What follows belongs to an exercise in optimizing a design on an open flow for small area; a production flow would make more cautious choices. RTL that was checked went through simulation tests only; none was proved equivalent to the original. The series may have gaps, and a smaller design here may also do less where the tests do not look. The RTL of runs 2 and 3 was laid out without a check of its function. Power and IR drop assume default switching activity.

`design.v`:
```
module rs_alu(
	input clk,
	input rst,
	output [31:0] PC_out,
	output [3:0] rob_id_out,	
	output [16:0] EX_ctrl_out,  
	output [5:0] p_rs_out,   
	output [5:0] p_rt_out,   
	output [15:0] imm_bits_out,
	output [5:0] p_rd_out,	 
	output stl_dec_rs_alu_full,  
	input [3:0] num_rob_entry,  
	input [31:0] PC_in, 
	input [16:0] EX_ctrl_in,  
	input [5:0] p_rs_in, 	 
	input [5:0] p_rt_in, 	 
	input p_rs_rdy_in,	 
	input p_rt_rdy_in,	 
	input rs_read,
	input rt_read,
	input [15:0] imm_bits_in,
	input [5:0] p_rd_new, 	 
	input alloc_RS_en, 	 
	input stall_issue,	 
	output wire issue_en,	 
	input recover,			
	input [3:0] rec_rob_entry,  
	input stall_hazard,
	input bus_en,
	input [5:0] tag		 
);
	reg [3:0] alloc_index;  
	wire [2:0] alloc_index_3b;
	reg [2:0] issue_index; reg [2:0] flush_index;
	reg flush_hit;  
	reg valid[0:8];
	reg [3:0] rob_id[0:8];  
	reg [5:0] prf_rs[0:8];  
	reg [5:0] prf_rt[0:8];  
	reg [5:0] prf_rd[0:8];  
	reg [15:0] imm_bits[0:8];  
	reg [16:0] ex_ctrl[0:8]; 	
	reg [31:0] PC[0:8];   
	reg prf_rs_rdy[0:8];  
	reg prf_rt_rdy[0:8];  
	always@( posedge clk or negedge rst) begin
		if( ~rst) begin
			alloc_index <= 4'd0;
		end else begin
			if( stall_hazard == 1'b1) 
				alloc_index <= alloc_index;
			else begin
				if( recover==1'b1)
					alloc_index <= flush_hit ? alloc_index - 1 : alloc_index;
				else begin
				case( {alloc_RS_en, issue_en})
				2'b00: alloc_index <= alloc_index;
				2'b01: alloc_index <= alloc_index - 1;
				2'b10: alloc_index <= alloc_index + 1;
				2'b11: alloc_index <= alloc_index;	
				endcase
				end
			end
		end
	end
	assign alloc_index_3b = alloc_index[2:0];
	always@( *) begin
	flush_hit = recover && ((valid[0] && rec_rob_entry == rob_id[0]) || (valid[1] && rec_rob_entry == rob_id[1]) ||
	                        (valid[2] && rec_rob_entry == rob_id[2]) || (valid[3] && rec_rob_entry == rob_id[3]) ||
	                        (valid[4] && rec_rob_entry == rob_id[4]) || (valid[5] && rec_rob_entry == rob_id[5]) ||
	                        (valid[6] && rec_rob_entry == rob_id[6]) || (valid[7] && rec_rob_entry == rob_id[7]));
	end
	always@( *) begin
	if( recover == 1'b1) begin
		if( valid[0] == 1'b1 && rec_rob_entry == rob_id[0]) flush_index = 3'b000;
		else if( valid[1] == 1'b1 && rec_rob_entry == rob_id[1]) flush_index = 3'b001;
		else if( valid[2] == 1'b1 && rec_rob_entry == rob_id[2]) flush_index = 3'b010;
		else if( valid[3] == 1'b1 && rec_rob_entry == rob_id[3]) flush_index = 3'b011;
		else if( valid[4] == 1'b1 && rec_rob_entry == rob_id[4]) flush_index = 3'b100;
		else if( valid[5] == 1'b1 && rec_rob_entry == rob_id[5]) flush_index = 3'b101;
		else if( valid[6] == 1'b1 && rec_rob_entry == rob_id[6]) flush_index = 3'b110;
		else if( valid[7] == 1'b1 && rec_rob_entry == rob_id[7]) flush_index = 3'b111;
		else flush_index = 3'b000;
	end else flush_index = 3'b000;
	end
	always@( posedge clk or negedge rst) begin
			if( ~rst) begin
				valid[8] <= 1'b0;
				for( integer i=0; i<8; i=i+1) valid[i] <= 1'b0;
			end else begin
				valid[8] <= 1'b0;
	   	for( integer i=0; i<8; i=i+1) begin
			if( recover == 1'b1) begin
				if( flush_hit && (i==flush_index || i>flush_index)) begin					
					if( i < alloc_index-1 ) valid[i] <= valid[i+1];
					else valid[i] <= 1'b0;
				end else valid[i] <= valid[i];
			end 	
			else if( ((i == issue_index || i > issue_index) && i < alloc_index) && issue_en == 1'b1) begin
				if( i == alloc_index-1 || i==7) begin 
					if( alloc_RS_en) valid[i] <= 1'b1;
					else valid[i] <= 1'b0;
				end else
					valid[i] <= valid[i+1];
			end else if( i == alloc_index_3b && alloc_index[3] == 1'b0 && alloc_RS_en == 1'b1 && issue_en == 1'b0)
				valid[i] <= 1'b1;
			else
				valid[i] <= valid[i];
	   	end  
			end
	end  
	always@( posedge clk or negedge rst) begin
			if( ~rst) begin
				rob_id[8] <= 4'd0;
				for( integer i=0; i<8; i=i+1) rob_id[i] <= 4'd0;
			end else begin
				rob_id[8] <= 4'd0;
	   	for( integer i=0; i<8; i=i+1) begin
			if( recover == 1'b1) begin
				if( flush_hit && (i == flush_index || i>flush_index)) begin
					if( i < alloc_index-1) rob_id[i] <= rob_id[i+1];
					else rob_id[i] <= 4'd0;
				end else rob_id[i] <= rob_id[i];
			end 	
			else if( ((i == issue_index || i > issue_index) && i < alloc_index) && issue_en == 1'b1) begin
				if( i == alloc_index-1 || i==7)  
					if( alloc_RS_en) rob_id[i] <= num_rob_entry;  
					else rob_id[i] <= 4'd0;
				else
					rob_id[i] <= rob_id[i+1];
			end else if( i == alloc_index_3b && alloc_index[3] == 1'b0 && alloc_RS_en == 1'b1 && issue_en == 1'b0)
				rob_id[i] <= num_rob_entry;  
			else
				rob_id[i] <= rob_id[i];
	   	end  
			end
	end  
	always@( posedge clk or negedge rst) begin
			if( ~rst) begin
				prf_rs[8] <= 6'd00;  
				for( integer i=0; i<8; i=i+1) prf_rs[i] <= 6'd0;
			end else begin
				prf_rs[8] <= 6'd00;
	   	for( integer i=0; i<8; i=i+1) begin
			if( recover == 1'b1) begin
				if( flush_hit && (i == flush_index || i>flush_index)) begin
					if( i < alloc_index-1) prf_rs[i] <= prf_rs[i+1];
					else prf_rs[i] <= 6'd0;
				end else prf_rs[i] <= prf_rs[i];
			end 	
			else if( ((i == issue_index || i > issue_index) && i < alloc_index) && issue_en == 1'b1) begin
				if( i == alloc_index-1 || i==7)  
					if( alloc_RS_en) prf_rs[i] <= p_rs_in;  
					else prf_rs[i] <= 6'd0;
				else
					prf_rs[i] <= prf_rs[i+1];
			end else if( i == alloc_index_3b && alloc_index[3] == 1'b0 && alloc_RS_en == 1'b1 && issue_en == 1'b0)
				prf_rs[i] <= p_rs_in;  
			else
				prf_rs[i] <= prf_rs[i];
	   	end  
			end
	end  
	always@( posedge clk or negedge rst) begin
			if( ~rst) begin
				prf_rt[8] <= 6'd00;  
				for( integer i=0; i<8; i=i+1) prf_rt[i] <= 6'd0;
			end else begin
				prf_rt[8] <= 6'd00;
	   	for( integer i=0; i<8; i=i+1) begin
			if( recover == 1'b1) begin
				if( flush_hit && (i == flush_index || i>flush_index)) begin
					if( i < alloc_index-1) prf_rt[i] <= prf_rt[i+1];
					else prf_rt[i] <= 6'd0;
				end else prf_rt[i] <= prf_rt[i];
			end 	
			else if( ((i == issue_index || i > issue_index) && i < alloc_index) && issue_en == 1'b1) begin
				if( i == alloc_index-1 || i==7)  
					if( alloc_RS_en) prf_rt[i] <= p_rt_in;  
					else prf_rt[i] <= 6'd0;
				else
					prf_rt[i] <= prf_rt[i+1];
			end else if( i == alloc_index_3b && alloc_index[3] == 1'b0 && alloc_RS_en == 1'b1 && issue_en == 1'b0)
				prf_rt[i] <= p_rt_in;  
			else
				prf_rt[i] <= prf_rt[i];
	   	end  
			end
	end  
	always@( posedge clk or negedge rst) begin
			if( ~rst) begin
				prf_rd[8] <= 6'd00;  
				for( integer i=0; i<8; i=i+1) prf_rd[i] <= 4'd0;
			end else begin
				prf_rd[8] <= 6'd00;
	   	for( integer i=0; i<8; i=i+1) begin
			if( recover == 1'b1) begin
				if( flush_hit && (i == flush_index || i>flush_index)) begin
					if( i < alloc_index-1) prf_rd[i] <= prf_rd[i+1];
					else prf_rd[i] <= 4'd0;
				end else prf_rd[i] <= prf_rd[i];
			end 	
			else if( ((i == issue_index || i > issue_index) && i < alloc_index) && issue_en == 1'b1) begin
				if( i == alloc_index-1 || i==7)  
					if( alloc_RS_en) prf_rd[i] <= p_rd_new;
					else prf_rd[i] <= 4'd0;
				else
					prf_rd[i] <= prf_rd[i+1];
			end else if( i == alloc_index_3b && alloc_index[3] == 1'b0 && alloc_RS_en == 1'b1 && issue_en == 1'b0)
				prf_rd[i] <= p_rd_new;
			else
				prf_rd[i] <= prf_rd[i];
	   	end  
			end
	end  
	always@( posedge clk or negedge rst) begin
			if( ~rst) begin
				imm_bits[8] <= 6'd00;  
				for( integer i=0; i<8; i=i+1) imm_bits[i] <= 4'd0;
			end else begin
				imm_bits[8] <= 6'd00;
	   	for( integer i=0; i<8; i=i+1) begin
			if( recover == 1'b1) begin
				if( flush_hit && (i == flush_index || i>flush_index)) begin
					if( i < alloc_index-1) imm_bits[i] <= imm_bits[i+1];
					else imm_bits[i] <= 4'd0;
				end else imm_bits[i] <= imm_bits[i];
			end 	
			else if( ((i == issue_index || i > issue_index) && i < alloc_index) && issue_en == 1'b1) begin
				if( i == alloc_index-1 || i==7)  
					if( alloc_RS_en) imm_bits[i] <= imm_bits_in;
					else imm_bits[i] <= 4'd0;
				else
					imm_bits[i] <= imm_bits[i+1];
			end else if( i == alloc_index_3b && alloc_index[3] == 1'b0 && alloc_RS_en == 1'b1 && issue_en == 1'b0)
				imm_bits[i] <= imm_bits_in;
			else
				imm_bits[i] <= imm_bits[i];
	   	end  
			end
	end  
	always@( posedge clk or negedge rst) begin
			if( ~rst) begin
				ex_ctrl[8] <= 17'd0;  
				for( integer i=0; i<8; i=i+1) ex_ctrl[i] <= 17'd0;
			end else begin
				ex_ctrl[8] <= 17'd0;
	   	for( integer i=0; i<8; i=i+1) begin
			if( recover == 1'b1) begin
				if( flush_hit && (i == flush_index || i>flush_index)) begin
					if( i < alloc_index-1) ex_ctrl[i] <= ex_ctrl[i+1];
					else ex_ctrl[i] <= 17'd0;
				end else ex_ctrl[i] <= ex_ctrl[i];
			end 	
			else if( ((i == issue_index || i > issue_index) && i < alloc_index) && issue_en == 1'b1) begin
				if( i == alloc_index-1 || i==7)  
					if( alloc_RS_en) ex_ctrl[i] <= EX_ctrl_in;
					else ex_ctrl[i] <= 17'd0;
				else
					ex_ctrl[i] <= ex_ctrl[i+1];
			end else if( i == alloc_index_3b && alloc_index[3] == 1'b0 && alloc_RS_en == 1'b1 && issue_en == 1'b0)
				ex_ctrl[i] <= EX_ctrl_in;
			else
				ex_ctrl[i] <= ex_ctrl[i];
	   	end  
			end
	end  
	always@( posedge clk or negedge rst) begin
			if( ~rst) begin
				PC[8] <= 32'd0;  
				for( integer i=0; i<8; i=i+1) PC[i] <= 32'd0;
			end else begin
				PC[8] <= 32'd0;
	   	for( integer i=0; i<8; i=i+1) begin
			if( recover == 1'b1) begin
				if( flush_hit && (i == flush_index || i>flush_index)) begin
					if( i < alloc_index-1) PC[i] <= PC[i+1];
					else PC[i] <= 32'd0;
				end else PC[i] <= PC[i];
			end 	
			else if( ((i == issue_index || i > issue_index) && i < alloc_index) && issue_en == 1'b1) begin
				if( i == alloc_index-1 || i==7)  
					if( alloc_RS_en) PC[i] <= PC_in;
					else PC[i] <= 32'd0;
				else
					PC[i] <= PC[i+1];
			end else if( i == alloc_index_3b && alloc_index[3] == 1'b0 && alloc_RS_en == 1'b1 && issue_en == 1'b0)
				PC[i] <= PC_in;
			else
				PC[i] <= PC[i];
	   	end  
			end
	end  
	always@( posedge clk or negedge rst) begin
			if( ~rst) begin
				prf_rs_rdy[8] <= 1'b0;  
				for( integer i=0; i<8; i=i+1) prf_rs_rdy[i] <= 1'b0;
			end else begin
				prf_rs_rdy[8] <= 1'b0;
	   	for( integer i=0; i<8; i=i+1) begin
			if( recover == 1'b1) begin
				if( flush_hit && (i == flush_index || i>flush_index)) begin
					if( i < alloc_index-1) prf_rs_rdy[i] <= prf_rs_rdy[i+1];
					else prf_rs_rdy[i] <= 1'b0;
				end else prf_rs_rdy[i] <= prf_rs_rdy[i];
			end 
			else if( issue_en == 1'b1) begin	
			    if( i >= issue_index && i < alloc_index) begin
				if( bus_en==1'b1) begin
					if( i != alloc_index-1) begin
						if( tag == prf_rs[i+1]) prf_rs_rdy[i] <= 1'b1;  
						else prf_rs_rdy[i] <= prf_rs_rdy[i+1];  
					end else begin
						if( alloc_RS_en==1'b1) begin
							if( tag == p_rs_in) prf_rs_rdy[i] <= 1'b1;  
							else prf_rs_rdy[i] <= p_rs_rdy_in | (~rs_read);
						end else	
							prf_rs_rdy[i] <= 1'b0;
					end
				end else begin
					if( i != alloc_index-1)
						prf_rs_rdy[i] <= prf_rs_rdy[i+1];  
					else begin
						if( alloc_RS_en==1'b1) prf_rs_rdy[i] <= p_rs_rdy_in | (~rs_read);  
						else prf_rs_rdy[i] <= 1'b0;
					end
				end
			    end else if( i < issue_index) begin
				if(bus_en==1'b1 && tag == prf_rs[i]) prf_rs_rdy[i] <= 1'b1;
				else prf_rs_rdy[i] <= prf_rs_rdy[i]; 								
			    end else begin
				prf_rs_rdy[i] <= prf_rs_rdy[i]; 		
			    end 	
			end else begin  
				if( bus_en==1'b1) begin
					if( i < alloc_index)
						if( tag == prf_rs[i]) prf_rs_rdy[i] <= 1'b1;  
						else prf_rs_rdy[i] <= prf_rs_rdy[i];
					else if( i==alloc_index && alloc_RS_en == 1'b1)
						if( tag == p_rs_in) prf_rs_rdy[i] <= 1'b1;
						else prf_rs_rdy[i] <= p_rs_rdy_in | (~rs_read);  
					else  
						prf_rs_rdy[i] <= prf_rs_rdy[i];	 
				end else begin
					if( i==alloc_index && alloc_RS_en == 1'b1)
						prf_rs_rdy[i] <= p_rs_rdy_in | (~rs_read);  
					else
						prf_rs_rdy[i] <= prf_rs_rdy[i];	 
				end
			end
	   	end  
			end
	end
	always@( posedge clk or negedge rst) begin
			if( ~rst) begin
				prf_rt_rdy[8] <= 1'b0;  
				for( integer i=0; i<8; i=i+1) prf_rt_rdy[i] <= 1'b0;
			end else begin
				prf_rt_rdy[8] <= 1'b0;
	   	for( integer i=0; i<8; i=i+1) begin
			if( recover == 1'b1) begin
				if( flush_hit && (i == flush_index || i>flush_index)) begin
					if( i < alloc_index-1) prf_rt_rdy[i] <= prf_rt_rdy[i+1];
					else prf_rt_rdy[i] <= 1'b0;
				end else prf_rt_rdy[i] <= prf_rt_rdy[i];
			end
			else if( issue_en == 1'b1) begin	
			    if( i >= issue_index && i < alloc_index) begin
				if( bus_en==1'b1) begin
					if( i != alloc_index-1) begin
						if( tag == prf_rt[i+1]) prf_rt_rdy[i] <= 1'b1;  
						else prf_rt_rdy[i] <= prf_rt_rdy[i+1];  
					end else begin
						if( alloc_RS_en==1'b1) begin
							if( tag == p_rt_in) prf_rt_rdy[i] <= 1'b1;  
							else prf_rt_rdy[i] <= p_rt_rdy_in | (~rt_read);
						end else	
							prf_rt_rdy[i] <= 1'b0;
					end
				end else begin
					if( i != alloc_index-1)
						prf_rt_rdy[i] <= prf_rt_rdy[i+1];  
					else begin
						if( alloc_RS_en==1'b1) prf_rt_rdy[i] <= p_rt_rdy_in | (~rt_read);  
						else prf_rt_rdy[i] <= 1'b0;
					end
				end
			    end else if( i < issue_index) begin
				if(bus_en==1'b1 && tag == prf_rt[i]) prf_rt_rdy[i] <= 1'b1;
				else prf_rt_rdy[i] <= prf_rt_rdy[i]; 								
			    end else begin
				prf_rt_rdy[i] <= prf_rt_rdy[i]; 		
			    end 	
			end else begin  
				if( bus_en==1'b1) begin
					if( i < alloc_index)
						if( tag == prf_rt[i]) prf_rt_rdy[i] <= 1'b1;  
						else prf_rt_rdy[i] <= prf_rt_rdy[i];
					else if( i==alloc_index && alloc_RS_en == 1'b1)
						if( tag == p_rt_in) prf_rt_rdy[i] <= 1'b1;
						else prf_rt_rdy[i] <= p_rt_rdy_in | (~rt_read);  
					else  
						prf_rt_rdy[i] <= prf_rt_rdy[i];	 
				end else begin
					if( i==alloc_index && alloc_RS_en == 1'b1)
						prf_rt_rdy[i] <= p_rt_rdy_in | (~rt_read);  
					else
						prf_rt_rdy[i] <= prf_rt_rdy[i];	 
				end
			end
	   	end  
			end
	end
	reg inst_rdy[0:7];  
	wire is_inst_rdy;
	genvar k;
	generate for( k=0; k<8; k=k+1) begin : inst_rdy_block
		always@( valid[k], prf_rs_rdy[k], prf_rt_rdy[k]) begin
			inst_rdy[k] = valid[k] & prf_rs_rdy[k] & prf_rt_rdy[k];
		end
	end
	endgenerate
	assign is_inst_rdy = inst_rdy[0] | inst_rdy[1] | inst_rdy[2] | inst_rdy[3] | inst_rdy[4] | inst_rdy[5] | inst_rdy[6] | inst_rdy[7] ;
	assign issue_en = (recover | stall_hazard | stall_issue) ? (1'b0) : ( is_inst_rdy);
	always@( inst_rdy[0], inst_rdy[1], inst_rdy[2], inst_rdy[3], inst_rdy[4], inst_rdy[5], inst_rdy[6], inst_rdy[7]) begin
		if( inst_rdy[0]) issue_index = 3'b000;
		else if( inst_rdy[1]) issue_index = 3'b001;
		else if( inst_rdy[2]) issue_index = 3'b010;
		else if( inst_rdy[3]) issue_index = 3'b011;
		else if( inst_rdy[4]) issue_index = 3'b100;
		else if( inst_rdy[5]) issue_index = 3'b101;
		else if( inst_rdy[6]) issue_index = 3'b110;
		else if( inst_rdy[7]) issue_index = 3'b111;
		else issue_index = 3'b000;
	end
	assign p_rs_out = prf_rs[issue_index];
	assign p_rt_out = prf_rt[issue_index];
	assign p_rd_out = prf_rd[issue_index];
	assign EX_ctrl_out = ex_ctrl[issue_index];
	assign imm_bits_out = imm_bits[issue_index];
	assign rob_id_out = rob_id[issue_index];
	assign PC_out = PC[issue_index];	
	assign stl_dec_rs_alu_full = valid[0] & valid[1] & valid[2] & valid[3] & valid[4] & valid[5] & valid[6] & valid[7];
endmodule
```
`run.sh`:
```
#!/bin/bash
# synth_recipe.tcl (not shown) runs the flow's synth.tcl, then flattens the netlist and writes it again
# the make line also repeats each setting of config.mk as NAME=value (left out here)
make -C /OpenROAD-flow-scripts/flow DESIGN_CONFIG=/design/flow/config.mk WORK_HOME=/design/flow/orfs CLKGATE_MAP_FILE= SYNTH_SCRIPT=/design/flow/synth_recipe.tcl finish
```
`config.mk`:
```
export PLATFORM = sky130hd
export DESIGN_NAME = rs_alu
export DESIGN_NICKNAME = rs_alu
export VERILOG_FILES = /design/flow/design.v
export SDC_FILE = /design/flow/constraint.sdc
export NUM_CORES = 4
export LEC_CHECK = 0
export CAP_MARGIN = 20
export CORE_MARGIN = 2
export CORE_UTILIZATION = 40
export SLEW_MARGIN = 20
```
`constraint.sdc`:
```
create_clock -name core_clock -period 8.0 [get_ports {clk}]
set_input_delay 1.6000 -clock core_clock [delete_from_list [all_inputs] [get_ports {clk}]]
set_output_delay 1.6000 -clock core_clock [all_outputs]
set_load 0.01 [all_outputs]
```
run_1/sizes.png
(1.5 px per um)
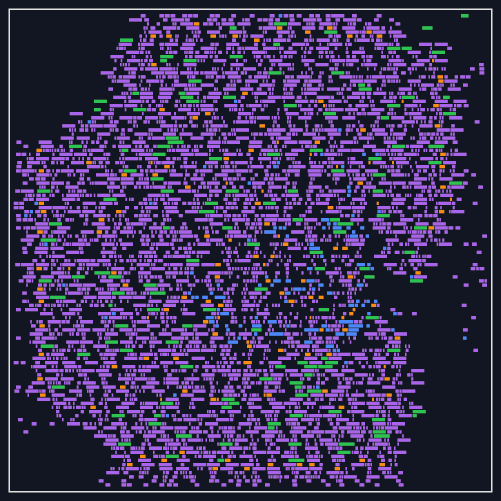
[_2 cells] orange | cells: 143 | most used: mux2_2
[_3 and _4 cells] blue | cells: 115 | most used: buf_4
[_0 and _1 cells] purple | cells: 4,119 | most used: dfrtp_1
[_6 and larger] green | cells: 141 | most used: clkbuf_16

run_1/layer_met4.png
(1 px per um) Supply wires on this layer in grey.
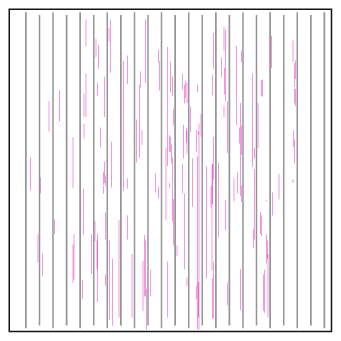
share of all routed wire: 3.2%
nets with wire on the layer: 89
main direction: vertical
via count: 37,340
total routed wirelength: 159,200 um

==> flow_metrics.py, run 1 <==
metrics = {
    "status": {
        "outcome": "finished clean",
    },
    "cells_and_area": {
        "clock_area_frac": 0.06594,
        "multi_input_gates": 3244,
        "multi_input_area_share": 0.4342,
        "stdcell_count": 5820,
        "inv_count": 104,
        "n_fill_cell": 9582,
    },
    "floorplan": {
        "io_pins": 197,
        "die_area_mm2": 0.1029,
    },
    "global_route": {
        "grt_max_degree": 150,
        "antenna_found_initial": 5,
    },
    "yosys": {
        "ys_seq_elements": 724,
        "ys_warn_count": 12,
        "synth_xor_area_frac": 0.03121,
        "synth_flop_cell": "dfrtp_1",
        "synth_seq_area_share": 0.4515,
        "syn_nets": 4635,
    },
    "placed_design": {
        "port_buffers": 196,
        "place.gp.congestion": 0.9821,
    },
    "pwr": {
        "total_power_uw": 23650,
        "p_leak_uw": 0.01869,
    },
    "cts": {
        "cts_root_buffer": "clkbuf_16",
        "clk_latency_ns": 0.67,
    },
    "detailed_routing": {
        "drt_pass1_iterations": 10,
    },
    "hold_path": {
        "hp-start": "PC[1][9]$_DFFE_PN0P_",
    },
    "timing": {
        "tns_ns": 0,
    },
}
run_1/power_grid.png
(1.5 px per um) Pins as bars on the die edge. Tap cells in grey.
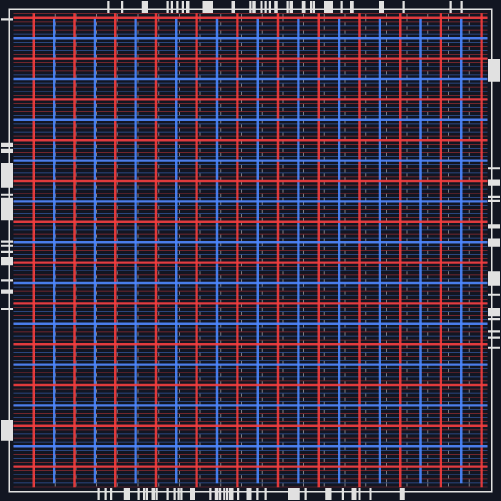
[VDD] blue
[VSS] red
met4 straps: 23
met1 rails: 117
met5 straps: 23
signal pins: 197

-- run 1: Yosys cell counts, types with 10 or more instances --
| cell type | number |
|---|---|
| mux2i_1 | 95 |
| nor4_1 | 13 |
| a22oi_1 | 526 |
| a31oi_1 | 101 |
| a22o_1 | 89 |
| nand4_1 | 24 |
| nor2_1 | 587 |
| and3_1 | 10 |
| o21ai_0 | 112 |
| clkbuf_1 | 278 |
| xnor2_1 | 80 |
| a222oi_1 | 87 |
| nand2_1 | 505 |
| xor2_1 | 63 |
| a21oi_1 | 492 |
| a21o_1 | 11 |
| ha_1 | 12 |
| nand3_1 | 26 |
| a221oi_1 | 88 |
| o21ai_1 | 20 |
| buf_1 | 50 |
| dfrtp_1 | 724 |
| buf_2 | 97 |
| nor3_1 | 31 |
| inv_1 | 103 |
| nor2b_1 | 62 |
| mux2_2 | 100 |
-- run 1: flip-flops by register name, summed over array words and instances (netlist names) --
name         flops
alloc_index      4
prf_rs_rdy       8
imm_bits       128
rob_id          32
valid            8
PC             256
ex_ctrl        136
prf_rt_rdy       8
prf_rt          48
prf_rd          48
prf_rs          48
run_1/io_fan.png
(2 px per um)
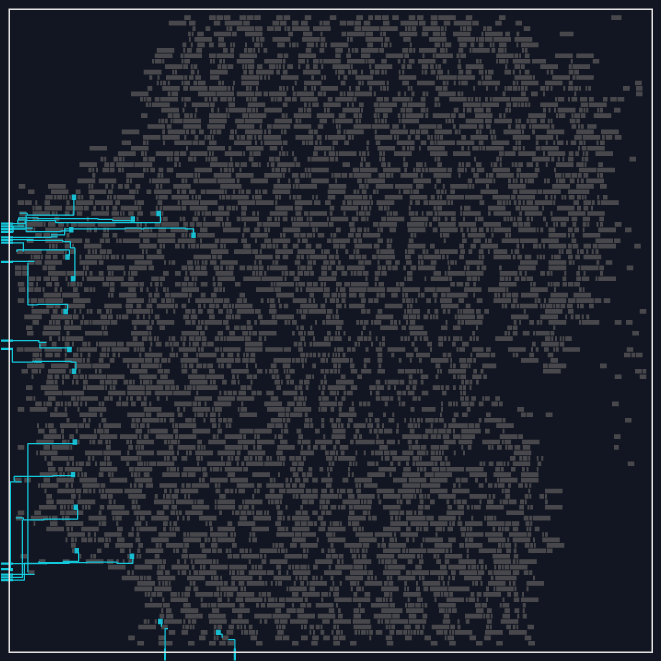

## Run 2: what changed since run 1
==> design.v (replaced) <==
module rs_alu(
	input clk,
	input rst,
	output [31:0] PC_out,
	output [3:0] rob_id_out,
	output [16:0] EX_ctrl_out,
	output [5:0] p_rs_out,
	output [5:0] p_rt_out,
	output [15:0] imm_bits_out,
	output [5:0] p_rd_out,
	output stl_dec_rs_alu_full,
	input [3:0] num_rob_entry,
	input [31:0] PC_in,
	input [16:0] EX_ctrl_in,
	input [5:0] p_rs_in,
	input [5:0] p_rt_in,
	input p_rs_rdy_in,
	input p_rt_rdy_in,
	input rs_read,
	input rt_read,
	input [15:0] imm_bits_in,
	input [5:0] p_rd_new,
	input alloc_RS_en,
	input stall_issue,
	output wire issue_en,
	input recover,
	input [3:0] rec_rob_entry,
	input stall_hazard,
	input bus_en,
	input [5:0] tag
);
	localparam W = 87;
	reg [7:0] valid;
	reg [7:0] rs_rdy;
	reg [7:0] rt_rdy;
	reg [3:0] rob_id [0:7];
	reg [5:0] prf_rs [0:7];
	reg [5:0] prf_rt [0:7];
	reg [W-1:0] payload [0:7];  
	reg [7:0] age [0:7];
	reg [7:0] alloc_sel;
	always @(*) begin
		alloc_sel = 8'd0;
		for (integer i = 7; i >= 0; i = i - 1)
			if (!valid[i]) alloc_sel = 8'd1 << i;
	end
	wire [7:0] alloc_we = alloc_RS_en ? alloc_sel : 8'd0;
	function automatic older(input integer j, input integer k);
		older = (j < k) ? age[j][k] : ~age[k][j];
	endfunction
	wire [7:0] req = valid & rs_rdy & rt_rdy;
	reg [7:0] grant;
	always @(*) begin
		for (integer i = 0; i < 8; i = i + 1) begin
			grant[i] = req[i];
			for (integer j = 0; j < 8; j = j + 1)
				if (j != i && req[j] && older(j, i)) grant[i] = 1'b0;
		end
	end
	wire no_issue = recover | stall_hazard | stall_issue;
	assign issue_en = ~no_issue & (|req);
	wire [7:0] issue_clr = no_issue ? 8'd0 : grant;
	reg [7:0] flush_clr;
	always @(*) begin
		for (integer i = 0; i < 8; i = i + 1)
			flush_clr[i] = recover && valid[i] && (rob_id[i] == rec_rob_entry);
	end
	always @(posedge clk or negedge rst) begin
		if (~rst) valid <= 8'd0;
		else valid <= (valid & ~issue_clr & ~flush_clr) | alloc_we;
	end
	wire rs_rdy_new = p_rs_rdy_in | ~rs_read | (bus_en && tag == p_rs_in);
	wire rt_rdy_new = p_rt_rdy_in | ~rt_read | (bus_en && tag == p_rt_in);
	always @(posedge clk) begin
		for (integer i = 0; i < 8; i = i + 1) begin
			if (alloc_we[i]) begin
				rs_rdy[i] <= rs_rdy_new;
				rt_rdy[i] <= rt_rdy_new;
				rob_id[i] <= num_rob_entry;
				prf_rs[i] <= p_rs_in;
				prf_rt[i] <= p_rt_in;
				payload[i] <= {PC_in, EX_ctrl_in, imm_bits_in, p_rd_new};
			end else begin
				if (bus_en && tag == prf_rs[i]) rs_rdy[i] <= 1'b1;
				if (bus_en && tag == prf_rt[i]) rt_rdy[i] <= 1'b1;
			end
			for (integer k = i + 1; k < 8; k = k + 1) begin
				if (alloc_we[k]) age[i][k] <= 1'b1;
				else if (alloc_we[i]) age[i][k] <= 1'b0;
			end
		end
	end
	reg [2:0] gidx;
	always @(*) begin
		gidx = 3'd0;
		for (integer i = 7; i >= 0; i = i - 1)
			if (grant[i]) gidx = i;
	end
	wire [W-1:0] pl_out = payload[gidx];
	wire [3:0] rob_out = rob_id[gidx];
	wire [5:0] rs_out = prf_rs[gidx];
	wire [5:0] rt_out = prf_rt[gidx];
	assign {PC_out, EX_ctrl_out, imm_bits_out, p_rd_out} = pl_out;
	assign rob_id_out = rob_out;
	assign p_rs_out = rs_out;
	assign p_rt_out = rt_out;
	assign stl_dec_rs_alu_full = &valid;
endmodule
--- a/config.mk
+++ b/config.mk
@@ -8,4 +8,6 @@
 export CAP_MARGIN = 20
 export CORE_MARGIN = 2
 export CORE_UTILIZATION = 40
+export CTS_BUF_LIST = sky130_fd_sc_hd__clkbuf_4 sky130_fd_sc_hd__clkbuf_8 sky130_fd_sc_hd__clkbuf_16
+export GPL_TIMING_DRIVEN = 0
 export SLEW_MARGIN = 20
run_2/io_fan.png
(2 px per um)
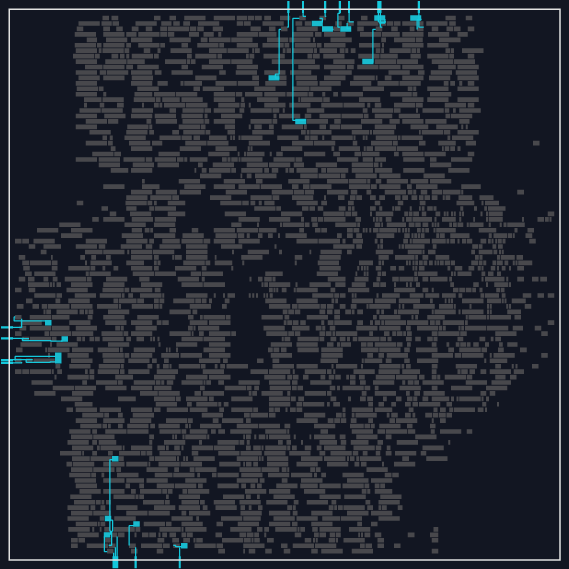
[EX_ctrl_out] cyan | bits: 17 | direction: output | edge: 8 top, 5 bottom, 4 left | end cells: 17 | buffers: 17 | wire: 418 um
buffers added on ports: 184
Boundary Pins: 197

run_2/sizes.png
(1.5 px per um)
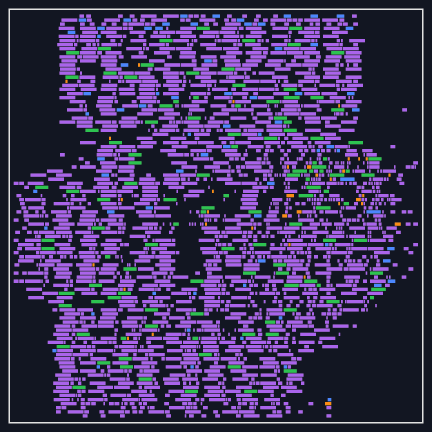
[_3 and _4 cells] blue | cells: 71 | most used: mux2_4
[_2 cells] orange | cells: 34 | most used: clkinv_2
[_6 and larger] green | cells: 115 | most used: clkbuf_16
[_0 and _1 cells] purple | cells: 1,890 | most used: edfxtp_1

run_2/layer_met4.png
(1.5 px per um) Supply wires on this layer in grey.
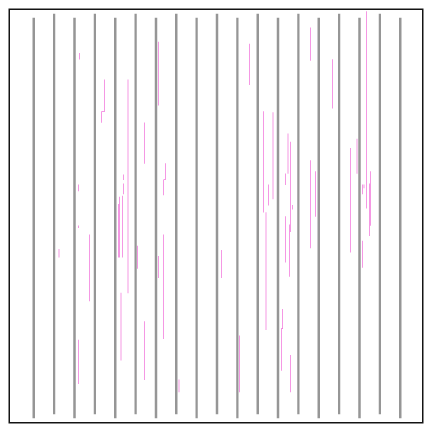
longest straight run: 142 um
wire length on this layer: 1,660 um
nets with wire on the layer: 31
share of all routed wire: 2.1%
main direction: vertical

==> flow_metrics.py, run 2 <==
metrics = {
    "status": {
        "outcome": "finished clean",
    },
    "cells_and_area": {
        "multi_input_area_share": 0.1849,
        "regMostFlops": "payload",
        "num-nonclk-buffers": 311,
        "multi_input_gates": 858,
        "stdcell_count": 3070,
        "clock_area_frac": 0.07007,
        "antenna_cells": 1,
        "largest_register_ffs": 568,
        "n_fill_cell": 6098,
        "reg_top3": "payload (568), prf_rs (48), prf_rt (48)",
        "inv_count": 51,
    },
    "detailed_routing": {
        "wl_per_cell_um": 26.36,
        "wirelength_um": 80910,
        "viasPerCell": 5.683,
        "drt_pass1_iterations": 8,
        "vias": 17450,
        "drtAntennaViolNets": 0,
    },
    "yosys": {
        "synth_seq_area_share": 0.7556,
        "synth_flop_cell": "edfxtp_1",
        "synth_commonest_cells": "edfxtp_1 (712), a22oi_1 (211), nand3_1 (110)",
        "ys_warn_count": 6,
        "synthCells": 1771,
        "synth.most_common_cell": "edfxtp_1",
        "ys_seq_elements": 748,
        "synth.avg_cell_area_um2": 16.55,
        "syn_nets": 1879,
        "netlist.area_leader.share": 0.7296,
    },
    "worst_setup_path": {
        "critPathSlowestCell": "clkbuf_1",
        "cp_max_fo": 10,
    },
    "global_route": {
        "grt_pass1_vias": 17650,
        "grt_max_degree": 58,
        "antenna_found_initial": 4,
    },
    "cts": {
        "clk_latency_ns": 0.62,
        "htreeDepth": 3,
        "cts_root_buffer": "clkbuf_16",
    },
    "timing": {
        "timing.slew.headroom": 0.3064,
        "fmax_ghz": 0.1544,
        "tns_ns": 0,
    },
    "placed_design": {
        "place.gp.congestion": 0.8569,
    },
    "floorplan": {
        "core_area_mm2": 0.07271,
        "die_area_mm2": 0.07544,
    },
    "hold_path": {
        "hp-start": "age[4][5]$_SDFFE_PP1P_",
        "hold_class": "flip-flop to flip-flop",
    },
    "pwr": {
        "p_leak_uw": 0.01148,
        "total_power_uw": 14030,
    },
}
-- run 2: changes by cell type after synthesis, moves of 89 or more --
| cell | delta |
|---|---|
| a21oi_1 | -492 |
| clkbuf_1 | -187 |
| a31oi_1 | -101 |
| nand2_1 | -426 |
| nor2_1 | -580 |
| mux2i_1 | -95 |
| a22o_1 | -89 |
| dfrtp_1 | -716 |
| a22oi_1 | -315 |
| o21ai_0 | -92 |
| mux2_2 | -100 |
| edfxtp_1 | +712 |
-- run 2: metal layers --
metal,wire length [um],up-vias,part of all wire,global-route usage
met3,5500,115,0.068,0.02924
met5,39,-,0.00048,0
li1,-,7719,-,-
met4,1660,6,0.021,0.06379
met2,39220,730,0.48,0.3485
met1,34490,8878,0.43,0.2951
-- run 2: where the power goes --
group          leakage, uW  switching (uW)  internal, uW
clock              0.00123            1470          2000
combinational      0.00348            3010          2520
sequential         0.00677             185          4840
-- run 2: kinds of logic (layout without fill, tap and decap cells) --
group,Yosys count,count (layout),synth area share
DFF,748,748,0.7556
other,0,1,0
buffers and inverters,165,504,0.02387
and+or+nand+nor,282,282,0.04914
xor gates and xnor gates,140,140,0.04184
AOI/OAI and AO/OA,386,386,0.1044
muxes,50,50,0.02523
## Run 3: what changed since run 2
--- a/config.mk
+++ b/config.mk
@@ -8,6 +8,7 @@
 export CAP_MARGIN = 20
 export CORE_MARGIN = 2
 export CORE_UTILIZATION = 40
-export CTS_BUF_LIST = sky130_fd_sc_hd__clkbuf_4 sky130_fd_sc_hd__clkbuf_8 sky130_fd_sc_hd__clkbuf_16
+export CTS_BUF_LIST = sky130_fd_sc_hd__clkbuf_8
+export CTS_CLUSTER_SIZE = 12
 export GPL_TIMING_DRIVEN = 0
 export SLEW_MARGIN = 20
run_3/io_fan.png
(2 px per um)
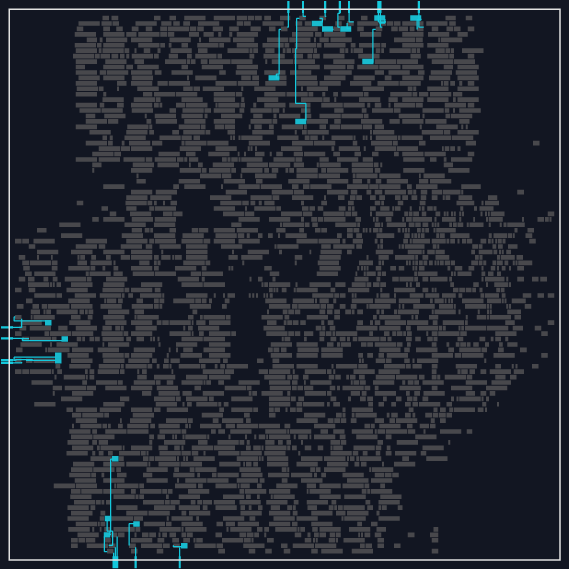
[EX_ctrl_out] cyan | bits: 17 | direction: output | edge: 8 top, 5 bottom, 4 left | end cells: 17 | buffers: 17 | wire: 415 um

run_3/layer_met4.png
(1.5 px per um) Supply wires on this layer in grey.
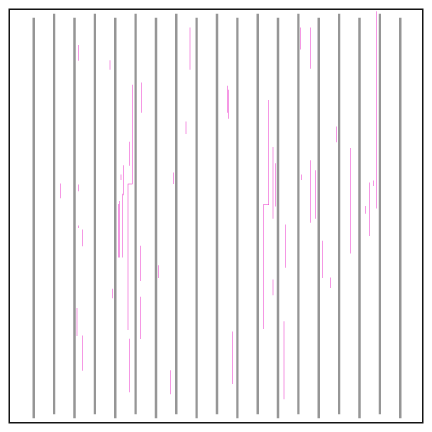
share of all routed wire: 1.7%
main direction: vertical
nets with wire on the layer: 28
wire length on this layer: 1,380 um
total routed wirelength: 81,520 um
via count: 17,640

run_3/sizes.png
(1.5 px per um)
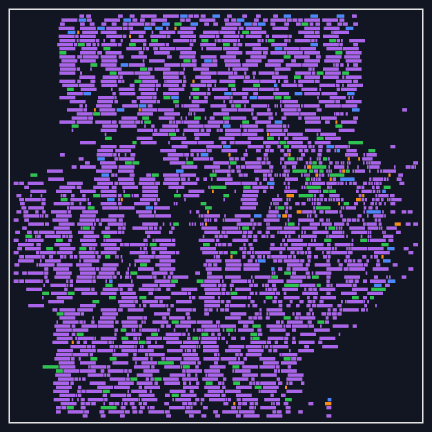
[_6 and larger] green | cells: 154 | most used: clkbuf_8
[_3 and _4 cells] blue | cells: 56 | most used: mux2_4
[_2 cells] orange | cells: 34 | most used: clkinv_2
[_0 and _1 cells] purple | cells: 1,942 | most used: edfxtp_1

==> flow_metrics.py, run 3 <==
metrics = {
    "status": {
        "outcome": "finished clean",
    },
    "pwr": {
        "powerSeq_uw": 5020,
        "p_leak_uw": 0.01149,
        "clk-power_uw": 3000,
        "seqPwrFrac": 0.371,
        "p_int_uw": 8877,
        "combinationalPowerShare": 0.408,
        "power-top-group": "combinational cells",
        "p_sw_frac": 0.3452,
        "pwr-share-clk": 0.222,
        "power_density_mw_per_mm2": 388.5,
        "powerComb_uw": 5530,
        "p_switching_uw": 4681,
    },
    "yosys": {
        "ys_warn_count": 6,
        "syn_nets": 1879,
        "async_flop_share": 0.01070,
        "synth.avg_cell_area_um2": 16.55,
        "synth.most_common_cell": "edfxtp_1",
        "synth_commonest_cells": "edfxtp_1 (712), a22oi_1 (211), nand3_1 (110)",
        "synth_flop_cell": "edfxtp_1",
        "synth_seq_area_share": 0.7556,
        "netlist.area_leader.share": 0.7296,
        "ys_seq_elements": 748,
        "synthCells": 1771,
    },
    "global_route": {
        "grt_use_met3": 0.03893,
        "grt.busiest_layer": "met2",
        "gr-total-overflow": 0,
        "antenna_found_initial": 6,
        "grt_max_degree": 58,
        "grt_pass1_wl_um": 118400,
        "grt_pass1_vias": 18070,
        "grt_use_met2": 0.3518,
        "use_met1": 0.2938,
    },
    "detailed_routing": {
        "wl_met1_um": 34960,
        "drtAntennaViolNets": 0,
        "viasPerCell": 5.604,
        "drt_pass1_iterations": 10,
        "routed-wl-met2_um": 39570,
        "top_layer": "met5",
        "drc_errors": 0,
        "route.met3.wl_um": 5553,
    },
    "placed_design": {
        "place.gp.congestion": 0.8569,
        "port_buffers": 184,
    },
    "timing": {
        "fmax_ghz": 0.1512,
        "timing.slew.headroom": 0.3117,
        "tightestPinTransition_ns": 1.032,
        "tns_ns": 0,
    },
    "hold_path": {
        "hp-start": "age[1][4]$_SDFFE_PP1P_",
    },
    "cells_and_area": {
        "n_fill_cell": 6192,
        "regMostFlops": "payload",
        "stdcell_count": 3147,
        "reg_top3": "payload (568), prf_rs (48), prf_rt (48)",
        "largest_register_ffs": 568,
    },
    "cts": {
        "cts_root_buffer": "clkbuf_8",
        "clk_latency_ns": 0.74,
    },
    "floorplan": {
        "die_area_mm2": 0.07544,
        "core_area_mm2": 0.07271,
        "io_pins": 197,
    },
}
[run 3: layout make-up]
class                           instances  area, um2  area share
Antenna cell                            2      5.005   0.0001434
Buffer                                114      508.0     0.01456
Clock buffer                          119       1638     0.04694
Clock inverter                         99      539.3     0.01545
Inverter                               51      231.5    0.006634
Multi-Input combinational cell        858       6504      0.1864
Sequential cell                       748      22140      0.6345
Tap cell                              959       1200     0.03439
Timing Repair Buffer                  197       2127     0.06096
[run 3: worst max-delay path: cells and delay by family, from the launching register on]
family	cells	cell delay [ns]
AND/OR/NAND/NOR	4	1.44
buffers and inverters	3	1.96
flip-flops	1	0.48
AO/OA/AOI/OAI	2	0.39
[run 3: logic make-up (layout without fill, tap and decap cells)]
| group | after synthesis | after routing | synth area share |
|---|---|---|---|
| buffers and inverters | 165 | 580 | 0.02387 |
| flip-flops | 748 | 748 | 0.7556 |
| multiplexers | 50 | 50 | 0.02523 |
| AND/OR/NAND/NOR | 282 | 282 | 0.04914 |
| XOR/XNOR | 140 | 140 | 0.04184 |
| other | 0 | 2 | 0 |
| AO/OA/AOI/OAI | 386 | 386 | 0.1044 |
run_3/power_grid.png
(1.5 px per um) Pins as bars on the die edge. Tap cells in grey.
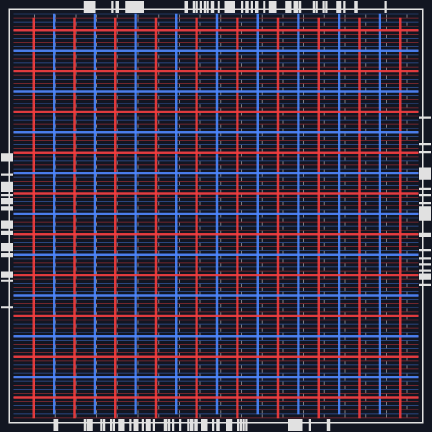

## Run 4: what changed since run 3
--- a/design.v
+++ b/design.v
@@ -90,16 +90,21 @@
 			end
 		end
 	end
-	reg [2:0] gidx;
+	reg [W-1:0] pl_out;
+	reg [3:0] rob_out;
+	reg [5:0] rs_out, rt_out;
 	always @(*) begin
-		gidx = 3'd0;
-		for (integer i = 7; i >= 0; i = i - 1)
-			if (grant[i]) gidx = i;
+		pl_out = {W{1'b0}};
+		rob_out = 4'd0;
+		rs_out = 6'd0;
+		rt_out = 6'd0;
+		for (integer i = 0; i < 8; i = i + 1) begin
+			pl_out = pl_out | ({W{grant[i]}} & payload[i]);
+			rob_out = rob_out | ({4{grant[i]}} & rob_id[i]);
+			rs_out = rs_out | ({6{grant[i]}} & prf_rs[i]);
+			rt_out = rt_out | ({6{grant[i]}} & prf_rt[i]);
+		end
 	end
-	wire [W-1:0] pl_out = payload[gidx];
-	wire [3:0] rob_out = rob_id[gidx];
-	wire [5:0] rs_out = prf_rs[gidx];
-	wire [5:0] rt_out = prf_rt[gidx];
 	assign {PC_out, EX_ctrl_out, imm_bits_out, p_rd_out} = pl_out;
 	assign rob_id_out = rob_out;
 	assign p_rs_out = rs_out;
--- a/config.mk
+++ b/config.mk
@@ -8,7 +8,4 @@
 export CAP_MARGIN = 20
 export CORE_MARGIN = 2
 export CORE_UTILIZATION = 40
-export CTS_BUF_LIST = sky130_fd_sc_hd__clkbuf_8
-export CTS_CLUSTER_SIZE = 12
-export GPL_TIMING_DRIVEN = 0
 export SLEW_MARGIN = 20
run_4/power_grid.png
(1.5 px per um) Pins as bars on the die edge. Tap cells in grey.
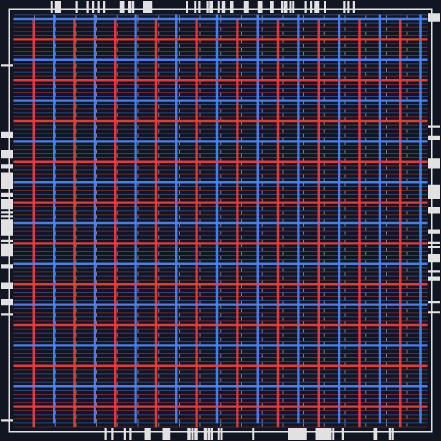
[VSS] red
[VDD] blue
tap cells: 978
rows: 101
signal pins: 197
met5 straps: 20
worst vdd ir: 0.2320 mV
core area: 0.07582 mm2
width of the die: 280.7 um
DIE HEIGHT: 280.7 um

run_4/sizes.png
(1.5 px per um)
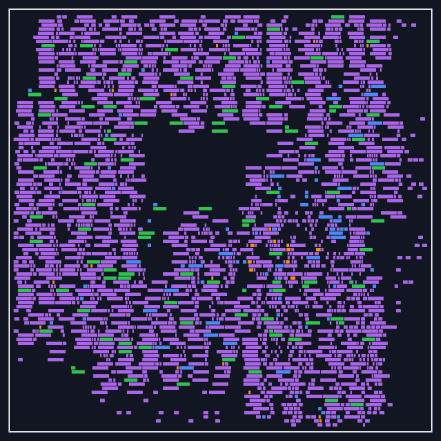
[_3 and _4 cells] blue | cells: 78 | most used: buf_4
[_0 and _1 cells] purple | cells: 2,182 | most used: edfxtp_1
[_2 cells] orange | cells: 25 | most used: clkinv_2
[_6 and larger] green | cells: 98 | most used: clkbuf_16

run_4/io_fan.png
(2 px per um)
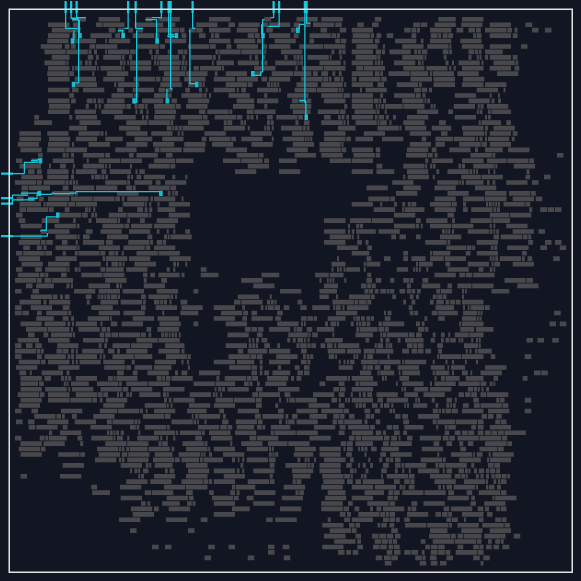
[EX_ctrl_out] cyan | bits: 17 | direction: output | edge: 13 top, 4 left | end cells: 17 | buffers: 17 | wire: 564 um

==> flow_metrics.py, run 4 <==
metrics = {
    "status": {
        "outcome": "finished clean",
    },
    "placed_design": {
        "place.gp.congestion": 0.8891,
    },
    "worst_setup_path": {
        "crit_buf_inv": 2,
        "crit_family": "simple AND/OR/NAND/NOR gates",
    },
    "yosys": {
        "syn_nets": 2245,
        "synth_seq_area_share": 0.7228,
        "ys_seq_elements": 748,
        "synth.area.mux_share": 0,
        "synth_flop_cell": "edfxtp_1",
        "ys_warn_count": 6,
        "synth_compound_area_frac": 0.09248,
        "synthSimpleGateAreaFrac": 0.09113,
        "synth.avg_cell_area_um2": 14.33,
        "netlist.area_leader.share": 0.6980,
    },
    "global_route": {
        "grt_pass1_wl_um": 127500,
        "grt_pass1_vias": 19720,
        "gr-total-overflow": 0,
    },
    "floorplan": {
        "taps": 978,
        "io_pins": 197,
    },
    "hold_path": {
        "hp-start": "age[2][5]$_SDFFE_PP1P_",
    },
    "cells_and_area": {
        "register_area_mm2": 0.02214,
        "largest_cell_class": "flip-flops and latches",
        "largest_register_ffs": 568,
        "seq_share": 0.6141,
        "design.seq.count": 748,
        "multi_input_area_share": 0.1913,
    },
    "timing": {
        "timing.slew.headroom": 0.2377,
        "tightestPinTransition_ns": 1.129,
    },
    "pwr": {
        "p_int_uw": 8397,
        "powerSeq_uw": 5070,
        "clk-power_uw": 3510,
        "power_density_mw_per_mm2": 354.8,
        "combinationalPowerShare": 0.329,
        "pwr-share-clk": 0.274,
        "p_switching_uw": 4394,
        "p_leak_uw": 0.01244,
    },
    "detailed_routing": {
        "drtAntennaViolNets": 0,
        "drc_errors": 0,
        "viasPerCell": 5.686,
    },
    "cts": {
        "clk_latency_ns": 0.61,
    },
}
## run 4: cell count changes in the layout (fill, tap and decap cells not counted), moves of 67 or more
cell / delta
a2111oi_0: +67
clkbuf_1: -70
nor3_1: +262
clkbuf_8: -116
clkbuf_16: +80
inv_1: +179
## run 4: stage by stage
stage          cells  power (uW)  instance area, um2
2_1_floorplan   2137        7211               30630
3_3_place_gp    3217        9331               33560
3_5_place_dp    3218        9357               33570
4_1_cts         3360       12880               36030
5_1_grt         3361       13330               36050
6_report        3361       12790               36050
## run 4: worst reg2reg max path: stages, from the launching register on
cell and delay (ns):
dfrtp_1 0.61, nand3_1 0.20, or2_2 0.33, or3_1 0.64, inv_4 0.51, buf_4 0.71
## run 4: cell families after synthesis
| family | count (synthesis) |
|---|---|
| XOR/XNOR | 140 |
| AND/OR/NAND/NOR | 543 |
| flip-flops | 748 |
| buffers and inverters | 403 |
| AO/OA/AOI/OAI | 303 |
## run 4: per-layer routing
layer,GRT usage,share of wire,vias to the layer above
met4,0.07158,0.023,14
li1,-,-,8459
met5,0,0.0011,-
met3,0.04473,0.080,154
met1,0.2958,0.42,9667
met2,0.3578,0.48,815
run_4/layer_met4.png
(1.5 px per um) Supply wires on this layer in grey.
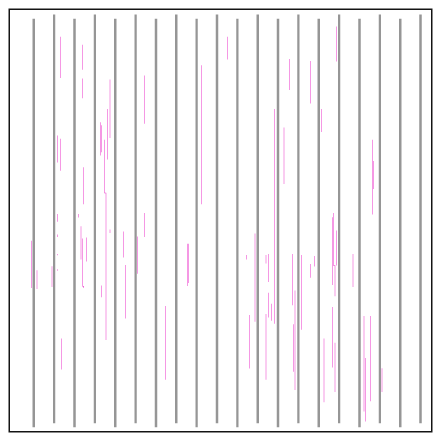

## Run 5: what changed since run 4
--- a/design.v
+++ b/design.v
@@ -90,6 +90,13 @@
 			end
 		end
 	end
+	reg [2:0] gidx;
+	always @(*) begin
+		gidx = 3'd0;
+		for (integer i = 7; i >= 0; i = i - 1)
+			if (grant[i]) gidx = i;
+	end
+	wire [7:0] sel = 8'd1 << gidx;
 	reg [W-1:0] pl_out;
 	reg [3:0] rob_out;
 	reg [5:0] rs_out, rt_out;
@@ -99,10 +106,10 @@
 		rs_out = 6'd0;
 		rt_out = 6'd0;
 		for (integer i = 0; i < 8; i = i + 1) begin
-			pl_out = pl_out | ({W{grant[i]}} & payload[i]);
-			rob_out = rob_out | ({4{grant[i]}} & rob_id[i]);
-			rs_out = rs_out | ({6{grant[i]}} & prf_rs[i]);
-			rt_out = rt_out | ({6{grant[i]}} & prf_rt[i]);
+			pl_out = pl_out | ({W{sel[i]}} & payload[i]);
+			rob_out = rob_out | ({4{sel[i]}} & rob_id[i]);
+			rs_out = rs_out | ({6{sel[i]}} & prf_rs[i]);
+			rt_out = rt_out | ({6{sel[i]}} & prf_rt[i]);
 		end
 	end
 	assign {PC_out, EX_ctrl_out, imm_bits_out, p_rd_out} = pl_out;
==> flow/run.sh (new file) <==
#!/bin/bash
# Standard ORFS layout with three changes: port buffers use the smallest buffer,
# CTS uses mid-size clock buffers without dummy loads, and non-critical gates are
# downsized after global routing. Full make output goes to flow.log here.
set -euo pipefail
CTS="-sink_clustering_enable -repair_clock_nets -dont_use_dummy_load -buf_list sky130_fd_sc_hd__clkbuf_8 -sink_clustering_size 16"
bash standard.sh \
  "BUFFER_PORTS_ARGS=-buffer_cell sky130_fd_sc_hd__buf_1" \
  "CTS_ARGS=$CTS" \
  RECOVER_POWER=100 \
  finish > flow.log 2>&1
==> standard.sh (new file) <==
#!/bin/bash
# synth_recipe.tcl (not shown) runs the flow's synth.tcl, then flattens the netlist and writes it again
# the make line also repeats each setting of config.mk as NAME=value (left out here)
make -C /OpenROAD-flow-scripts/flow DESIGN_CONFIG=/design/flow/config.mk WORK_HOME=/design/flow/orfs CLKGATE_MAP_FILE= SYNTH_SCRIPT=/design/flow/synth_recipe.tcl "${@:-finish}"
removed: run.sh
run_5/layer_met4.png
(1.5 px per um) Supply wires on this layer in grey.
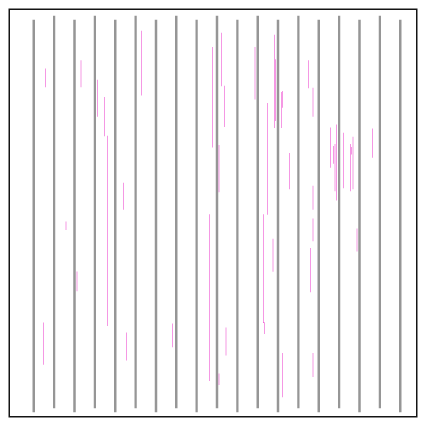
wire length on this layer: 1,420 um
longest straight run: 127 um

run_5/power_grid.png
(1.5 px per um) Pins as bars on the die edge. Tap cells in grey.
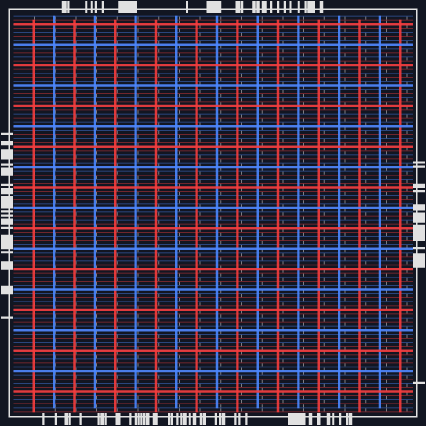
[VSS] red
[VDD] blue
met4 straps: 19
tap cells: 940
rows: 97
signal pins: 197
met1 rails: 98
core area: 0.07027 mm2
DIE HEIGHT: 270.7 um

==> flow_metrics.py, run 5 <==
metrics = {
    "status": {
        "outcome": "complete, but fails checks",
        "failed_checks": "capacitance limit, slew limit",
    },
    "yosys": {
        "synthSimpleGateAreaFrac": 0.04778,
        "ys_seq_elements": 748,
        "synth.area.mux_share": 0,
        "synth_seq_area_share": 0.7785,
        "ys_warn_count": 6,
        "synth.avg_cell_area_um2": 17.06,
        "synth_compound_area_frac": 0.1143,
        "netlist.area_leader.share": 0.7517,
        "syn_nets": 1775,
        "synth_flop_cell": "edfxtp_1",
    },
    "worst_setup_path": {
        "worst_ep_required_time_ns": 6.40,
        "crit_buf_inv": 3,
        "crit_family": "buffers and inverters",
        "crit_chain": "and3_1, o2111ai_1, nor4b_1, buf_4, clkbuf_2, a222oi_1, nand3_1, a21o_1, buf_1",
    },
    "global_route": {
        "grt_use_met3": 0.03390,
        "grt_pass1_vias": 16880,
        "grt_use_met2": 0.3221,
        "grt_pass1_wl_um": 108100,
        "grt.busiest_layer": "met2",
        "track_usage": 0.1968,
        "use_met1": 0.2707,
        "gr-total-overflow": 0,
    },
    "timing": {
        "slew_violations": 638,
        "tightestPinTransition_ns": 3.948,
        "timing.slew.headroom": -1.632,
    },
    "pwr": {
        "vdd_ir_drop_max_mv": 0.2401,
        "p_leak_uw": 0.01035,
        "total_power_uw": 11040,
        "power_density_mw_per_mm2": 347.0,
    },
    "cells_and_area": {
        "n_fill_cell": 6105,
        "regMostFlops": "payload",
        "layout-drive-gt1-share": 0.08639,
        "largest_register_ffs": 568,
    },
    "detailed_routing": {
        "top_layer": "met4",
        "drc_errors": 0,
        "routed-wl-met2_um": 35500,
        "drtAntennaViolNets": 0,
        "route.met3.wl_um": 4975,
    },
    "floorplan": {
        "fp.dieW_um": 270.7,
        "io_pins": 197,
    },
    "hold_path": {
        "whs_path_depth": 2,
    },
    "cts": {
        "htreeDepth": 3,
    },
    "run": {
        "maxCapViolations": 14,
    },
    "placed_design": {
        "place.gp.congestion": 0.8866,
    },
}
run_5/sizes.png
(1.5 px per um)
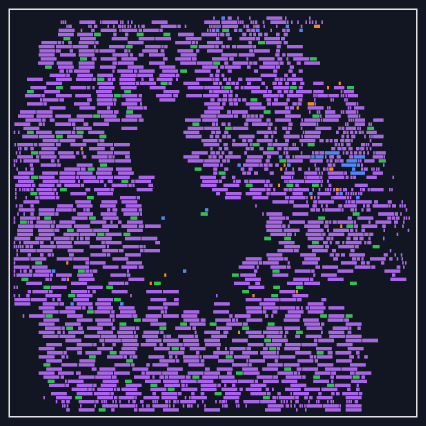
[_2 cells] orange | cells: 20
[_6 and larger] green | cells: 118 | most used: clkbuf_8
[_0 and _1 cells] purple | cells: 1,745 | most used: edfxtp_1
[_3 and _4 cells] blue | cells: 27 | most used: buf_4

==> run 5: changes by cell type after synthesis, sizes merged, moves of 14 or more <==
cell     before  now
nand4        43   29
inv         269   10
a2111oi      89    3
buf          54   25
nor3        274   11
a21o          0   91
a222oi        0   87
==> run 5: metrics by stage <==
stage	area [um2]	std cells	hold slack (ns)
4_1_cts	31890	2850	0.4644
6_report	31820	2852	0.4687
2_1_floorplan	28440	1667	0.4299
5_1_grt	31810	2851	0.4972
3_5_place_dp	30270	2732	0.4561
3_3_place_gp	30260	2732	0.4568
==> run 5: kinds of logic after synthesis <==
family,Yosys count
buf+inv,114
compound gates,396
flops,748
xor+xnor,140
simple gates,269
==> run 5: layout make-up <==
class | instances | area [um2] | share of cell area
multi-input combinational | 805 | 5873 | 0.1846
inverter | 10 | 47.55 | 0.001494
timing repair buffer | 229 | 948.4 | 0.02981
sequential | 748 | 22140 | 0.6959
tap | 940 | 1176 | 0.03697
clock buffer | 118 | 1624 | 0.05105
antenna | 2 | 5.005 | 0.0001573
==> run 5: report_power, final <==
part / total (uW) / switching (uW) / internal [uW]
clock network: 2580 / 1290 / 1290
logic: 3360 / 2280 / 1070
registers: 5100 / 213 / 4890
run_5/io_fan.png
(2 px per um)
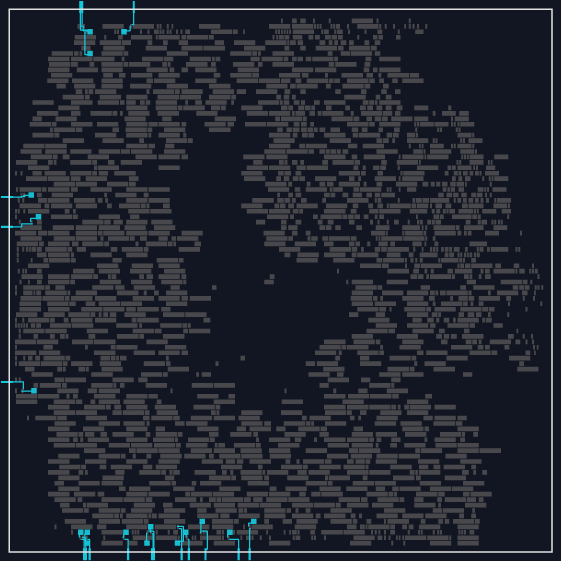

## Run 6: what changed since run 5
==> flow/run.sh (replaced) <==
#!/bin/bash
# Standard ORFS layout with three changes: port buffers use the smallest buffer,
# CTS uses mid-size clock buffers without dummy loads, and non-critical gates are
# downsized after global routing. Full make output goes to flow.log here.
set -euo pipefail
CTS="-sink_clustering_enable -repair_clock_nets -dont_use_dummy_load -buf_list sky130_fd_sc_hd__clkbuf_4 -sink_clustering_size 10"
bash standard.sh \
  "BUFFER_PORTS_ARGS=-buffer_cell sky130_fd_sc_hd__buf_1" \
  "CTS_ARGS=$CTS" \
  RECOVER_POWER=100 \
  finish > flow.log 2>&1
run_6/io_fan.png
(2 px per um)
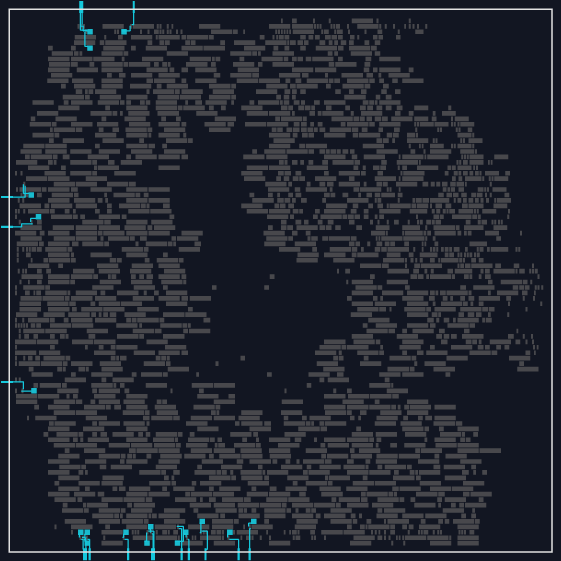
[EX_ctrl_out] cyan | bits: 17 | direction: output | edge: 11 bottom, 3 left, 3 top | end cells: 17 | buffers: 17 | wire: 250 um
buffers added on ports: 196

run_6/layer_met4.png
(1.5 px per um) Supply wires on this layer in grey.
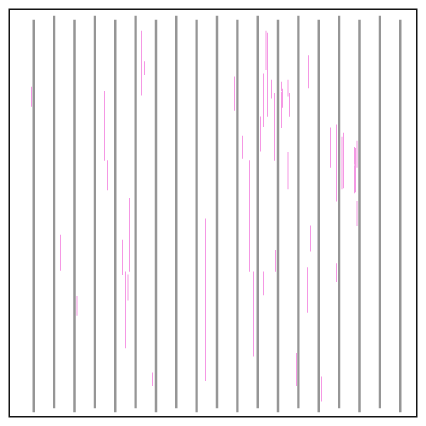
nets with wire on the layer: 28
main direction: vertical
total routed wirelength: 73,890 um
via count: 16,940

==> flow_metrics.py, run 6 <==
metrics = {
    "global_route": {
        "grt_use_met2": 0.3213,
        "track_usage": 0.1987,
        "grt_pass1_wl_um": 108600,
        "gr-total-overflow": 0,
        "grt_pass1_vias": 17400,
    },
    "cells_and_area": {
        "largest_register_ffs": 568,
        "layout-drive-gt1-share": 0.1182,
        "stdcell_count": 2921,
        "regMostFlops": "payload",
    },
    "yosys": {
        "synthSimpleGateAreaFrac": 0.04778,
        "ys_seq_elements": 748,
        "synth_area_leader_cell": "edfxtp_1",
        "synth.area.mux_share": 0,
        "synth.avg_cell_area_um2": 17.06,
        "synth_flop_cell": "edfxtp_1",
        "synth_seq_area_share": 0.7785,
    },
    "detailed_routing": {
        "top_layer": "met4",
        "drc_errors": 0,
        "routed-wl-met2_um": 35660,
        "drtAntennaViolNets": 0,
        "route.met3.wl_um": 5464,
    },
    "worst_setup_path": {
        "crit_family": "buffers and inverters",
        "startpoint_type": "flip-flop",
        "r2r_cells": 5,
        "crit_chain": "and3_1, o2111ai_1, nor4b_4, buf_4, clkbuf_2, a222oi_1, nand3_1, a21o_1, buf_1",
        "crit_buf_inv": 3,
        "worst_ep_required_time_ns": 6.40,
        "reg2reg_slack_ns": 1.63,
    },
    "pwr": {
        "p_sw_frac": 0.3504,
        "powerSeq_uw": 5100,
        "p_leak_uw": 0.01037,
        "vdd_ir_drop_max_mv": 0.2452,
        "power-top-group": "sequential cells",
        "seqPwrFrac": 0.472,
        "power_density_mw_per_mm2": 341.8,
        "p_int_uw": 7019,
        "clk-power_uw": 2340,
        "combinationalPowerShare": 0.311,
        "powerComb_uw": 3370,
        "total_power_uw": 10810,
        "pwr-share-clk": 0.216,
    },
    "placed_design": {
        "place.gp.congestion": 0.8866,
        "dp.cells": 2732,
        "dpl_cell_area_mm2": 0.03027,
    },
    "timing": {
        "fmax_ghz": 0.1461,
        "timing.slew.headroom": -1.614,
        "slew_violations": 671,
        "hold-worst-slack_ns": 0.4684,
        "setup_violations": 0,
    },
    "floorplan": {
        "die_height_um": 270.7,
        "core_area_mm2": 0.07027,
        "io_pins": 197,
    },
    "run": {
        "maxCapViolations": 15,
    },
    "status": {
        "failed_checks": "capacitance limit, slew limit",
        "outcome": "complete, but fails checks",
    },
    "cts": {
        "cts_buffer_depth": 3,
        "htreeDepth": 4,
    },
}
run_6/sizes.png
(1.5 px per um)
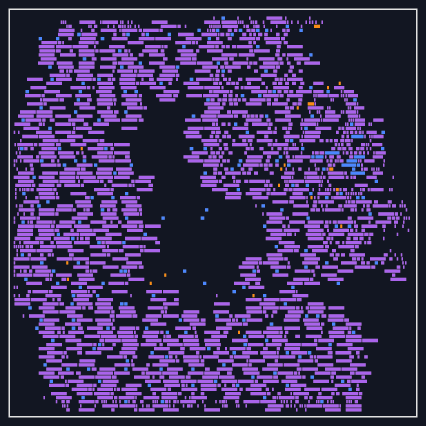
[_3 and _4 cells] blue | cells: 215 | most used: clkbuf_4
[_2 cells] orange | cells: 19 | most used: clkinvlp_2
[_0 and _1 cells] purple | cells: 1,745 | most used: edfxtp_1
Area growth syn-to-layout: 11.14%
Design Area, Final: 0.03161 mm2
Worst Slack Setup Final: 1.154 ns
Non-CTS buffers: 229

==> run 6: worst min path at each step <==
stage | from | end | slack [ns] | depth (start not counted)
after floorplan | age[1][4]$_SDFFE_PP1P_ | age[1][4]$_SDFFE_PP1P_ | 0.43 | 2
after global placement | age[0][3]$_SDFFE_PP1P_ | age[0][3]$_SDFFE_PP1P_ | 0.46 | 2
after detailed placement | age[0][3]$_SDFFE_PP1P_ | age[0][3]$_SDFFE_PP1P_ | 0.46 | 2
after CTS | rst | valid[0]$_DFF_PN0_ | 0.45 | 1
after global routing | age[5][7]$_SDFFE_PP1P_ | age[5][7]$_SDFFE_PP1P_ | 0.50 | 2
final | age[0][7]$_SDFFE_PP1P_ | age[0][7]$_SDFFE_PP1P_ | 0.47 | 2
==> run 6: layout make-up <==
class | count | area (um2)
Multi-Input combinational cell | 805 | 5888
Antenna cell | 2 | 5.005
Inverter | 10 | 47.55
Clock buffer | 187 | 1404
Fill cell | 6195 | 38660
Sequential cell | 748 | 22140
Tap cell | 940 | 1176
Timing Repair Buffer | 229 | 947.2
## Run 7: what changed since run 6
==> flow/run.sh (replaced) <==
#!/bin/bash
# Standard ORFS layout with three changes: port buffers use the smallest buffer,
# CTS uses mid-size clock buffers without dummy loads, and non-critical gates are
# downsized after global routing. Full make output goes to flow.log here.
set -euo pipefail
CTS="-sink_clustering_enable -repair_clock_nets -dont_use_dummy_load -buf_list sky130_fd_sc_hd__clkbuf_4 -sink_clustering_size 9 -sink_clustering_max_diameter 80"
bash standard.sh \
  "BUFFER_PORTS_ARGS=-buffer_cell sky130_fd_sc_hd__buf_1" \
  "CTS_ARGS=$CTS" \
  finish > flow.log 2>&1
--- a/config.mk
+++ b/config.mk
@@ -7,5 +7,5 @@
 export LEC_CHECK = 0
 export CAP_MARGIN = 20
 export CORE_MARGIN = 2
-export CORE_UTILIZATION = 40
+export CORE_UTILIZATION = 45
 export SLEW_MARGIN = 20
run_7/sizes.png
(2 px per um)
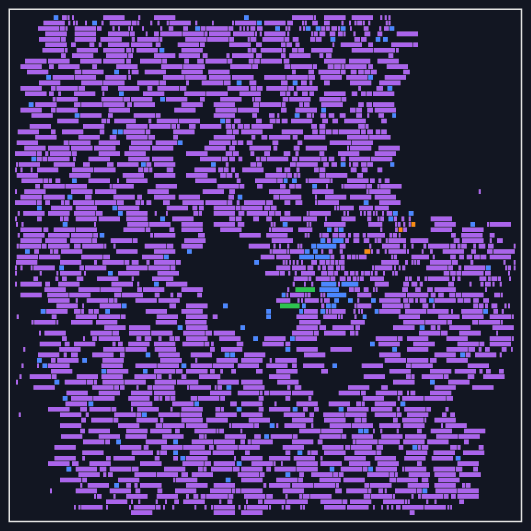
[_2 cells] orange | cells: 3 | most used: or2_2
[_3 and _4 cells] blue | cells: 144 | most used: clkbuf_4
[_0 and _1 cells] purple | cells: 1,740 | most used: edfxtp_1
[_6 and larger] green | cells: 2 | most used: buf_16
Area growth syn-to-layout: 8.680%
Non-CTS buffers: 233
Design Area, Final: 0.03091 mm2
Worst Slack Setup Final: 2.007 ns

run_7/power_grid.png
(2 px per um) Pins as bars on the die edge. Tap cells in grey.
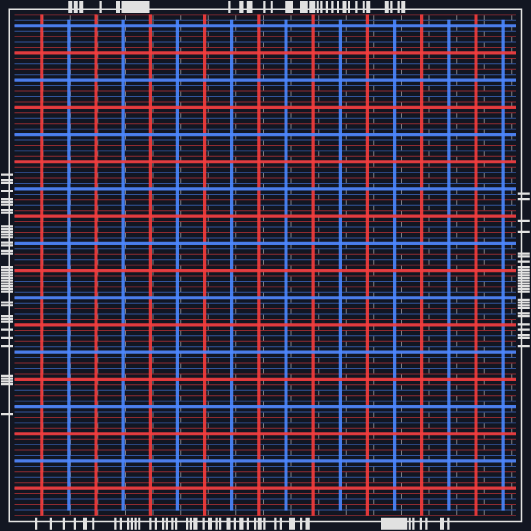
[VDD] blue
[VSS] red
tap cells: 846
met5 straps: 18
rows: 92
signal pins: 197
met4 straps: 18
width of the die: 255.4 um
core area: 0.06274 mm2
DIE HEIGHT: 255.4 um
worst vdd ir: 0.4361 mV

run_7/layer_met4.png
(1.5 px per um) Supply wires on this layer in grey.
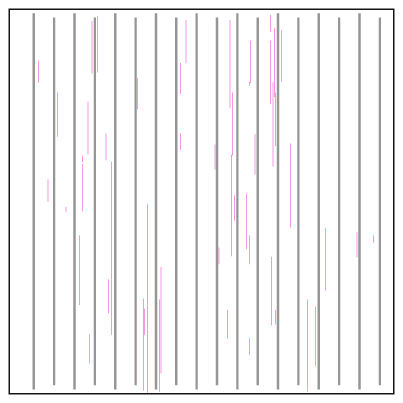
main direction: vertical
longest straight run: 126 um
wire length on this layer: 1,690 um

==> flow_metrics.py, run 7 <==
metrics = {
    "global_route": {
        "grt_use_met2": 0.3587,
    },
    "pwr": {
        "total_power_uw": 10230,
        "p_int_uw": 6469,
        "seqPwrFrac": 0.493,
        "p_leak_uw": 0.01005,
        "clk-power_uw": 1710,
        "powerSeq_uw": 5040,
        "pwr-share-clk": 0.167,
        "power_density_mw_per_mm2": 330.8,
        "combinationalPowerShare": 0.340,
        "powerComb_uw": 3480,
    },
    "detailed_routing": {
        "drc_errors": 0,
        "wirelength_um": 73810,
        "route.met3.wl_um": 5774,
        "vias": 16460,
        "top_layer": "met5",
        "routed-wl-met2_um": 35200,
    },
    "hold_path": {
        "hp-start": "age[0][7]$_SDFFE_PP1P_",
        "whs_path_depth": 2,
    },
    "worst_setup_path": {
        "worst_ep_required_time_ns": 6.40,
        "crit_family": "buffers and inverters",
        "reg2reg_slack_ns": 4.26,
        "r2r_cells": 5,
    },
    "cts": {
        "htreeDepth": 3,
        "cts_buffer_depth": 3,
    },
    "status": {
        "outcome": "finished clean",
    },
    "cells_and_area": {
        "largest_register_ffs": 568,
        "regMostFlops": "payload",
    },
    "yosys": {
        "synth.avg_cell_area_um2": 17.06,
        "ys_seq_elements": 748,
        "synth_seq_area_share": 0.7785,
    },
    "placed_design": {
        "dp.cells": 2641,
    },
    "timing": {
        "fmax_ghz": 0.1668,
        "setup_violations": 0,
        "slew_violations": 0,
        "timing.slew.headroom": 0.3565,
    },
}
==> run 7: changes by cell type in the layout (fill, tap and decap cells not counted), sizes merged <==
cell / previous run / this run
clkbuf: 289 / 93
buf: 127 / 233
clkinvlp: 8 / 0
inv: 2 / 10
diode: 2 / 3
==> run 7: layout make-up <==
class,instances,share of cell area
Inverter,10,0.001862
Clock buffer,93,0.02259
Tap cell,846,0.03425
Multi-Input combinational cell,805,0.1907
Antenna cell,3,0.0002429
Sequential cell,748,0.7163
Timing Repair Buffer,233,0.03408
==> run 7: cells by family after synthesis <==
family	after synthesis	share of synthesized area
xor+xnor	140	0.04311
simple gates	269	0.04778
flops	748	0.7785
compound gates	396	0.1143
buf+inv	114	0.01632
==> run 7: worst reg2reg max path: cells and delay by family (launching register included) <==
| kind | cells | cell delay [ns] |
|---|---|---|
| buf+inv | 2 | 1.58 |
| simple gates | 3 | 1.12 |
| flops | 1 | 0.61 |
==> run 7: per-stage QoR <==
stage               utilization  area, um2
finish                   0.4927      30910
global route             0.4927      30910
CTS                      0.4921      30870
detailed placement       0.4810      30180
global placement         0.4806      30150
floorplan                     -      28440
run_7/io_fan.png
(2 px per um)
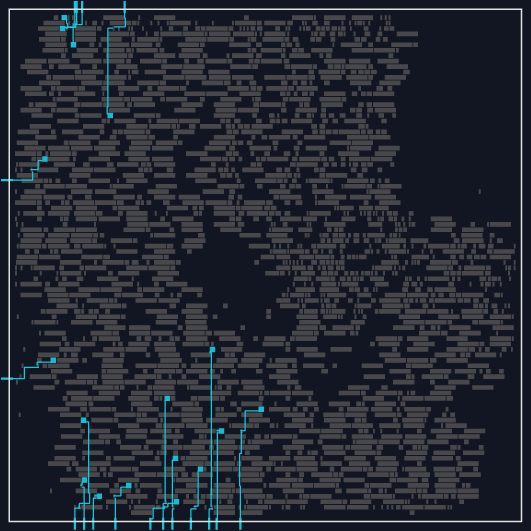

## Run 8: what changed since run 7
==> flow/run.sh (replaced) <==
#!/bin/bash
# Standard ORFS layout with three changes: port buffers use the smallest buffer,
# CTS uses mid-size clock buffers without dummy loads, and non-critical gates are
# downsized after global routing. Full make output goes to flow.log here.
set -euo pipefail
CTS="-sink_clustering_enable -repair_clock_nets -dont_use_dummy_load -buf_list sky130_fd_sc_hd__clkbuf_8 -sink_clustering_size 16 -sink_clustering_max_diameter 100"
bash standard.sh \
  "BUFFER_PORTS_ARGS=-buffer_cell sky130_fd_sc_hd__buf_1" \
  "CTS_ARGS=$CTS" \
  finish > flow.log 2>&1
run_8/io_fan.png
(2 px per um)
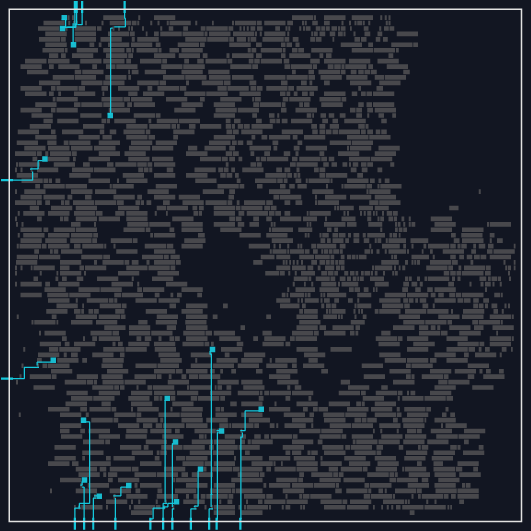
[EX_ctrl_out] cyan | bits: 17 | direction: output | edge: 11 bottom, 4 top, 2 left | end cells: 17 | buffers: 17 | wire: 630 um

run_8/layer_met4.png
(1.5 px per um) Supply wires on this layer in grey.
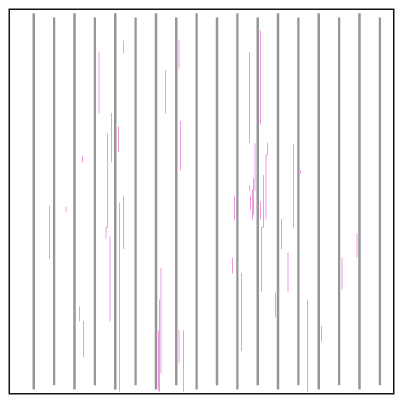
longest straight run: 126 um
main direction: vertical
nets with wire on the layer: 26
share of all routed wire: 2.0%
via count: 16,250
total routed wirelength: 73,150 um

run_8/sizes.png
(2 px per um)
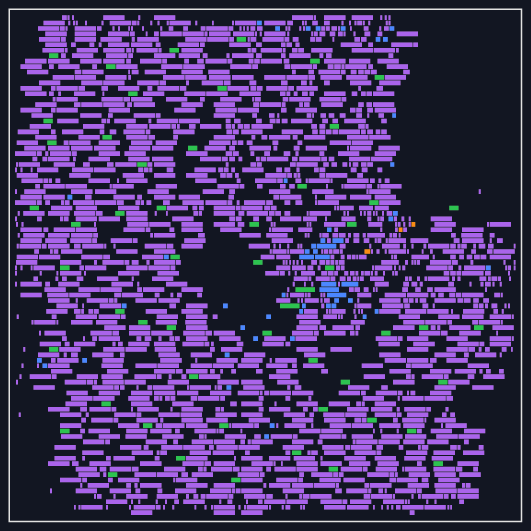
[_2 cells] orange | cells: 3 | most used: or2_2
[_0 and _1 cells] purple | cells: 1,740 | most used: edfxtp_1
[_6 and larger] green | cells: 54 | most used: clkbuf_8
[_3 and _4 cells] blue | cells: 51 | most used: buf_4
Worst Slack Setup Final: 2.214 ns
Design Area, Final: 0.03093 mm2
Area growth syn-to-layout: 8.750%

==> flow_metrics.py, run 8 <==
metrics = {
    "status": {
        "outcome": "finished clean",
    },
    "pwr": {
        "total_power_uw": 10220,
        "clk-power_uw": 1700,
        "power_density_mw_per_mm2": 330.5,
        "powerSeq_uw": 5040,
        "powerComb_uw": 3480,
        "vdd_ir_drop_max_mv": 0.4482,
        "p_switching_uw": 3705,
        "p_leak_uw": 0.009999,
        "combinationalPowerShare": 0.340,
        "p_int_uw": 6518,
        "seqPwrFrac": 0.493,
        "pwr-share-clk": 0.167,
    },
    "timing": {
        "setup_violations": 0,
        "timing.slew.headroom": 0.3585,
        "fmax_ghz": 0.1728,
        "slew_violations": 0,
        "hold-worst-slack_ns": 0.4747,
    },
    "global_route": {
        "grt_use_met3": 0.03343,
        "grt_max_degree": 64,
        "grt_use_met2": 0.3628,
    },
    "hold_path": {
        "whs_path_depth": 2,
        "hp-start": "age[0][5]$_SDFFE_PP1P_",
    },
    "worst_setup_path": {
        "worst_ep_required_time_ns": 6.40,
        "reg2reg_slack_ns": 4.32,
        "crit_family": "buffers and inverters",
        "r2r_cells": 5,
    },
    "detailed_routing": {
        "top_layer": "met5",
        "drc_errors": 0,
        "wl_per_cell_um": 27.11,
        "routed-wl-met2_um": 35530,
        "route.met3.wl_um": 5201,
    },
    "cells_and_area": {
        "largest_register_ffs": 568,
        "postLayoutCoreUtil": 0.4930,
        "regMostFlops": "payload",
        "layout_commonest_cell": "edfxtp_1",
    },
    "yosys": {
        "ys_seq_elements": 748,
        "synth.avg_cell_area_um2": 17.06,
        "synth_seq_area_share": 0.7785,
    },
    "cts": {
        "cts_buffer_depth": 3,
        "ctsHoldBuffers": 0,
        "htreeDepth": 2,
    },
    "placed_design": {
        "dpl_cell_area_mm2": 0.03018,
        "dp.cells": 2641,
    },
    "floorplan": {
        "fp.dieW_um": 255.4,
        "core_area_mm2": 0.06274,
        "die_height_um": 255.4,
    },
}
-- run 8: cell families after synthesis --
kind of cell | count (synthesis) | share of synthesized area
flops | 748 | 0.7785
xor+xnor | 140 | 0.04311
compound gates | 396 | 0.1143
buf+inv | 114 | 0.01632
simple gates | 269 | 0.04778
-- run 8: cell type report --
cell class                 instances  area (um2)
timing repair buffer             233        1054
inverter                          10       57.56
tap                              846        1059
clock buffer                      52       715.7
multi-input combinational        805        5893
fill                            5282       31810
antenna                            4       10.01
sequential                       748       22140
-- run 8: how the worst max path moves through the flow --
| stage | from | endpoint | slack (ns) |
|---|---|---|---|
| after CTS | rt_rdy[1]$_SDFFCE_PN1P_ | p_rt_out[4] | 2.20 |
| final | valid[7]$_DFF_PN0_ | imm_bits_out[9] | 2.21 |
| after global placement | valid[2]$_DFF_PN0_ | EX_ctrl_out[10] | 2.94 |
| after global routing | valid[7]$_DFF_PN0_ | imm_bits_out[9] | 2.01 |
| after detailed placement | valid[7]$_DFF_PN0_ | imm_bits_out[1] | 2.94 |
| after floorplan | alloc_RS_en | payload[5][0]$_DFFE_PP_ | 3.40 |
## Run 9: what changed since run 8
--- a/design.v
+++ b/design.v
@@ -29,7 +29,7 @@
 	input bus_en,
 	input [5:0] tag
 );
-	localparam W = 87;
+	localparam W = 71;
 	reg [7:0] valid;
 	reg [7:0] rs_rdy;
 	reg [7:0] rt_rdy;
==> run.sh (new file) <==
#!/bin/bash
# synth_recipe.tcl (not shown) runs the flow's synth.tcl, then flattens the netlist and writes it again
# the make line also repeats each setting of config.mk as NAME=value (left out here)
make -C /OpenROAD-flow-scripts/flow DESIGN_CONFIG=/design/flow/config.mk WORK_HOME=/design/flow/orfs CLKGATE_MAP_FILE= SYNTH_SCRIPT=/design/flow/synth_recipe.tcl finish
--- a/config.mk
+++ b/config.mk
@@ -8,4 +8,7 @@
 export CAP_MARGIN = 20
 export CORE_MARGIN = 2
 export CORE_UTILIZATION = 45
+export CTS_BUF_LIST = sky130_fd_sc_hd__clkbuf_8
+export CTS_CLUSTER_DIAMETER = 100
+export CTS_CLUSTER_SIZE = 16
 export SLEW_MARGIN = 20
removed: flow/run.sh
removed: standard.sh
run_9/layer_met4.png
(1.5 px per um) Supply wires on this layer in grey.
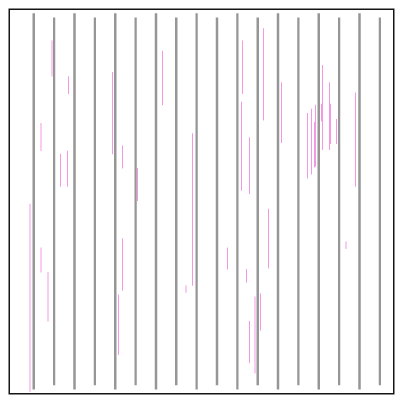
wire length on this layer: 1,360 um
main direction: vertical
longest straight run: 125 um
nets with wire on the layer: 20

run_9/sizes.png
(2 px per um)
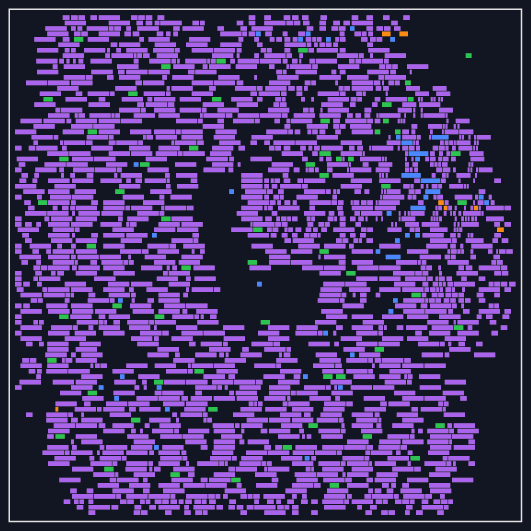
[_2 cells] orange | cells: 7
[_3 and _4 cells] blue | cells: 42 | most used: buf_4
[_0 and _1 cells] purple | cells: 1,746 | most used: edfxtp_1
[_6 and larger] green | cells: 61 | most used: clkbuf_8

run_9/io_fan.png
(2 px per um)
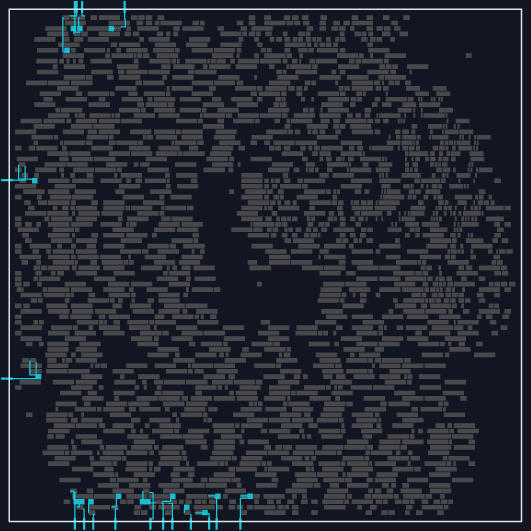
[EX_ctrl_out] cyan | bits: 17 | direction: output | edge: 11 bottom, 4 top, 2 left | end cells: 17 | buffers: 17 | wire: 280 um

==> flow_metrics.py, run 9 <==
metrics = {
    "detailed_routing": {
        "drc_errors": 0,
        "routed-wl-met2_um": 35590,
        "top_layer": "met4",
        "vias": 16150,
        "wirelength_um": 71810,
        "route.met3.wl_um": 4273,
        "wl_met1_um": 30580,
    },
    "pwr": {
        "p_switching_uw": 3651,
        "vdd_ir_drop_max_mv": 0.2301,
        "combinationalPowerShare": 0.372,
        "pwr-share-clk": 0.162,
        "powerComb_uw": 4020,
        "power_density_mw_per_mm2": 336.3,
        "seqPwrFrac": 0.466,
        "p_int_uw": 7168,
        "clk-power_uw": 1750,
        "powerSeq_uw": 5040,
    },
    "timing": {
        "timing.slew.headroom": 0.3328,
        "slew_violations": 0,
        "fmax_ghz": 0.1563,
        "setup_violations": 0,
    },
    "cells_and_area": {
        "reg_top3": "payload (568), prf_rs (48), prf_rt (48)",
        "postLayoutCellArea_mm2": 0.03218,
        "largest_register_ffs": 568,
        "n_fill_cell": 5132,
        "syn_to_final_growth_pct": 13.13,
        "layout_commonest_cell": "edfxtp_1",
        "multi_input_area_mm2": 0.005908,
        "register_area_mm2": 0.02214,
        "regMostFlops": "payload",
    },
    "global_route": {
        "grt_use_met3": 0.02837,
        "gr-total-overflow": 0,
        "grt_max_degree": 65,
        "grt_use_met2": 0.3650,
        "grt_pass1_wl_um": 106200,
    },
    "floorplan": {
        "fp.dieW_um": 255.4,
        "start_util": 0.4534,
        "core_area_mm2": 0.06274,
        "die_height_um": 255.4,
    },
    "worst_setup_path": {
        "startpoint": "valid[5]$_DFF_PN0_",
        "r2r_cells": 5,
        "reg2reg_slack_ns": 4.48,
        "worst_ep_required_time_ns": 6.40,
        "endpoint": "p_rd_out[5]",
    },
    "cts": {
        "post_cts_buffers": 0,
        "cts_buffer_depth": 3,
        "ctsHoldBuffers": 0,
        "htreeDepth": 2,
    },
    "placed_design": {
        "dpl_cell_area_mm2": 0.03138,
        "port_buffers": 196,
    },
    "yosys": {
        "ys_seq_elements": 748,
        "synth.avg_cell_area_um2": 17.06,
        "synth_seq_area_share": 0.7785,
        "syn_nets": 1775,
    },
    "hold_path": {
        "whs_path_depth": 2,
    },
    "status": {
        "outcome": "finished clean",
    },
}
==> run 9: layout make-up <==
cell class              count  area share
diodes                      1  0.00007777
clock buffers              52     0.02224
clock inverters            13    0.002178
inverters                  10    0.002411
multi-input cells         805      0.1836
flip-flops and latches    748      0.6881
well taps                 846     0.03290
repair buffers            228     0.06844
==> run 9: cell families (layout without fill, tap and decap cells) <==
family	Yosys count	after routing	share of synthesized area
and+or+nand+nor	269	269	0.04778
DFF	748	748	0.7785
AOI/OAI and AO/OA	396	396	0.1143
other	0	1	0
xor gates and xnor gates	140	140	0.04311
buffers and inverters	114	303	0.01632
==> run 9: critical path, cell delays in order (launching register included) <==
cell,delay (ns)
dfrtp_1,0.56
nand3_1,0.31
a41o_1,0.32
a2111oi_4,0.40
buf_4,0.65
buf_4,0.67
a222oi_1,0.25
nand3_1,0.24
a21o_1,0.11
clkdlybuf4s50_1,0.54
==> run 9: stage by stage <==
stage          setup WS [ns]  cells  power (uW)    util
2_1_floorplan          3.401   1667        7203       -
4_1_cts                1.568   2702       10950  0.5128
3_5_place_dp           2.312   2637        9218  0.5002
5_1_grt                1.379   2703       11330  0.5129
3_3_place_gp           2.385   2637        9182  0.5001
6_report               1.603   2703       10820  0.5129
## Run 10: what changed since run 9
--- a/design.v
+++ b/design.v
@@ -29,7 +29,7 @@
 	input bus_en,
 	input [5:0] tag
 );
-	localparam W = 71;
+	localparam W = 87;
 	reg [7:0] valid;
 	reg [7:0] rs_rdy;
 	reg [7:0] rt_rdy;
==> flow/run.sh (new file) <==
#!/bin/bash
# The standard layout (standard.sh) with these changes:
#  - synthesis maps logic with an area-oriented ABC script (flow/synth_area.tcl,
#    flow/area.abc); registers are mapped exactly as in the standard synthesis;
#  - port buffers use the smallest buffer cell;
#  - CTS uses clkbuf_8 with sink clusters of up to 16 and no dummy loads.
# The full make output goes to flow.log in this folder; ORFS's per-step logs are
# under orfs/logs/.
set -euo pipefail
HERE=$(pwd)
CTS="-sink_clustering_enable -repair_clock_nets -dont_use_dummy_load -buf_list sky130_fd_sc_hd__clkbuf_8 -sink_clustering_size 16 -sink_clustering_max_diameter 100"
export MY_ABC_SCRIPT="$HERE/flow/area.abc"
bash standard.sh \
  "SYNTH_SCRIPT=$HERE/flow/synth_area.tcl" \
  "BUFFER_PORTS_ARGS=-buffer_cell sky130_fd_sc_hd__buf_1" \
  "CTS_ARGS=$CTS" \
  finish > flow.log 2>&1
==> flow/area.abc (new file) <==
strash
dc2
dch -f
amap -m
==> flow/synth_area.tcl (new file) <==
# The standard synthesis script (synth_recipe.tcl), with one change: Yosys's abc
# step maps the logic with the area-oriented ABC script named by MY_ABC_SCRIPT.
# Flip-flop mapping (dfflibmap) runs before abc and is untouched, so the registers,
# their names and their cell types are the standard synthesis's.
proc synth {args} { yosys synth -nofsm -noshare {*}$args }
proc abc {args} {
  set i [lsearch -exact $args -script]
  if {$i >= 0 && [info exists ::env(MY_ABC_SCRIPT)]} { lset args [expr {$i + 1}] $::env(MY_ABC_SCRIPT) }
  yosys abc {*}$args
}
source $::env(SCRIPTS_DIR)/synth.tcl
# left out here: clear keep_hierarchy, flatten, clean up, hide names made inside functions, write 1_2_yosys.v
==> standard.sh (new file) <==
#!/bin/bash
# synth_recipe.tcl (not shown) runs the flow's synth.tcl, then flattens the netlist and writes it again
# the make line also repeats each setting of config.mk as NAME=value (left out here)
make -C /OpenROAD-flow-scripts/flow DESIGN_CONFIG=/design/flow/config.mk WORK_HOME=/design/flow/orfs CLKGATE_MAP_FILE= SYNTH_SCRIPT=/design/flow/synth_recipe.tcl "${@:-finish}"
==> config.mk (replaced) <==
export PLATFORM = sky130hd
export DESIGN_NAME = rs_alu
export DESIGN_NICKNAME = rs_alu
export VERILOG_FILES = /design/flow/design.v
export SDC_FILE = /design/flow/constraint.sdc
export NUM_CORES = 4
export LEC_CHECK = 0
export CAP_MARGIN = 10
export CORE_MARGIN = 2
export CORE_UTILIZATION = 45
export SLEW_MARGIN = 10
removed: run.sh
run_10/sizes.png
(2 px per um)
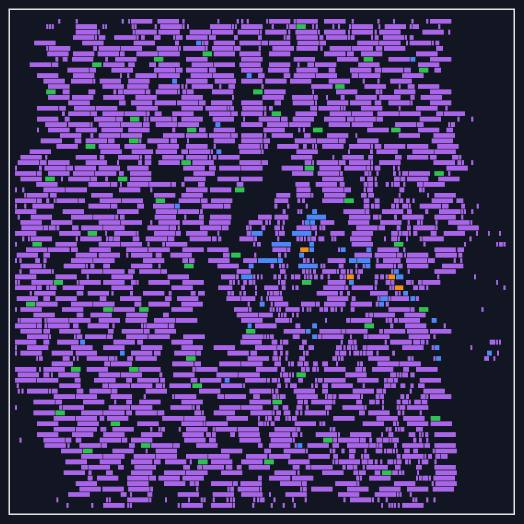
[_2 cells] orange | cells: 4 | most used: nor3_2
[_0 and _1 cells] purple | cells: 1,793 | most used: edfxtp_1
[_3 and _4 cells] blue | cells: 47 | most used: buf_4
[_6 and larger] green | cells: 52 | most used: clkbuf_8
Area growth syn-to-layout: 10.39%
Worst Slack Setup Final: 1.735 ns
Design Area, Final: 0.03049 mm2
Non-CTS buffers: 231

run_10/layer_met4.png
(1.5 px per um) Supply wires on this layer in grey.
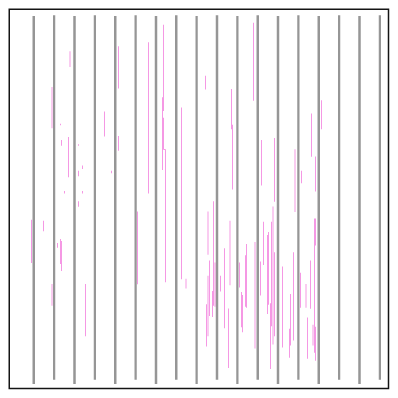
nets with wire on the layer: 50
main direction: vertical

run_10/power_grid.png
(2 px per um) Pins as bars on the die edge. Tap cells in grey.
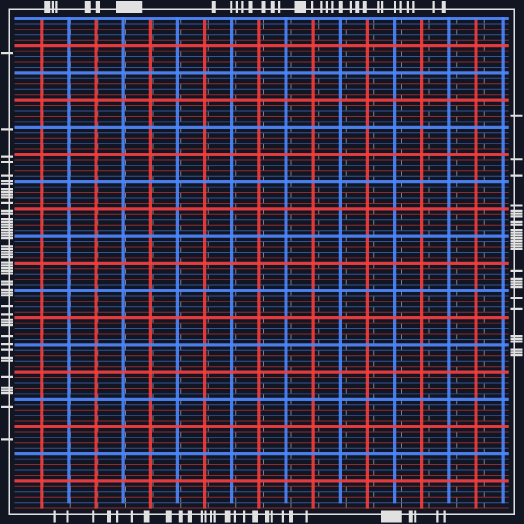
[VDD] blue
[VSS] red
met5 straps: 18
rows: 90

==> flow_metrics.py, run 10 <==
metrics = {
    "cells_and_area": {
        "regMostFlops": "payload",
        "stdcell_count": 2679,
        "n_fill_cell": 5022,
        "reg_top3": "payload (568), prf_rs (48), prf_rt (48)",
        "layout_commonest_cell": "edfxtp_1",
        "postLayoutCoreUtil": 0.5043,
    },
    "worst_setup_path": {
        "worst_ep_required_time_ns": 6.40,
        "slowest_delay_ns": 0.81,
        "r2r_cells": 6,
        "critPathSlowestCell": "buf_4",
        "crit_cells": 12,
        "crit_family": "buffers and inverters",
        "crit_buf_inv": 5,
        "startpoint": "valid[0]$_DFF_PN0_",
        "crit_chain": "nand3_1, clkinv_1, a21oi_1, o221ai_1, a2111oi_4, buf_4, buf_4, clkinv_1, o22ai_1, a221oi_1, o211ai_1, buf_1",
        "reg2reg_slack_ns": 4.18,
    },
    "yosys": {
        "synth_seq_area_share": 0.8015,
        "syn_nets": 1721,
        "synth_xor_area_frac": 0,
        "synth_fa_ha_area_frac": 0,
        "synth.avg_cell_area_um2": 17.13,
        "synth_compound_area_frac": 0.1336,
    },
    "floorplan": {
        "core_area_mm2": 0.06047,
        "die_height_um": 251.8,
        "fp.dieW_um": 251.8,
    },
    "pwr": {
        "seqPwrFrac": 0.497,
        "pwr-share-clk": 0.169,
        "powerSeq_uw": 5020,
        "clk-power_uw": 1710,
        "p_switching_uw": 3722,
        "total_power_uw": 10100,
        "combinationalPowerShare": 0.334,
        "vdd_ir_drop_max_mv": 0.3226,
        "power_density_mw_per_mm2": 331.1,
    },
    "cts": {
        "htreeDepth": 2,
        "post_cts_buffers": 0,
        "ctsHoldBuffers": 0,
    },
    "timing": {
        "slew_violations": 0,
        "timing.slew.headroom": 0.1822,
        "fmax_ghz": 0.1596,
    },
    "placed_design": {
        "dpl_cell_area_mm2": 0.02978,
        "port_buffers": 196,
        "dpl_worst_slack_ns": 2.466,
        "dp.cells": 2626,
    },
    "detailed_routing": {
        "drc_errors": 0,
        "vias": 17320,
        "wirelength_um": 76740,
    },
    "status": {
        "outcome": "finished clean",
    },
    "global_route": {
        "grt_max_degree": 68,
        "grt_pass1_wl_um": 111900,
    },
    "hold_path": {
        "whs_path_depth": 2,
    },
}
## run 10: changes by cell type after synthesis, sizes merged, moves of 38 or more
| cell | before | now |
|---|---|---|
| a221oi | 0 | 38 |
| xor2 | 75 | 0 |
| a222oi | 87 | 150 |
| xnor2 | 65 | 0 |
| nor2 | 5 | 63 |
| clkinv | 0 | 81 |
| a22oi | 174 | 49 |
| nand3 | 112 | 45 |
| clkbuf | 79 | 0 |
| nand2 | 87 | 139 |
| a21o | 91 | 0 |
| a21oi | 0 | 40 |
## run 10: cell type report
cell class / instances / area [um2] / area share
multi-input combinational: 784 / 5351 / 0.1755
clock buffer: 52 / 715.7 / 0.02347
timing repair buffer: 231 / 998.5 / 0.03274
sequential: 748 / 22140 / 0.7261
tap: 782 / 978.4 / 0.03209
antenna: 1 / 2.502 / 0.00008206
inverter: 81 / 306.5 / 0.01005
## run 10: routing by layer
| layer | share of wire | global-route usage | wire length (um) |
|---|---|---|---|
| met5 | 0.0013 | 0 | 103 |
| met4 | 0.032 | 0.08233 | 2489 |
| met3 | 0.094 | 0.05323 | 7210 |
| met2 | 0.46 | 0.3794 | 35410 |
| met1 | 0.41 | 0.3286 | 31530 |
run_10/io_fan.png
(2 px per um)
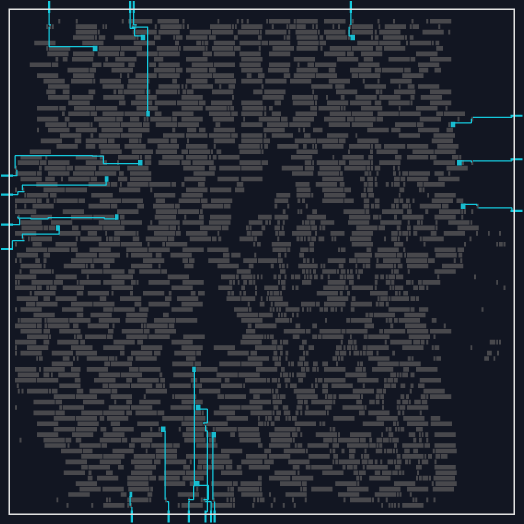

## Run 11: what changed since run 10
--- a/design.v
+++ b/design.v
@@ -29,7 +29,7 @@
 	input bus_en,
 	input [5:0] tag
 );
-	localparam W = 87;
+	localparam W = 71;
 	reg [7:0] valid;
 	reg [7:0] rs_rdy;
 	reg [7:0] rt_rdy;
--- a/config.mk
+++ b/config.mk
@@ -8,4 +8,5 @@
 export CAP_MARGIN = 10
 export CORE_MARGIN = 2
 export CORE_UTILIZATION = 45
+export GPL_TIMING_DRIVEN = 0
 export SLEW_MARGIN = 10
run_11/io_fan.png
(2 px per um)
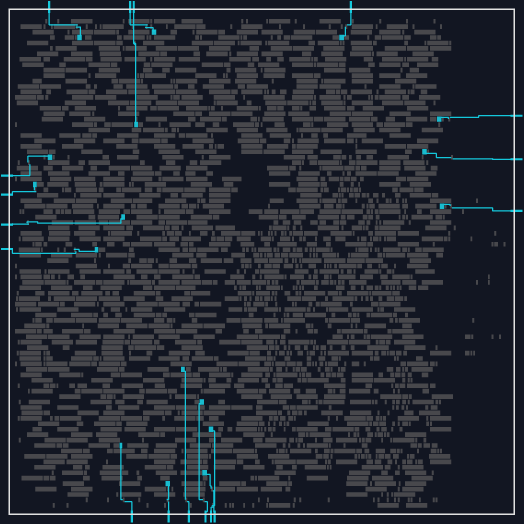
[EX_ctrl_out] cyan | bits: 17 | direction: output | edge: 6 bottom, 4 top, 4 left, 3 right | end cells: 17 | buffers: 17 | wire: 642 um

run_11/layer_met4.png
(1.5 px per um) Supply wires on this layer in grey.
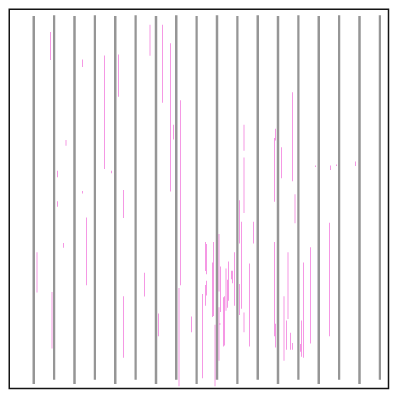
main direction: vertical
nets with wire on the layer: 55
longest straight run: 123 um
wire length on this layer: 2,080 um
share of all routed wire: 2.7%

run_11/sizes.png
(2 px per um)
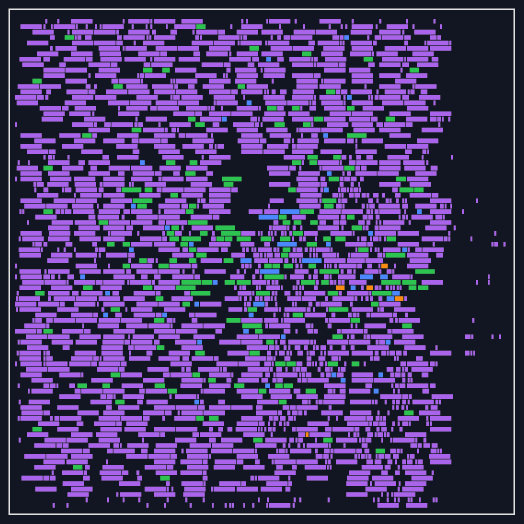
[_6 and larger] green | cells: 162 | most used: buf_6
[_2 cells] orange | cells: 5 | most used: nor3_2
[_0 and _1 cells] purple | cells: 1,793 | most used: edfxtp_1
[_3 and _4 cells] blue | cells: 46 | most used: buf_4

==> flow_metrics.py, run 11 <==
metrics = {
    "status": {
        "outcome": "finished clean",
    },
    "cells_and_area": {
        "reg_top3": "payload (568), prf_rs (48), prf_rt (48)",
        "clkbuf_count": 52,
        "seq_share": 0.6870,
        "stdcell_count": 2789,
        "inv_count": 81,
        "largest_cell_class": "flip-flops and latches",
        "regMostFlops": "payload",
        "multi_input_area_mm2": 0.005353,
        "postLayoutCellArea_mm2": 0.03223,
        "layout_commonest_cell": "edfxtp_1",
        "num-nonclk-buffers": 341,
        "postLayoutCoreUtil": 0.5329,
    },
    "worst_setup_path": {
        "slowest_delay_ns": 0.51,
        "startpoint": "valid[2]$_DFF_PN0_",
        "crit_chain": "nand3_1, clkinv_1, a21oi_1, o221ai_1, nor3_4, buf_16, buf_8, clkinv_1, nand2_1, nor3_1, nand3_1, nor4_2, buf_4, buf_4, buf_4, buf_4, a222oi_1, nand4_1, buf_1",
        "worst_ep_required_time_ns": 6.40,
    },
    "cts": {
        "htreeDepth": 2,
        "ctsHoldBuffers": 0,
        "post_cts_buffers": 0,
    },
    "yosys": {
        "syn_nets": 1721,
        "synth_seq_area_share": 0.8015,
        "synth.avg_cell_area_um2": 17.13,
    },
    "floorplan": {
        "core_area_mm2": 0.06047,
        "taps": 782,
        "fp.dieW_um": 251.8,
        "die_height_um": 251.8,
    },
    "detailed_routing": {
        "drc_errors": 0,
        "wirelength_um": 77530,
    },
    "global_route": {
        "grt_max_degree": 60,
        "grt_pass1_wl_um": 114100,
    },
    "pwr": {
        "vdd_ir_drop_max_mv": 0.1923,
        "seqPwrFrac": 0.469,
        "total_power_uw": 10680,
        "clk-power_uw": 1710,
        "p_switching_uw": 3844,
        "pwr-share-clk": 0.160,
    },
    "timing": {
        "slew_violations": 0,
    },
    "hold_path": {
        "whs_path_depth": 2,
    },
    "placed_design": {
        "dpl_cell_area_mm2": 0.03151,
        "dpl_worst_slack_ns": 1.886,
    },
}
## run 11: changes by cell type in the layout (fill, tap and decap cells not counted), sizes merged
cell and delta:
buf +110, clkinv +1, inv -1
## run 11: worst max-delay path: cells and delay by family (launching register included)
family	cells	cell delay, ns
AOI/OAI and AO/OA	3	0.70
buffers and inverters	9	1.93
DFF	1	0.46
and+or+nand+nor	7	1.52
## run 11: final timing paths
| kind | end | slack (ns) |
|---|---|---|
| setup / recovery | imm_bits_out[1] | 1.07 |
| hold / removal | age[2][7]$_SDFFE_PP1P_ | 0.47 |
| setup reg to reg | valid[5]$_DFF_PN0_ | 4.68 |
| hold reg to reg | age[2][7]$_SDFFE_PP1P_ | 0.47 |
| max in group asynchronous | valid[0]$_DFF_PN0_ | 6.87 |
| min in group asynchronous | valid[3]$_DFF_PN0_ | 0.82 |
## run 11: logic make-up after synthesis
logic type / share of synthesized area
buffers and inverters: 0.01101
and+or+nand+nor: 0.05394
DFF: 0.8015
AOI/OAI and AO/OA: 0.1336
## run 11: per-layer routing
metal  global-route usage  vias up  part of all wire
li1                     -     7688                 -
met2               0.3906      977              0.47
met3              0.05179      161             0.091
met1               0.3333     9014              0.41
met5                    0        -            0.0015
met4              0.06999       18             0.027
## Run 12: what changed since run 11
--- a/config.mk
+++ b/config.mk
@@ -7,6 +7,5 @@
 export LEC_CHECK = 0
 export CAP_MARGIN = 10
 export CORE_MARGIN = 2
-export CORE_UTILIZATION = 45
-export GPL_TIMING_DRIVEN = 0
+export CORE_UTILIZATION = 35
 export SLEW_MARGIN = 10
run_12/layer_met4.png
(1.5 px per um) Supply wires on this layer in grey.
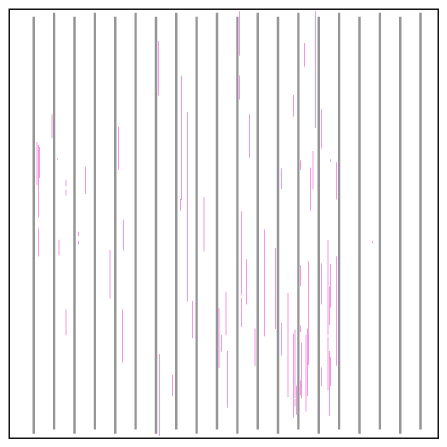
longest straight run: 126 um
nets with wire on the layer: 47
wire length on this layer: 2,140 um
main direction: vertical
share of all routed wire: 2.7%
via count: 17,460
total routed wirelength: 79,140 um

run_12/io_fan.png
(2 px per um)
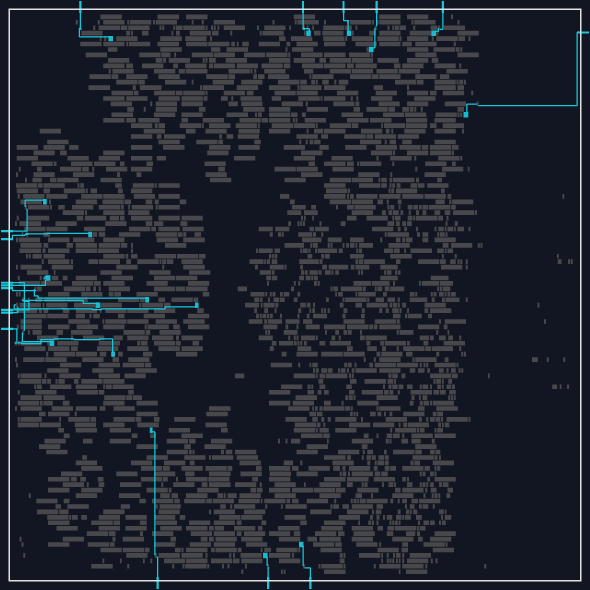
[EX_ctrl_out] cyan | bits: 17 | direction: output | edge: 8 left, 5 top, 3 bottom, 1 right | end cells: 17 | buffers: 17 | wire: 741 um

run_12/sizes.png
(1.5 px per um)
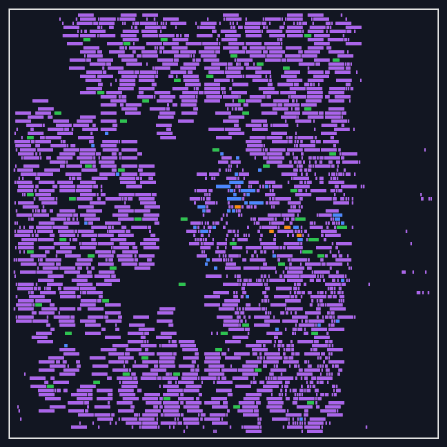
[_0 and _1 cells] purple | cells: 1,793 | most used: edfxtp_1
[_6 and larger] green | cells: 56 | most used: clkbuf_8
[_3 and _4 cells] blue | cells: 41 | most used: buf_4
[_2 cells] orange | cells: 4 | most used: nor3_2
Design Area, Final: 0.03087 mm2
Worst Slack Setup Final: 1.479 ns
Area growth syn-to-layout: 11.74%
Non-CTS buffers: 229

==> flow_metrics.py, run 12 <==
metrics = {
    "detailed_routing": {
        "drc_errors": 0,
    },
    "yosys": {
        "synth.area.mux_share": 0,
        "synth_compound_area_frac": 0.1336,
        "synth_top_family_by_area": "compound AO/OA/AOI/OAI gates",
        "synth_fa_ha_area_frac": 0,
        "synth_xor_area_frac": 0,
        "synthSimpleGateAreaFrac": 0.05394,
    },
    "cts": {
        "post_cts_buffers": 0,
        "htreeDepth": 2,
        "ctsHoldBuffers": 0,
    },
    "worst_setup_path": {
        "reg2reg_slack_ns": 4.08,
        "regToRegEndpoint": "valid[4]$_DFF_PN0_",
        "endpoint": "p_rs_out[5]",
        "startpoint": "valid[2]$_DFF_PN0_",
        "r2r_cells": 10,
        "worst_ep_required_time_ns": 6.40,
    },
    "pwr": {
        "vdd_ir_drop_max_mv": 0.3615,
        "clk-power_uw": 1700,
    },
    "placed_design": {
        "dpl_worst_slack_ns": 2.218,
        "dpl_cell_area_mm2": 0.03015,
    },
    "cells_and_area": {
        "stdcell_count": 2947,
        "regMostFlops": "payload",
        "postLayoutCoreUtil": 0.3927,
        "reg_top3": "payload (568), prf_rs (48), prf_rt (48)",
    },
    "hold_path": {
        "min_to": "age[2][7]$_SDFFE_PP1P_",
        "whs_path_depth": 2,
    },
    "timing": {
        "tightestPinTransition_ns": 1.117,
        "finalCriticalPeriod_ns": 6.521,
    },
    "floorplan": {
        "die_height_um": 284.9,
        "fp.dieW_um": 284.9,
        "core_area_mm2": 0.07861,
    },
    "global_route": {
        "use_met1": 0.2604,
        "grt_use_met3": 0.03168,
        "grt_max_degree": 94,
        "grt_pass1_wl_um": 115700,
        "grt.busiest_layer": "met2",
    },
    "status": {
        "outcome": "finished clean",
    },
}
## run 12: changes by cell type in the layout (fill, tap and decap cells not counted), moves of 2 or more
cell / change
buf_16: -19
diode_2: +2
buf_8: -28
buf_6: -54
buf_4: -5
buf_12: -5
## run 12: per-layer routing
metal | wire [um] | share of wire | vias to the layer above
met5 | 92 | 0.0012 | -
met4 | 2136 | 0.027 | 14
met3 | 6219 | 0.079 | 159
met2 | 37430 | 0.47 | 895
met1 | 33260 | 0.42 | 8927
li1 | - | - | 7465
## run 12: layout make-up
type,instances,area (um2),area share
Sequential cell,748,22140,0.7172
Multi-Input combinational cell,784,5351,0.1734
Tap cell,1050,1314,0.04256
Timing Repair Buffer,229,1033,0.03348
Clock buffer,52,715.7,0.02318
Inverter,81,306.5,0.009930
Antenna cell,3,7.507,0.0002432
## run 12: critical path: stages (launching register included)
cell and delay (ns):
dfrtp_1 0.44, nand3_1 0.24, clkinv_1 0.21, a21oi_1 0.18
o221ai_1 0.18, nor3_4 0.17, buf_4 0.71, clkinv_1 0.29
nand2_1 0.18, nor3_1 0.07, nand3_1 0.12, nor4_2 0.06
buf_4 0.43, clkinv_1 0.16, o22ai_1 0.08, a221oi_1 0.34
o211ai_1 0.17, buf_1 0.21
run_12/power_grid.png
(1.5 px per um) Pins as bars on the die edge. Tap cells in grey.
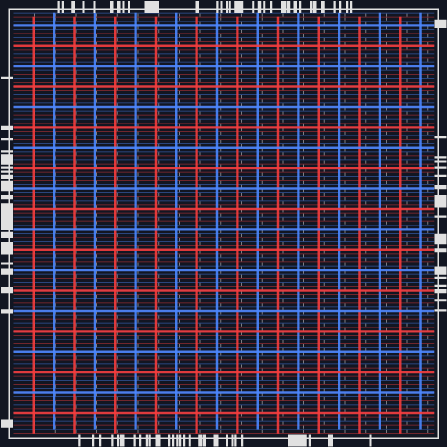

## Run 13: what changed since run 12
==> flow/area.abc (replaced) <==
strash
balance
dc2
dch -f
amap -m -F 50
--- a/config.mk
+++ b/config.mk
@@ -7,5 +7,5 @@
 export LEC_CHECK = 0
 export CAP_MARGIN = 10
 export CORE_MARGIN = 2
-export CORE_UTILIZATION = 35
+export CORE_UTILIZATION = 45
 export SLEW_MARGIN = 10
run_13/power_grid.png
(2 px per um) Pins as bars on the die edge. Tap cells in grey.
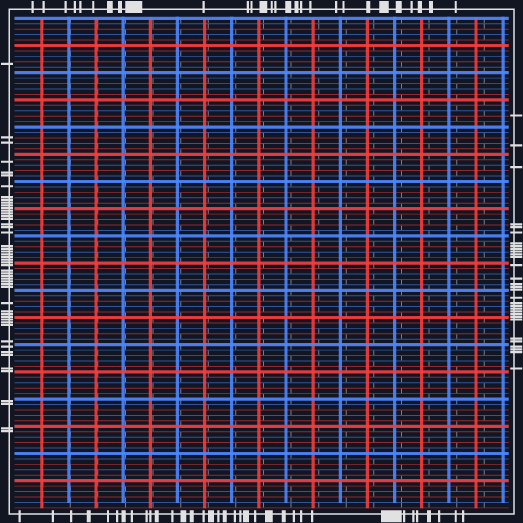
[VDD] blue
[VSS] red
rows: 90
signal pins: 197
core area: 0.06047 mm2
width of the die: 251.7 um

run_13/sizes.png
(2 px per um)
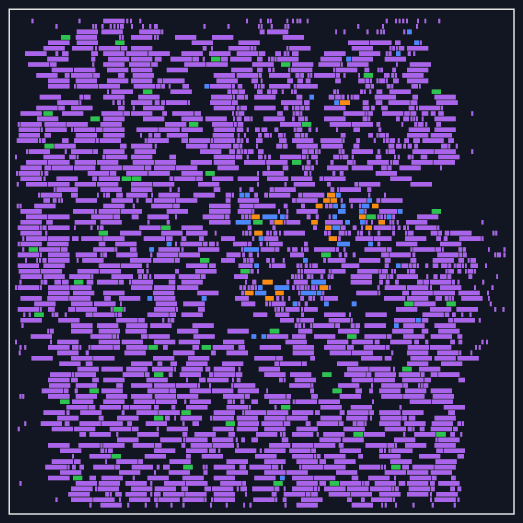
[_6 and larger] green | cells: 52 | most used: clkbuf_8
[_3 and _4 cells] blue | cells: 50 | most used: buf_4
[_2 cells] orange | cells: 20 | most used: o22ai_2
[_0 and _1 cells] purple | cells: 1,781 | most used: edfxtp_1
Non-CTS buffers: 235
Worst Slack Setup Final: 2.085 ns
Area growth syn-to-layout: 10.79%
Design Area, Final: 0.03058 mm2

run_13/io_fan.png
(2 px per um)
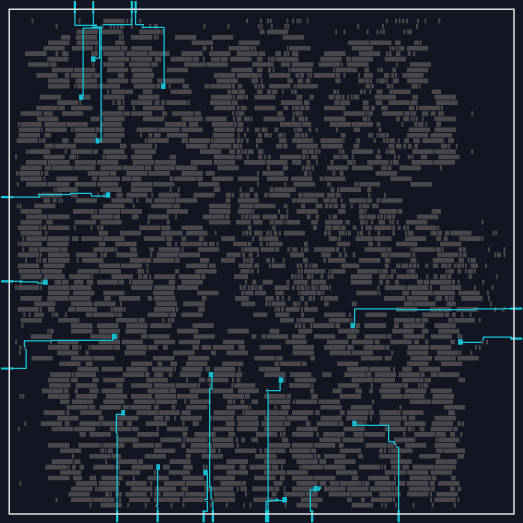
[EX_ctrl_out] cyan | bits: 17 | direction: output | edge: 8 bottom, 4 top, 3 left, 2 right | end cells: 17 | buffers: 17 | wire: 817 um

==> flow_metrics.py, run 13 <==
metrics = {
    "worst_setup_path": {
        "crit_buf_inv": 4,
        "crit_chain": "nand3_1, o22ai_1, nor4_4, clkinv_1, nand4_1, nor4_2, buf_4, clkinv_1, o22ai_1, a221oi_1, o211ai_1, buf_1",
        "crit_cells": 12,
        "worst_ep_required_time_ns": 6.40,
        "critPathSlowestCell": "buf_4",
        "crit_family": "buffers and inverters",
        "slowest_delay_ns": 0.53,
        "reg2reg_slack_ns": 4.71,
        "startpoint": "valid[1]$_DFF_PN0_",
        "regToRegEndpoint": "payload[6][9]$_DFFE_PP_",
        "cp_max_fo": 34,
        "r2r_cells": 5,
        "endpoint": "p_rt_out[3]",
    },
    "detailed_routing": {
        "routed-wl-met2_um": 36640,
        "wirelength_um": 77370,
        "wl_per_cell_um": 28.78,
        "top_layer": "met5",
        "drtAntennaViolNets": 0,
        "drt_pass1_iterations": 8,
        "route.met3.wl_um": 7316,
        "drc_errors": 0,
        "wl_met1_um": 31550,
        "vias": 17550,
    },
    "yosys": {
        "synth_xor_area_frac": 0,
        "async_flop_share": 0.01070,
        "synthSimpleGateAreaFrac": 0.05354,
        "synth_compound_area_frac": 0.1318,
        "synth_fa_ha_area_frac": 0,
        "synth_top_family_by_area": "compound AO/OA/AOI/OAI gates",
        "synth.area.mux_share": 0,
    },
    "placed_design": {
        "place.gp.congestion": 0.8843,
        "dp.cells": 2633,
        "place_hpwl_um": 42890,
        "dpl_worst_slack_ns": 2.853,
        "dpl_cell_area_mm2": 0.02986,
    },
    "cells_and_area": {
        "regMostFlops": "payload",
        "reg_top3": "payload (568), prf_rs (48), prf_rt (48)",
        "finalNetCount": 2013,
        "stdcell_count": 2688,
    },
    "hold_path": {
        "whs_path_depth": 2,
        "hold_class": "flip-flop to flip-flop",
        "min_to": "age[2][4]$_SDFFE_PP1P_",
    },
    "global_route": {
        "grt_pass1_wl_um": 112800,
        "grt_max_degree": 64,
        "antenna_found_initial": 8,
        "grt_pass1_vias": 17220,
    },
    "timing": {
        "slew_violations": 0,
        "finalCriticalPeriod_ns": 5.915,
        "tightestPinTransition_ns": 1.062,
    },
    "cts": {
        "htreeDepth": 2,
        "ctsHoldBuffers": 0,
        "post_cts_buffers": 0,
    },
    "pwr": {
        "power_density_mw_per_mm2": 329.4,
        "vdd_ir_drop_max_mv": 0.2124,
        "clk-power_uw": 1690,
        "combinationalPowerShare": 0.335,
    },
    "status": {
        "outcome": "finished clean",
    },
}
==> run 13: cell families (layout without fill, tap and decap cells) <==
| family | count (synthesis) | after routing |
|---|---|---|
| buffers and inverters | 92 | 379 |
| AND/OR/NAND/NOR | 313 | 313 |
| other | 0 | 3 |
| flip-flops | 748 | 748 |
| AO/OA/AOI/OAI | 463 | 463 |
==> run 13: layout make-up <==
type                    count  area [um2]  area share
multi-input cells         776        5363      0.1754
inverters                  92       345.3     0.01129
repair buffers            235        1028     0.03363
diodes                      3       7.507   0.0002455
flip-flops and latches    748       22140      0.7241
well taps                 782       978.4     0.03200
clock buffers              52       715.7     0.02340
==> run 13: through the flow <==
| step | total power (uW) | util |
|---|---|---|
| 4_1_cts | 10160 | 0.5056 |
| 3_5_place_dp | 8490 | 0.4937 |
| 5_1_grt | 10540 | 0.5056 |
| 3_3_place_gp | 8468 | 0.4937 |
| 6_report | 10070 | 0.5057 |
| 2_1_floorplan | 6891 | - |
==> run 13: metal layers <==
metal,vias up,global-route usage
met5,-,0
met4,12,0.06769
met3,144,0.04756
met2,930,0.3890
met1,8986,0.3309
li1,7474,-
## Run 14: what changed since run 13
==> flow/area.abc (replaced) <==
strash
dc2
dch -f
amap -m
==> flow_metrics.py, run 14 <==
metrics = {
    "placed_design": {
        "place_hpwl_um": 42780,
    },
    "detailed_routing": {
        "drt_pass1_iterations": 6,
        "route.met3.wl_um": 7210,
        "top_layer": "met5",
        "routed-wl-met2_um": 35410,
        "wirelength_um": 76740,
    },
    "worst_setup_path": {
        "worst_ep_required_time_ns": 6.40,
        "crit_cells": 12,
        "endpoint": "p_rs_out[3]",
        "regToRegEndpoint": "payload[6][22]$_DFFE_PP_",
        "critPathSlowestCell": "buf_4",
        "cp_max_fo": 59,
        "reg2reg_slack_ns": 4.18,
        "crit_family": "buffers and inverters",
        "startpoint": "valid[0]$_DFF_PN0_",
    },
    "cells_and_area": {
        "reg_top3": "payload (568), prf_rs (48), prf_rt (48)",
        "finalNetCount": 2006,
        "syn_to_final_growth_pct": 10.39,
        "regMostFlops": "payload",
    },
    "pwr": {
        "total_power_uw": 10100,
        "power_density_mw_per_mm2": 331.1,
    },
    "cts": {
        "htreeDepth": 2,
        "post_cts_buffers": 0,
        "ctsHoldBuffers": 0,
    },
    "global_route": {
        "grt_max_degree": 68,
        "use_met1": 0.3286,
    },
    "timing": {
        "finalCriticalPeriod_ns": 6.265,
        "slew_violations": 0,
    },
    "hold_path": {
        "whs_path_depth": 2,
    },
    "status": {
        "outcome": "finished clean",
    },
    "floorplan": {
        "fp.dieW_um": 251.8,
    },
    "yosys": {
        "async_flop_share": 0.01070,
    },
}
## run 14: cell type report
| type | count | area [um2] | share of cell area |
|---|---|---|---|
| Timing Repair Buffer | 231 | 998.5 | 0.03274 |
| Clock buffer | 52 | 715.7 | 0.02347 |
| Multi-Input combinational cell | 784 | 5351 | 0.1755 |
| Sequential cell | 748 | 22140 | 0.7261 |
| Antenna cell | 1 | 2.502 | 0.00008206 |
| Tap cell | 782 | 978.4 | 0.03209 |
| Inverter | 81 | 306.5 | 0.01005 |
## run 14: cells by family (layout without fill, tap and decap cells)
group	Yosys count	count (layout)	share of synthesized area
other cells	0	1	0
simple gates	328	328	0.05394
compound gates	456	456	0.1336
buf+inv	81	364	0.01101
flops	748	748	0.8015
## run 14: worst min-delay path, stage by stage, from the launching register on
cell     delay, ns
dfxtp_1       0.35
nand2_1       0.06
nand2_1       0.04
## run 14: stage by stage
stage / utilization / setup WS, ns / cells / setup TNS [ns]
final: 0.5043 / 1.735 / 2679 / 0
after floorplan: - / -2.827 / 1613 / -395.34
after CTS: 0.5042 / 1.735 / 2678 / 0
after global routing: 0.5043 / 1.520 / 2679 / 0
after detailed placement: 0.4924 / 2.466 / 2626 / 0
after global placement: 0.4924 / 2.540 / 2626 / 0

static timing again, ports no longer ideal:
Ports are ideal in the flow. The routed layouts listed here were re-timed in OpenROAD.
Step 1, drivers: a clkbuf_16 drives clk and a buf_2 each remaining input, both assumed.
Step 2 also shifts input and output timing later by t, the mid clock arrival at the registers, as if the neighbouring blocks saw the same clock.
a / b / c = ideal / step 1 / step 2; a / b = the first two.
| run | shift t [ns] | slack for setup (ns) | worst register clock-pin slew, ns | worst data-port slew with drivers (ns) |
|---|---|---|---|---|
| run 1 | 0.734 | 1.627 / 1.551 / 2.182 | 0.07 / 0.07 | 0.18 |
| run 2 | 0.675 | 1.523 / 1.459 / 2.134 | 0.06 / 0.06 | 0.11 |
| run 3 | 0.777 | 1.384 / 1.321 / 2.098 | 0.07 / 0.07 | 0.11 |
| run 4 | 0.671 | 2.112 / 2.053 / 2.564 | 0.06 / 0.06 | 0.17 |
| run 5 | 0.746 | 1.076 / 1.018 / 0.630 | 0.06 / 0.06 | 0.12 |
| run 6 | 0.981 | 1.154 / 1.094 / 0.441 | 0.07 / 0.07 | 0.11 |
| run 7 | 0.893 | 2.007 / 1.954 / 2.848 | 0.12 / 0.12 | 0.15 |
| run 8 | 0.708 | 2.214 / 2.155 / 2.863 | 0.12 / 0.12 | 0.14 |
| run 9 | 0.734 | 1.603 / 1.546 / 2.280 | 0.11 / 0.11 | 0.10 |
| run 10 | 0.714 | 1.735 / 1.681 / 2.395 | 0.11 / 0.11 | 0.10 |
| run 11 | 0.720 | 1.066 / 1.012 / 1.732 | 0.12 / 0.12 | 0.10 |
| run 12 | 0.705 | 1.479 / 1.428 / 2.133 | 0.11 / 0.11 | 0.12 |
| run 13 | 0.722 | 2.085 / 2.026 / 2.747 | 0.11 / 0.11 | 0.14 |
| run 14 | 0.714 | 1.735 / 1.681 / 2.395 | 0.11 / 0.11 | 0.10 |
For run 6, which loses most, drivers alone change the setup slack by -0.060 ns; drivers and shift together by -0.713 ns.
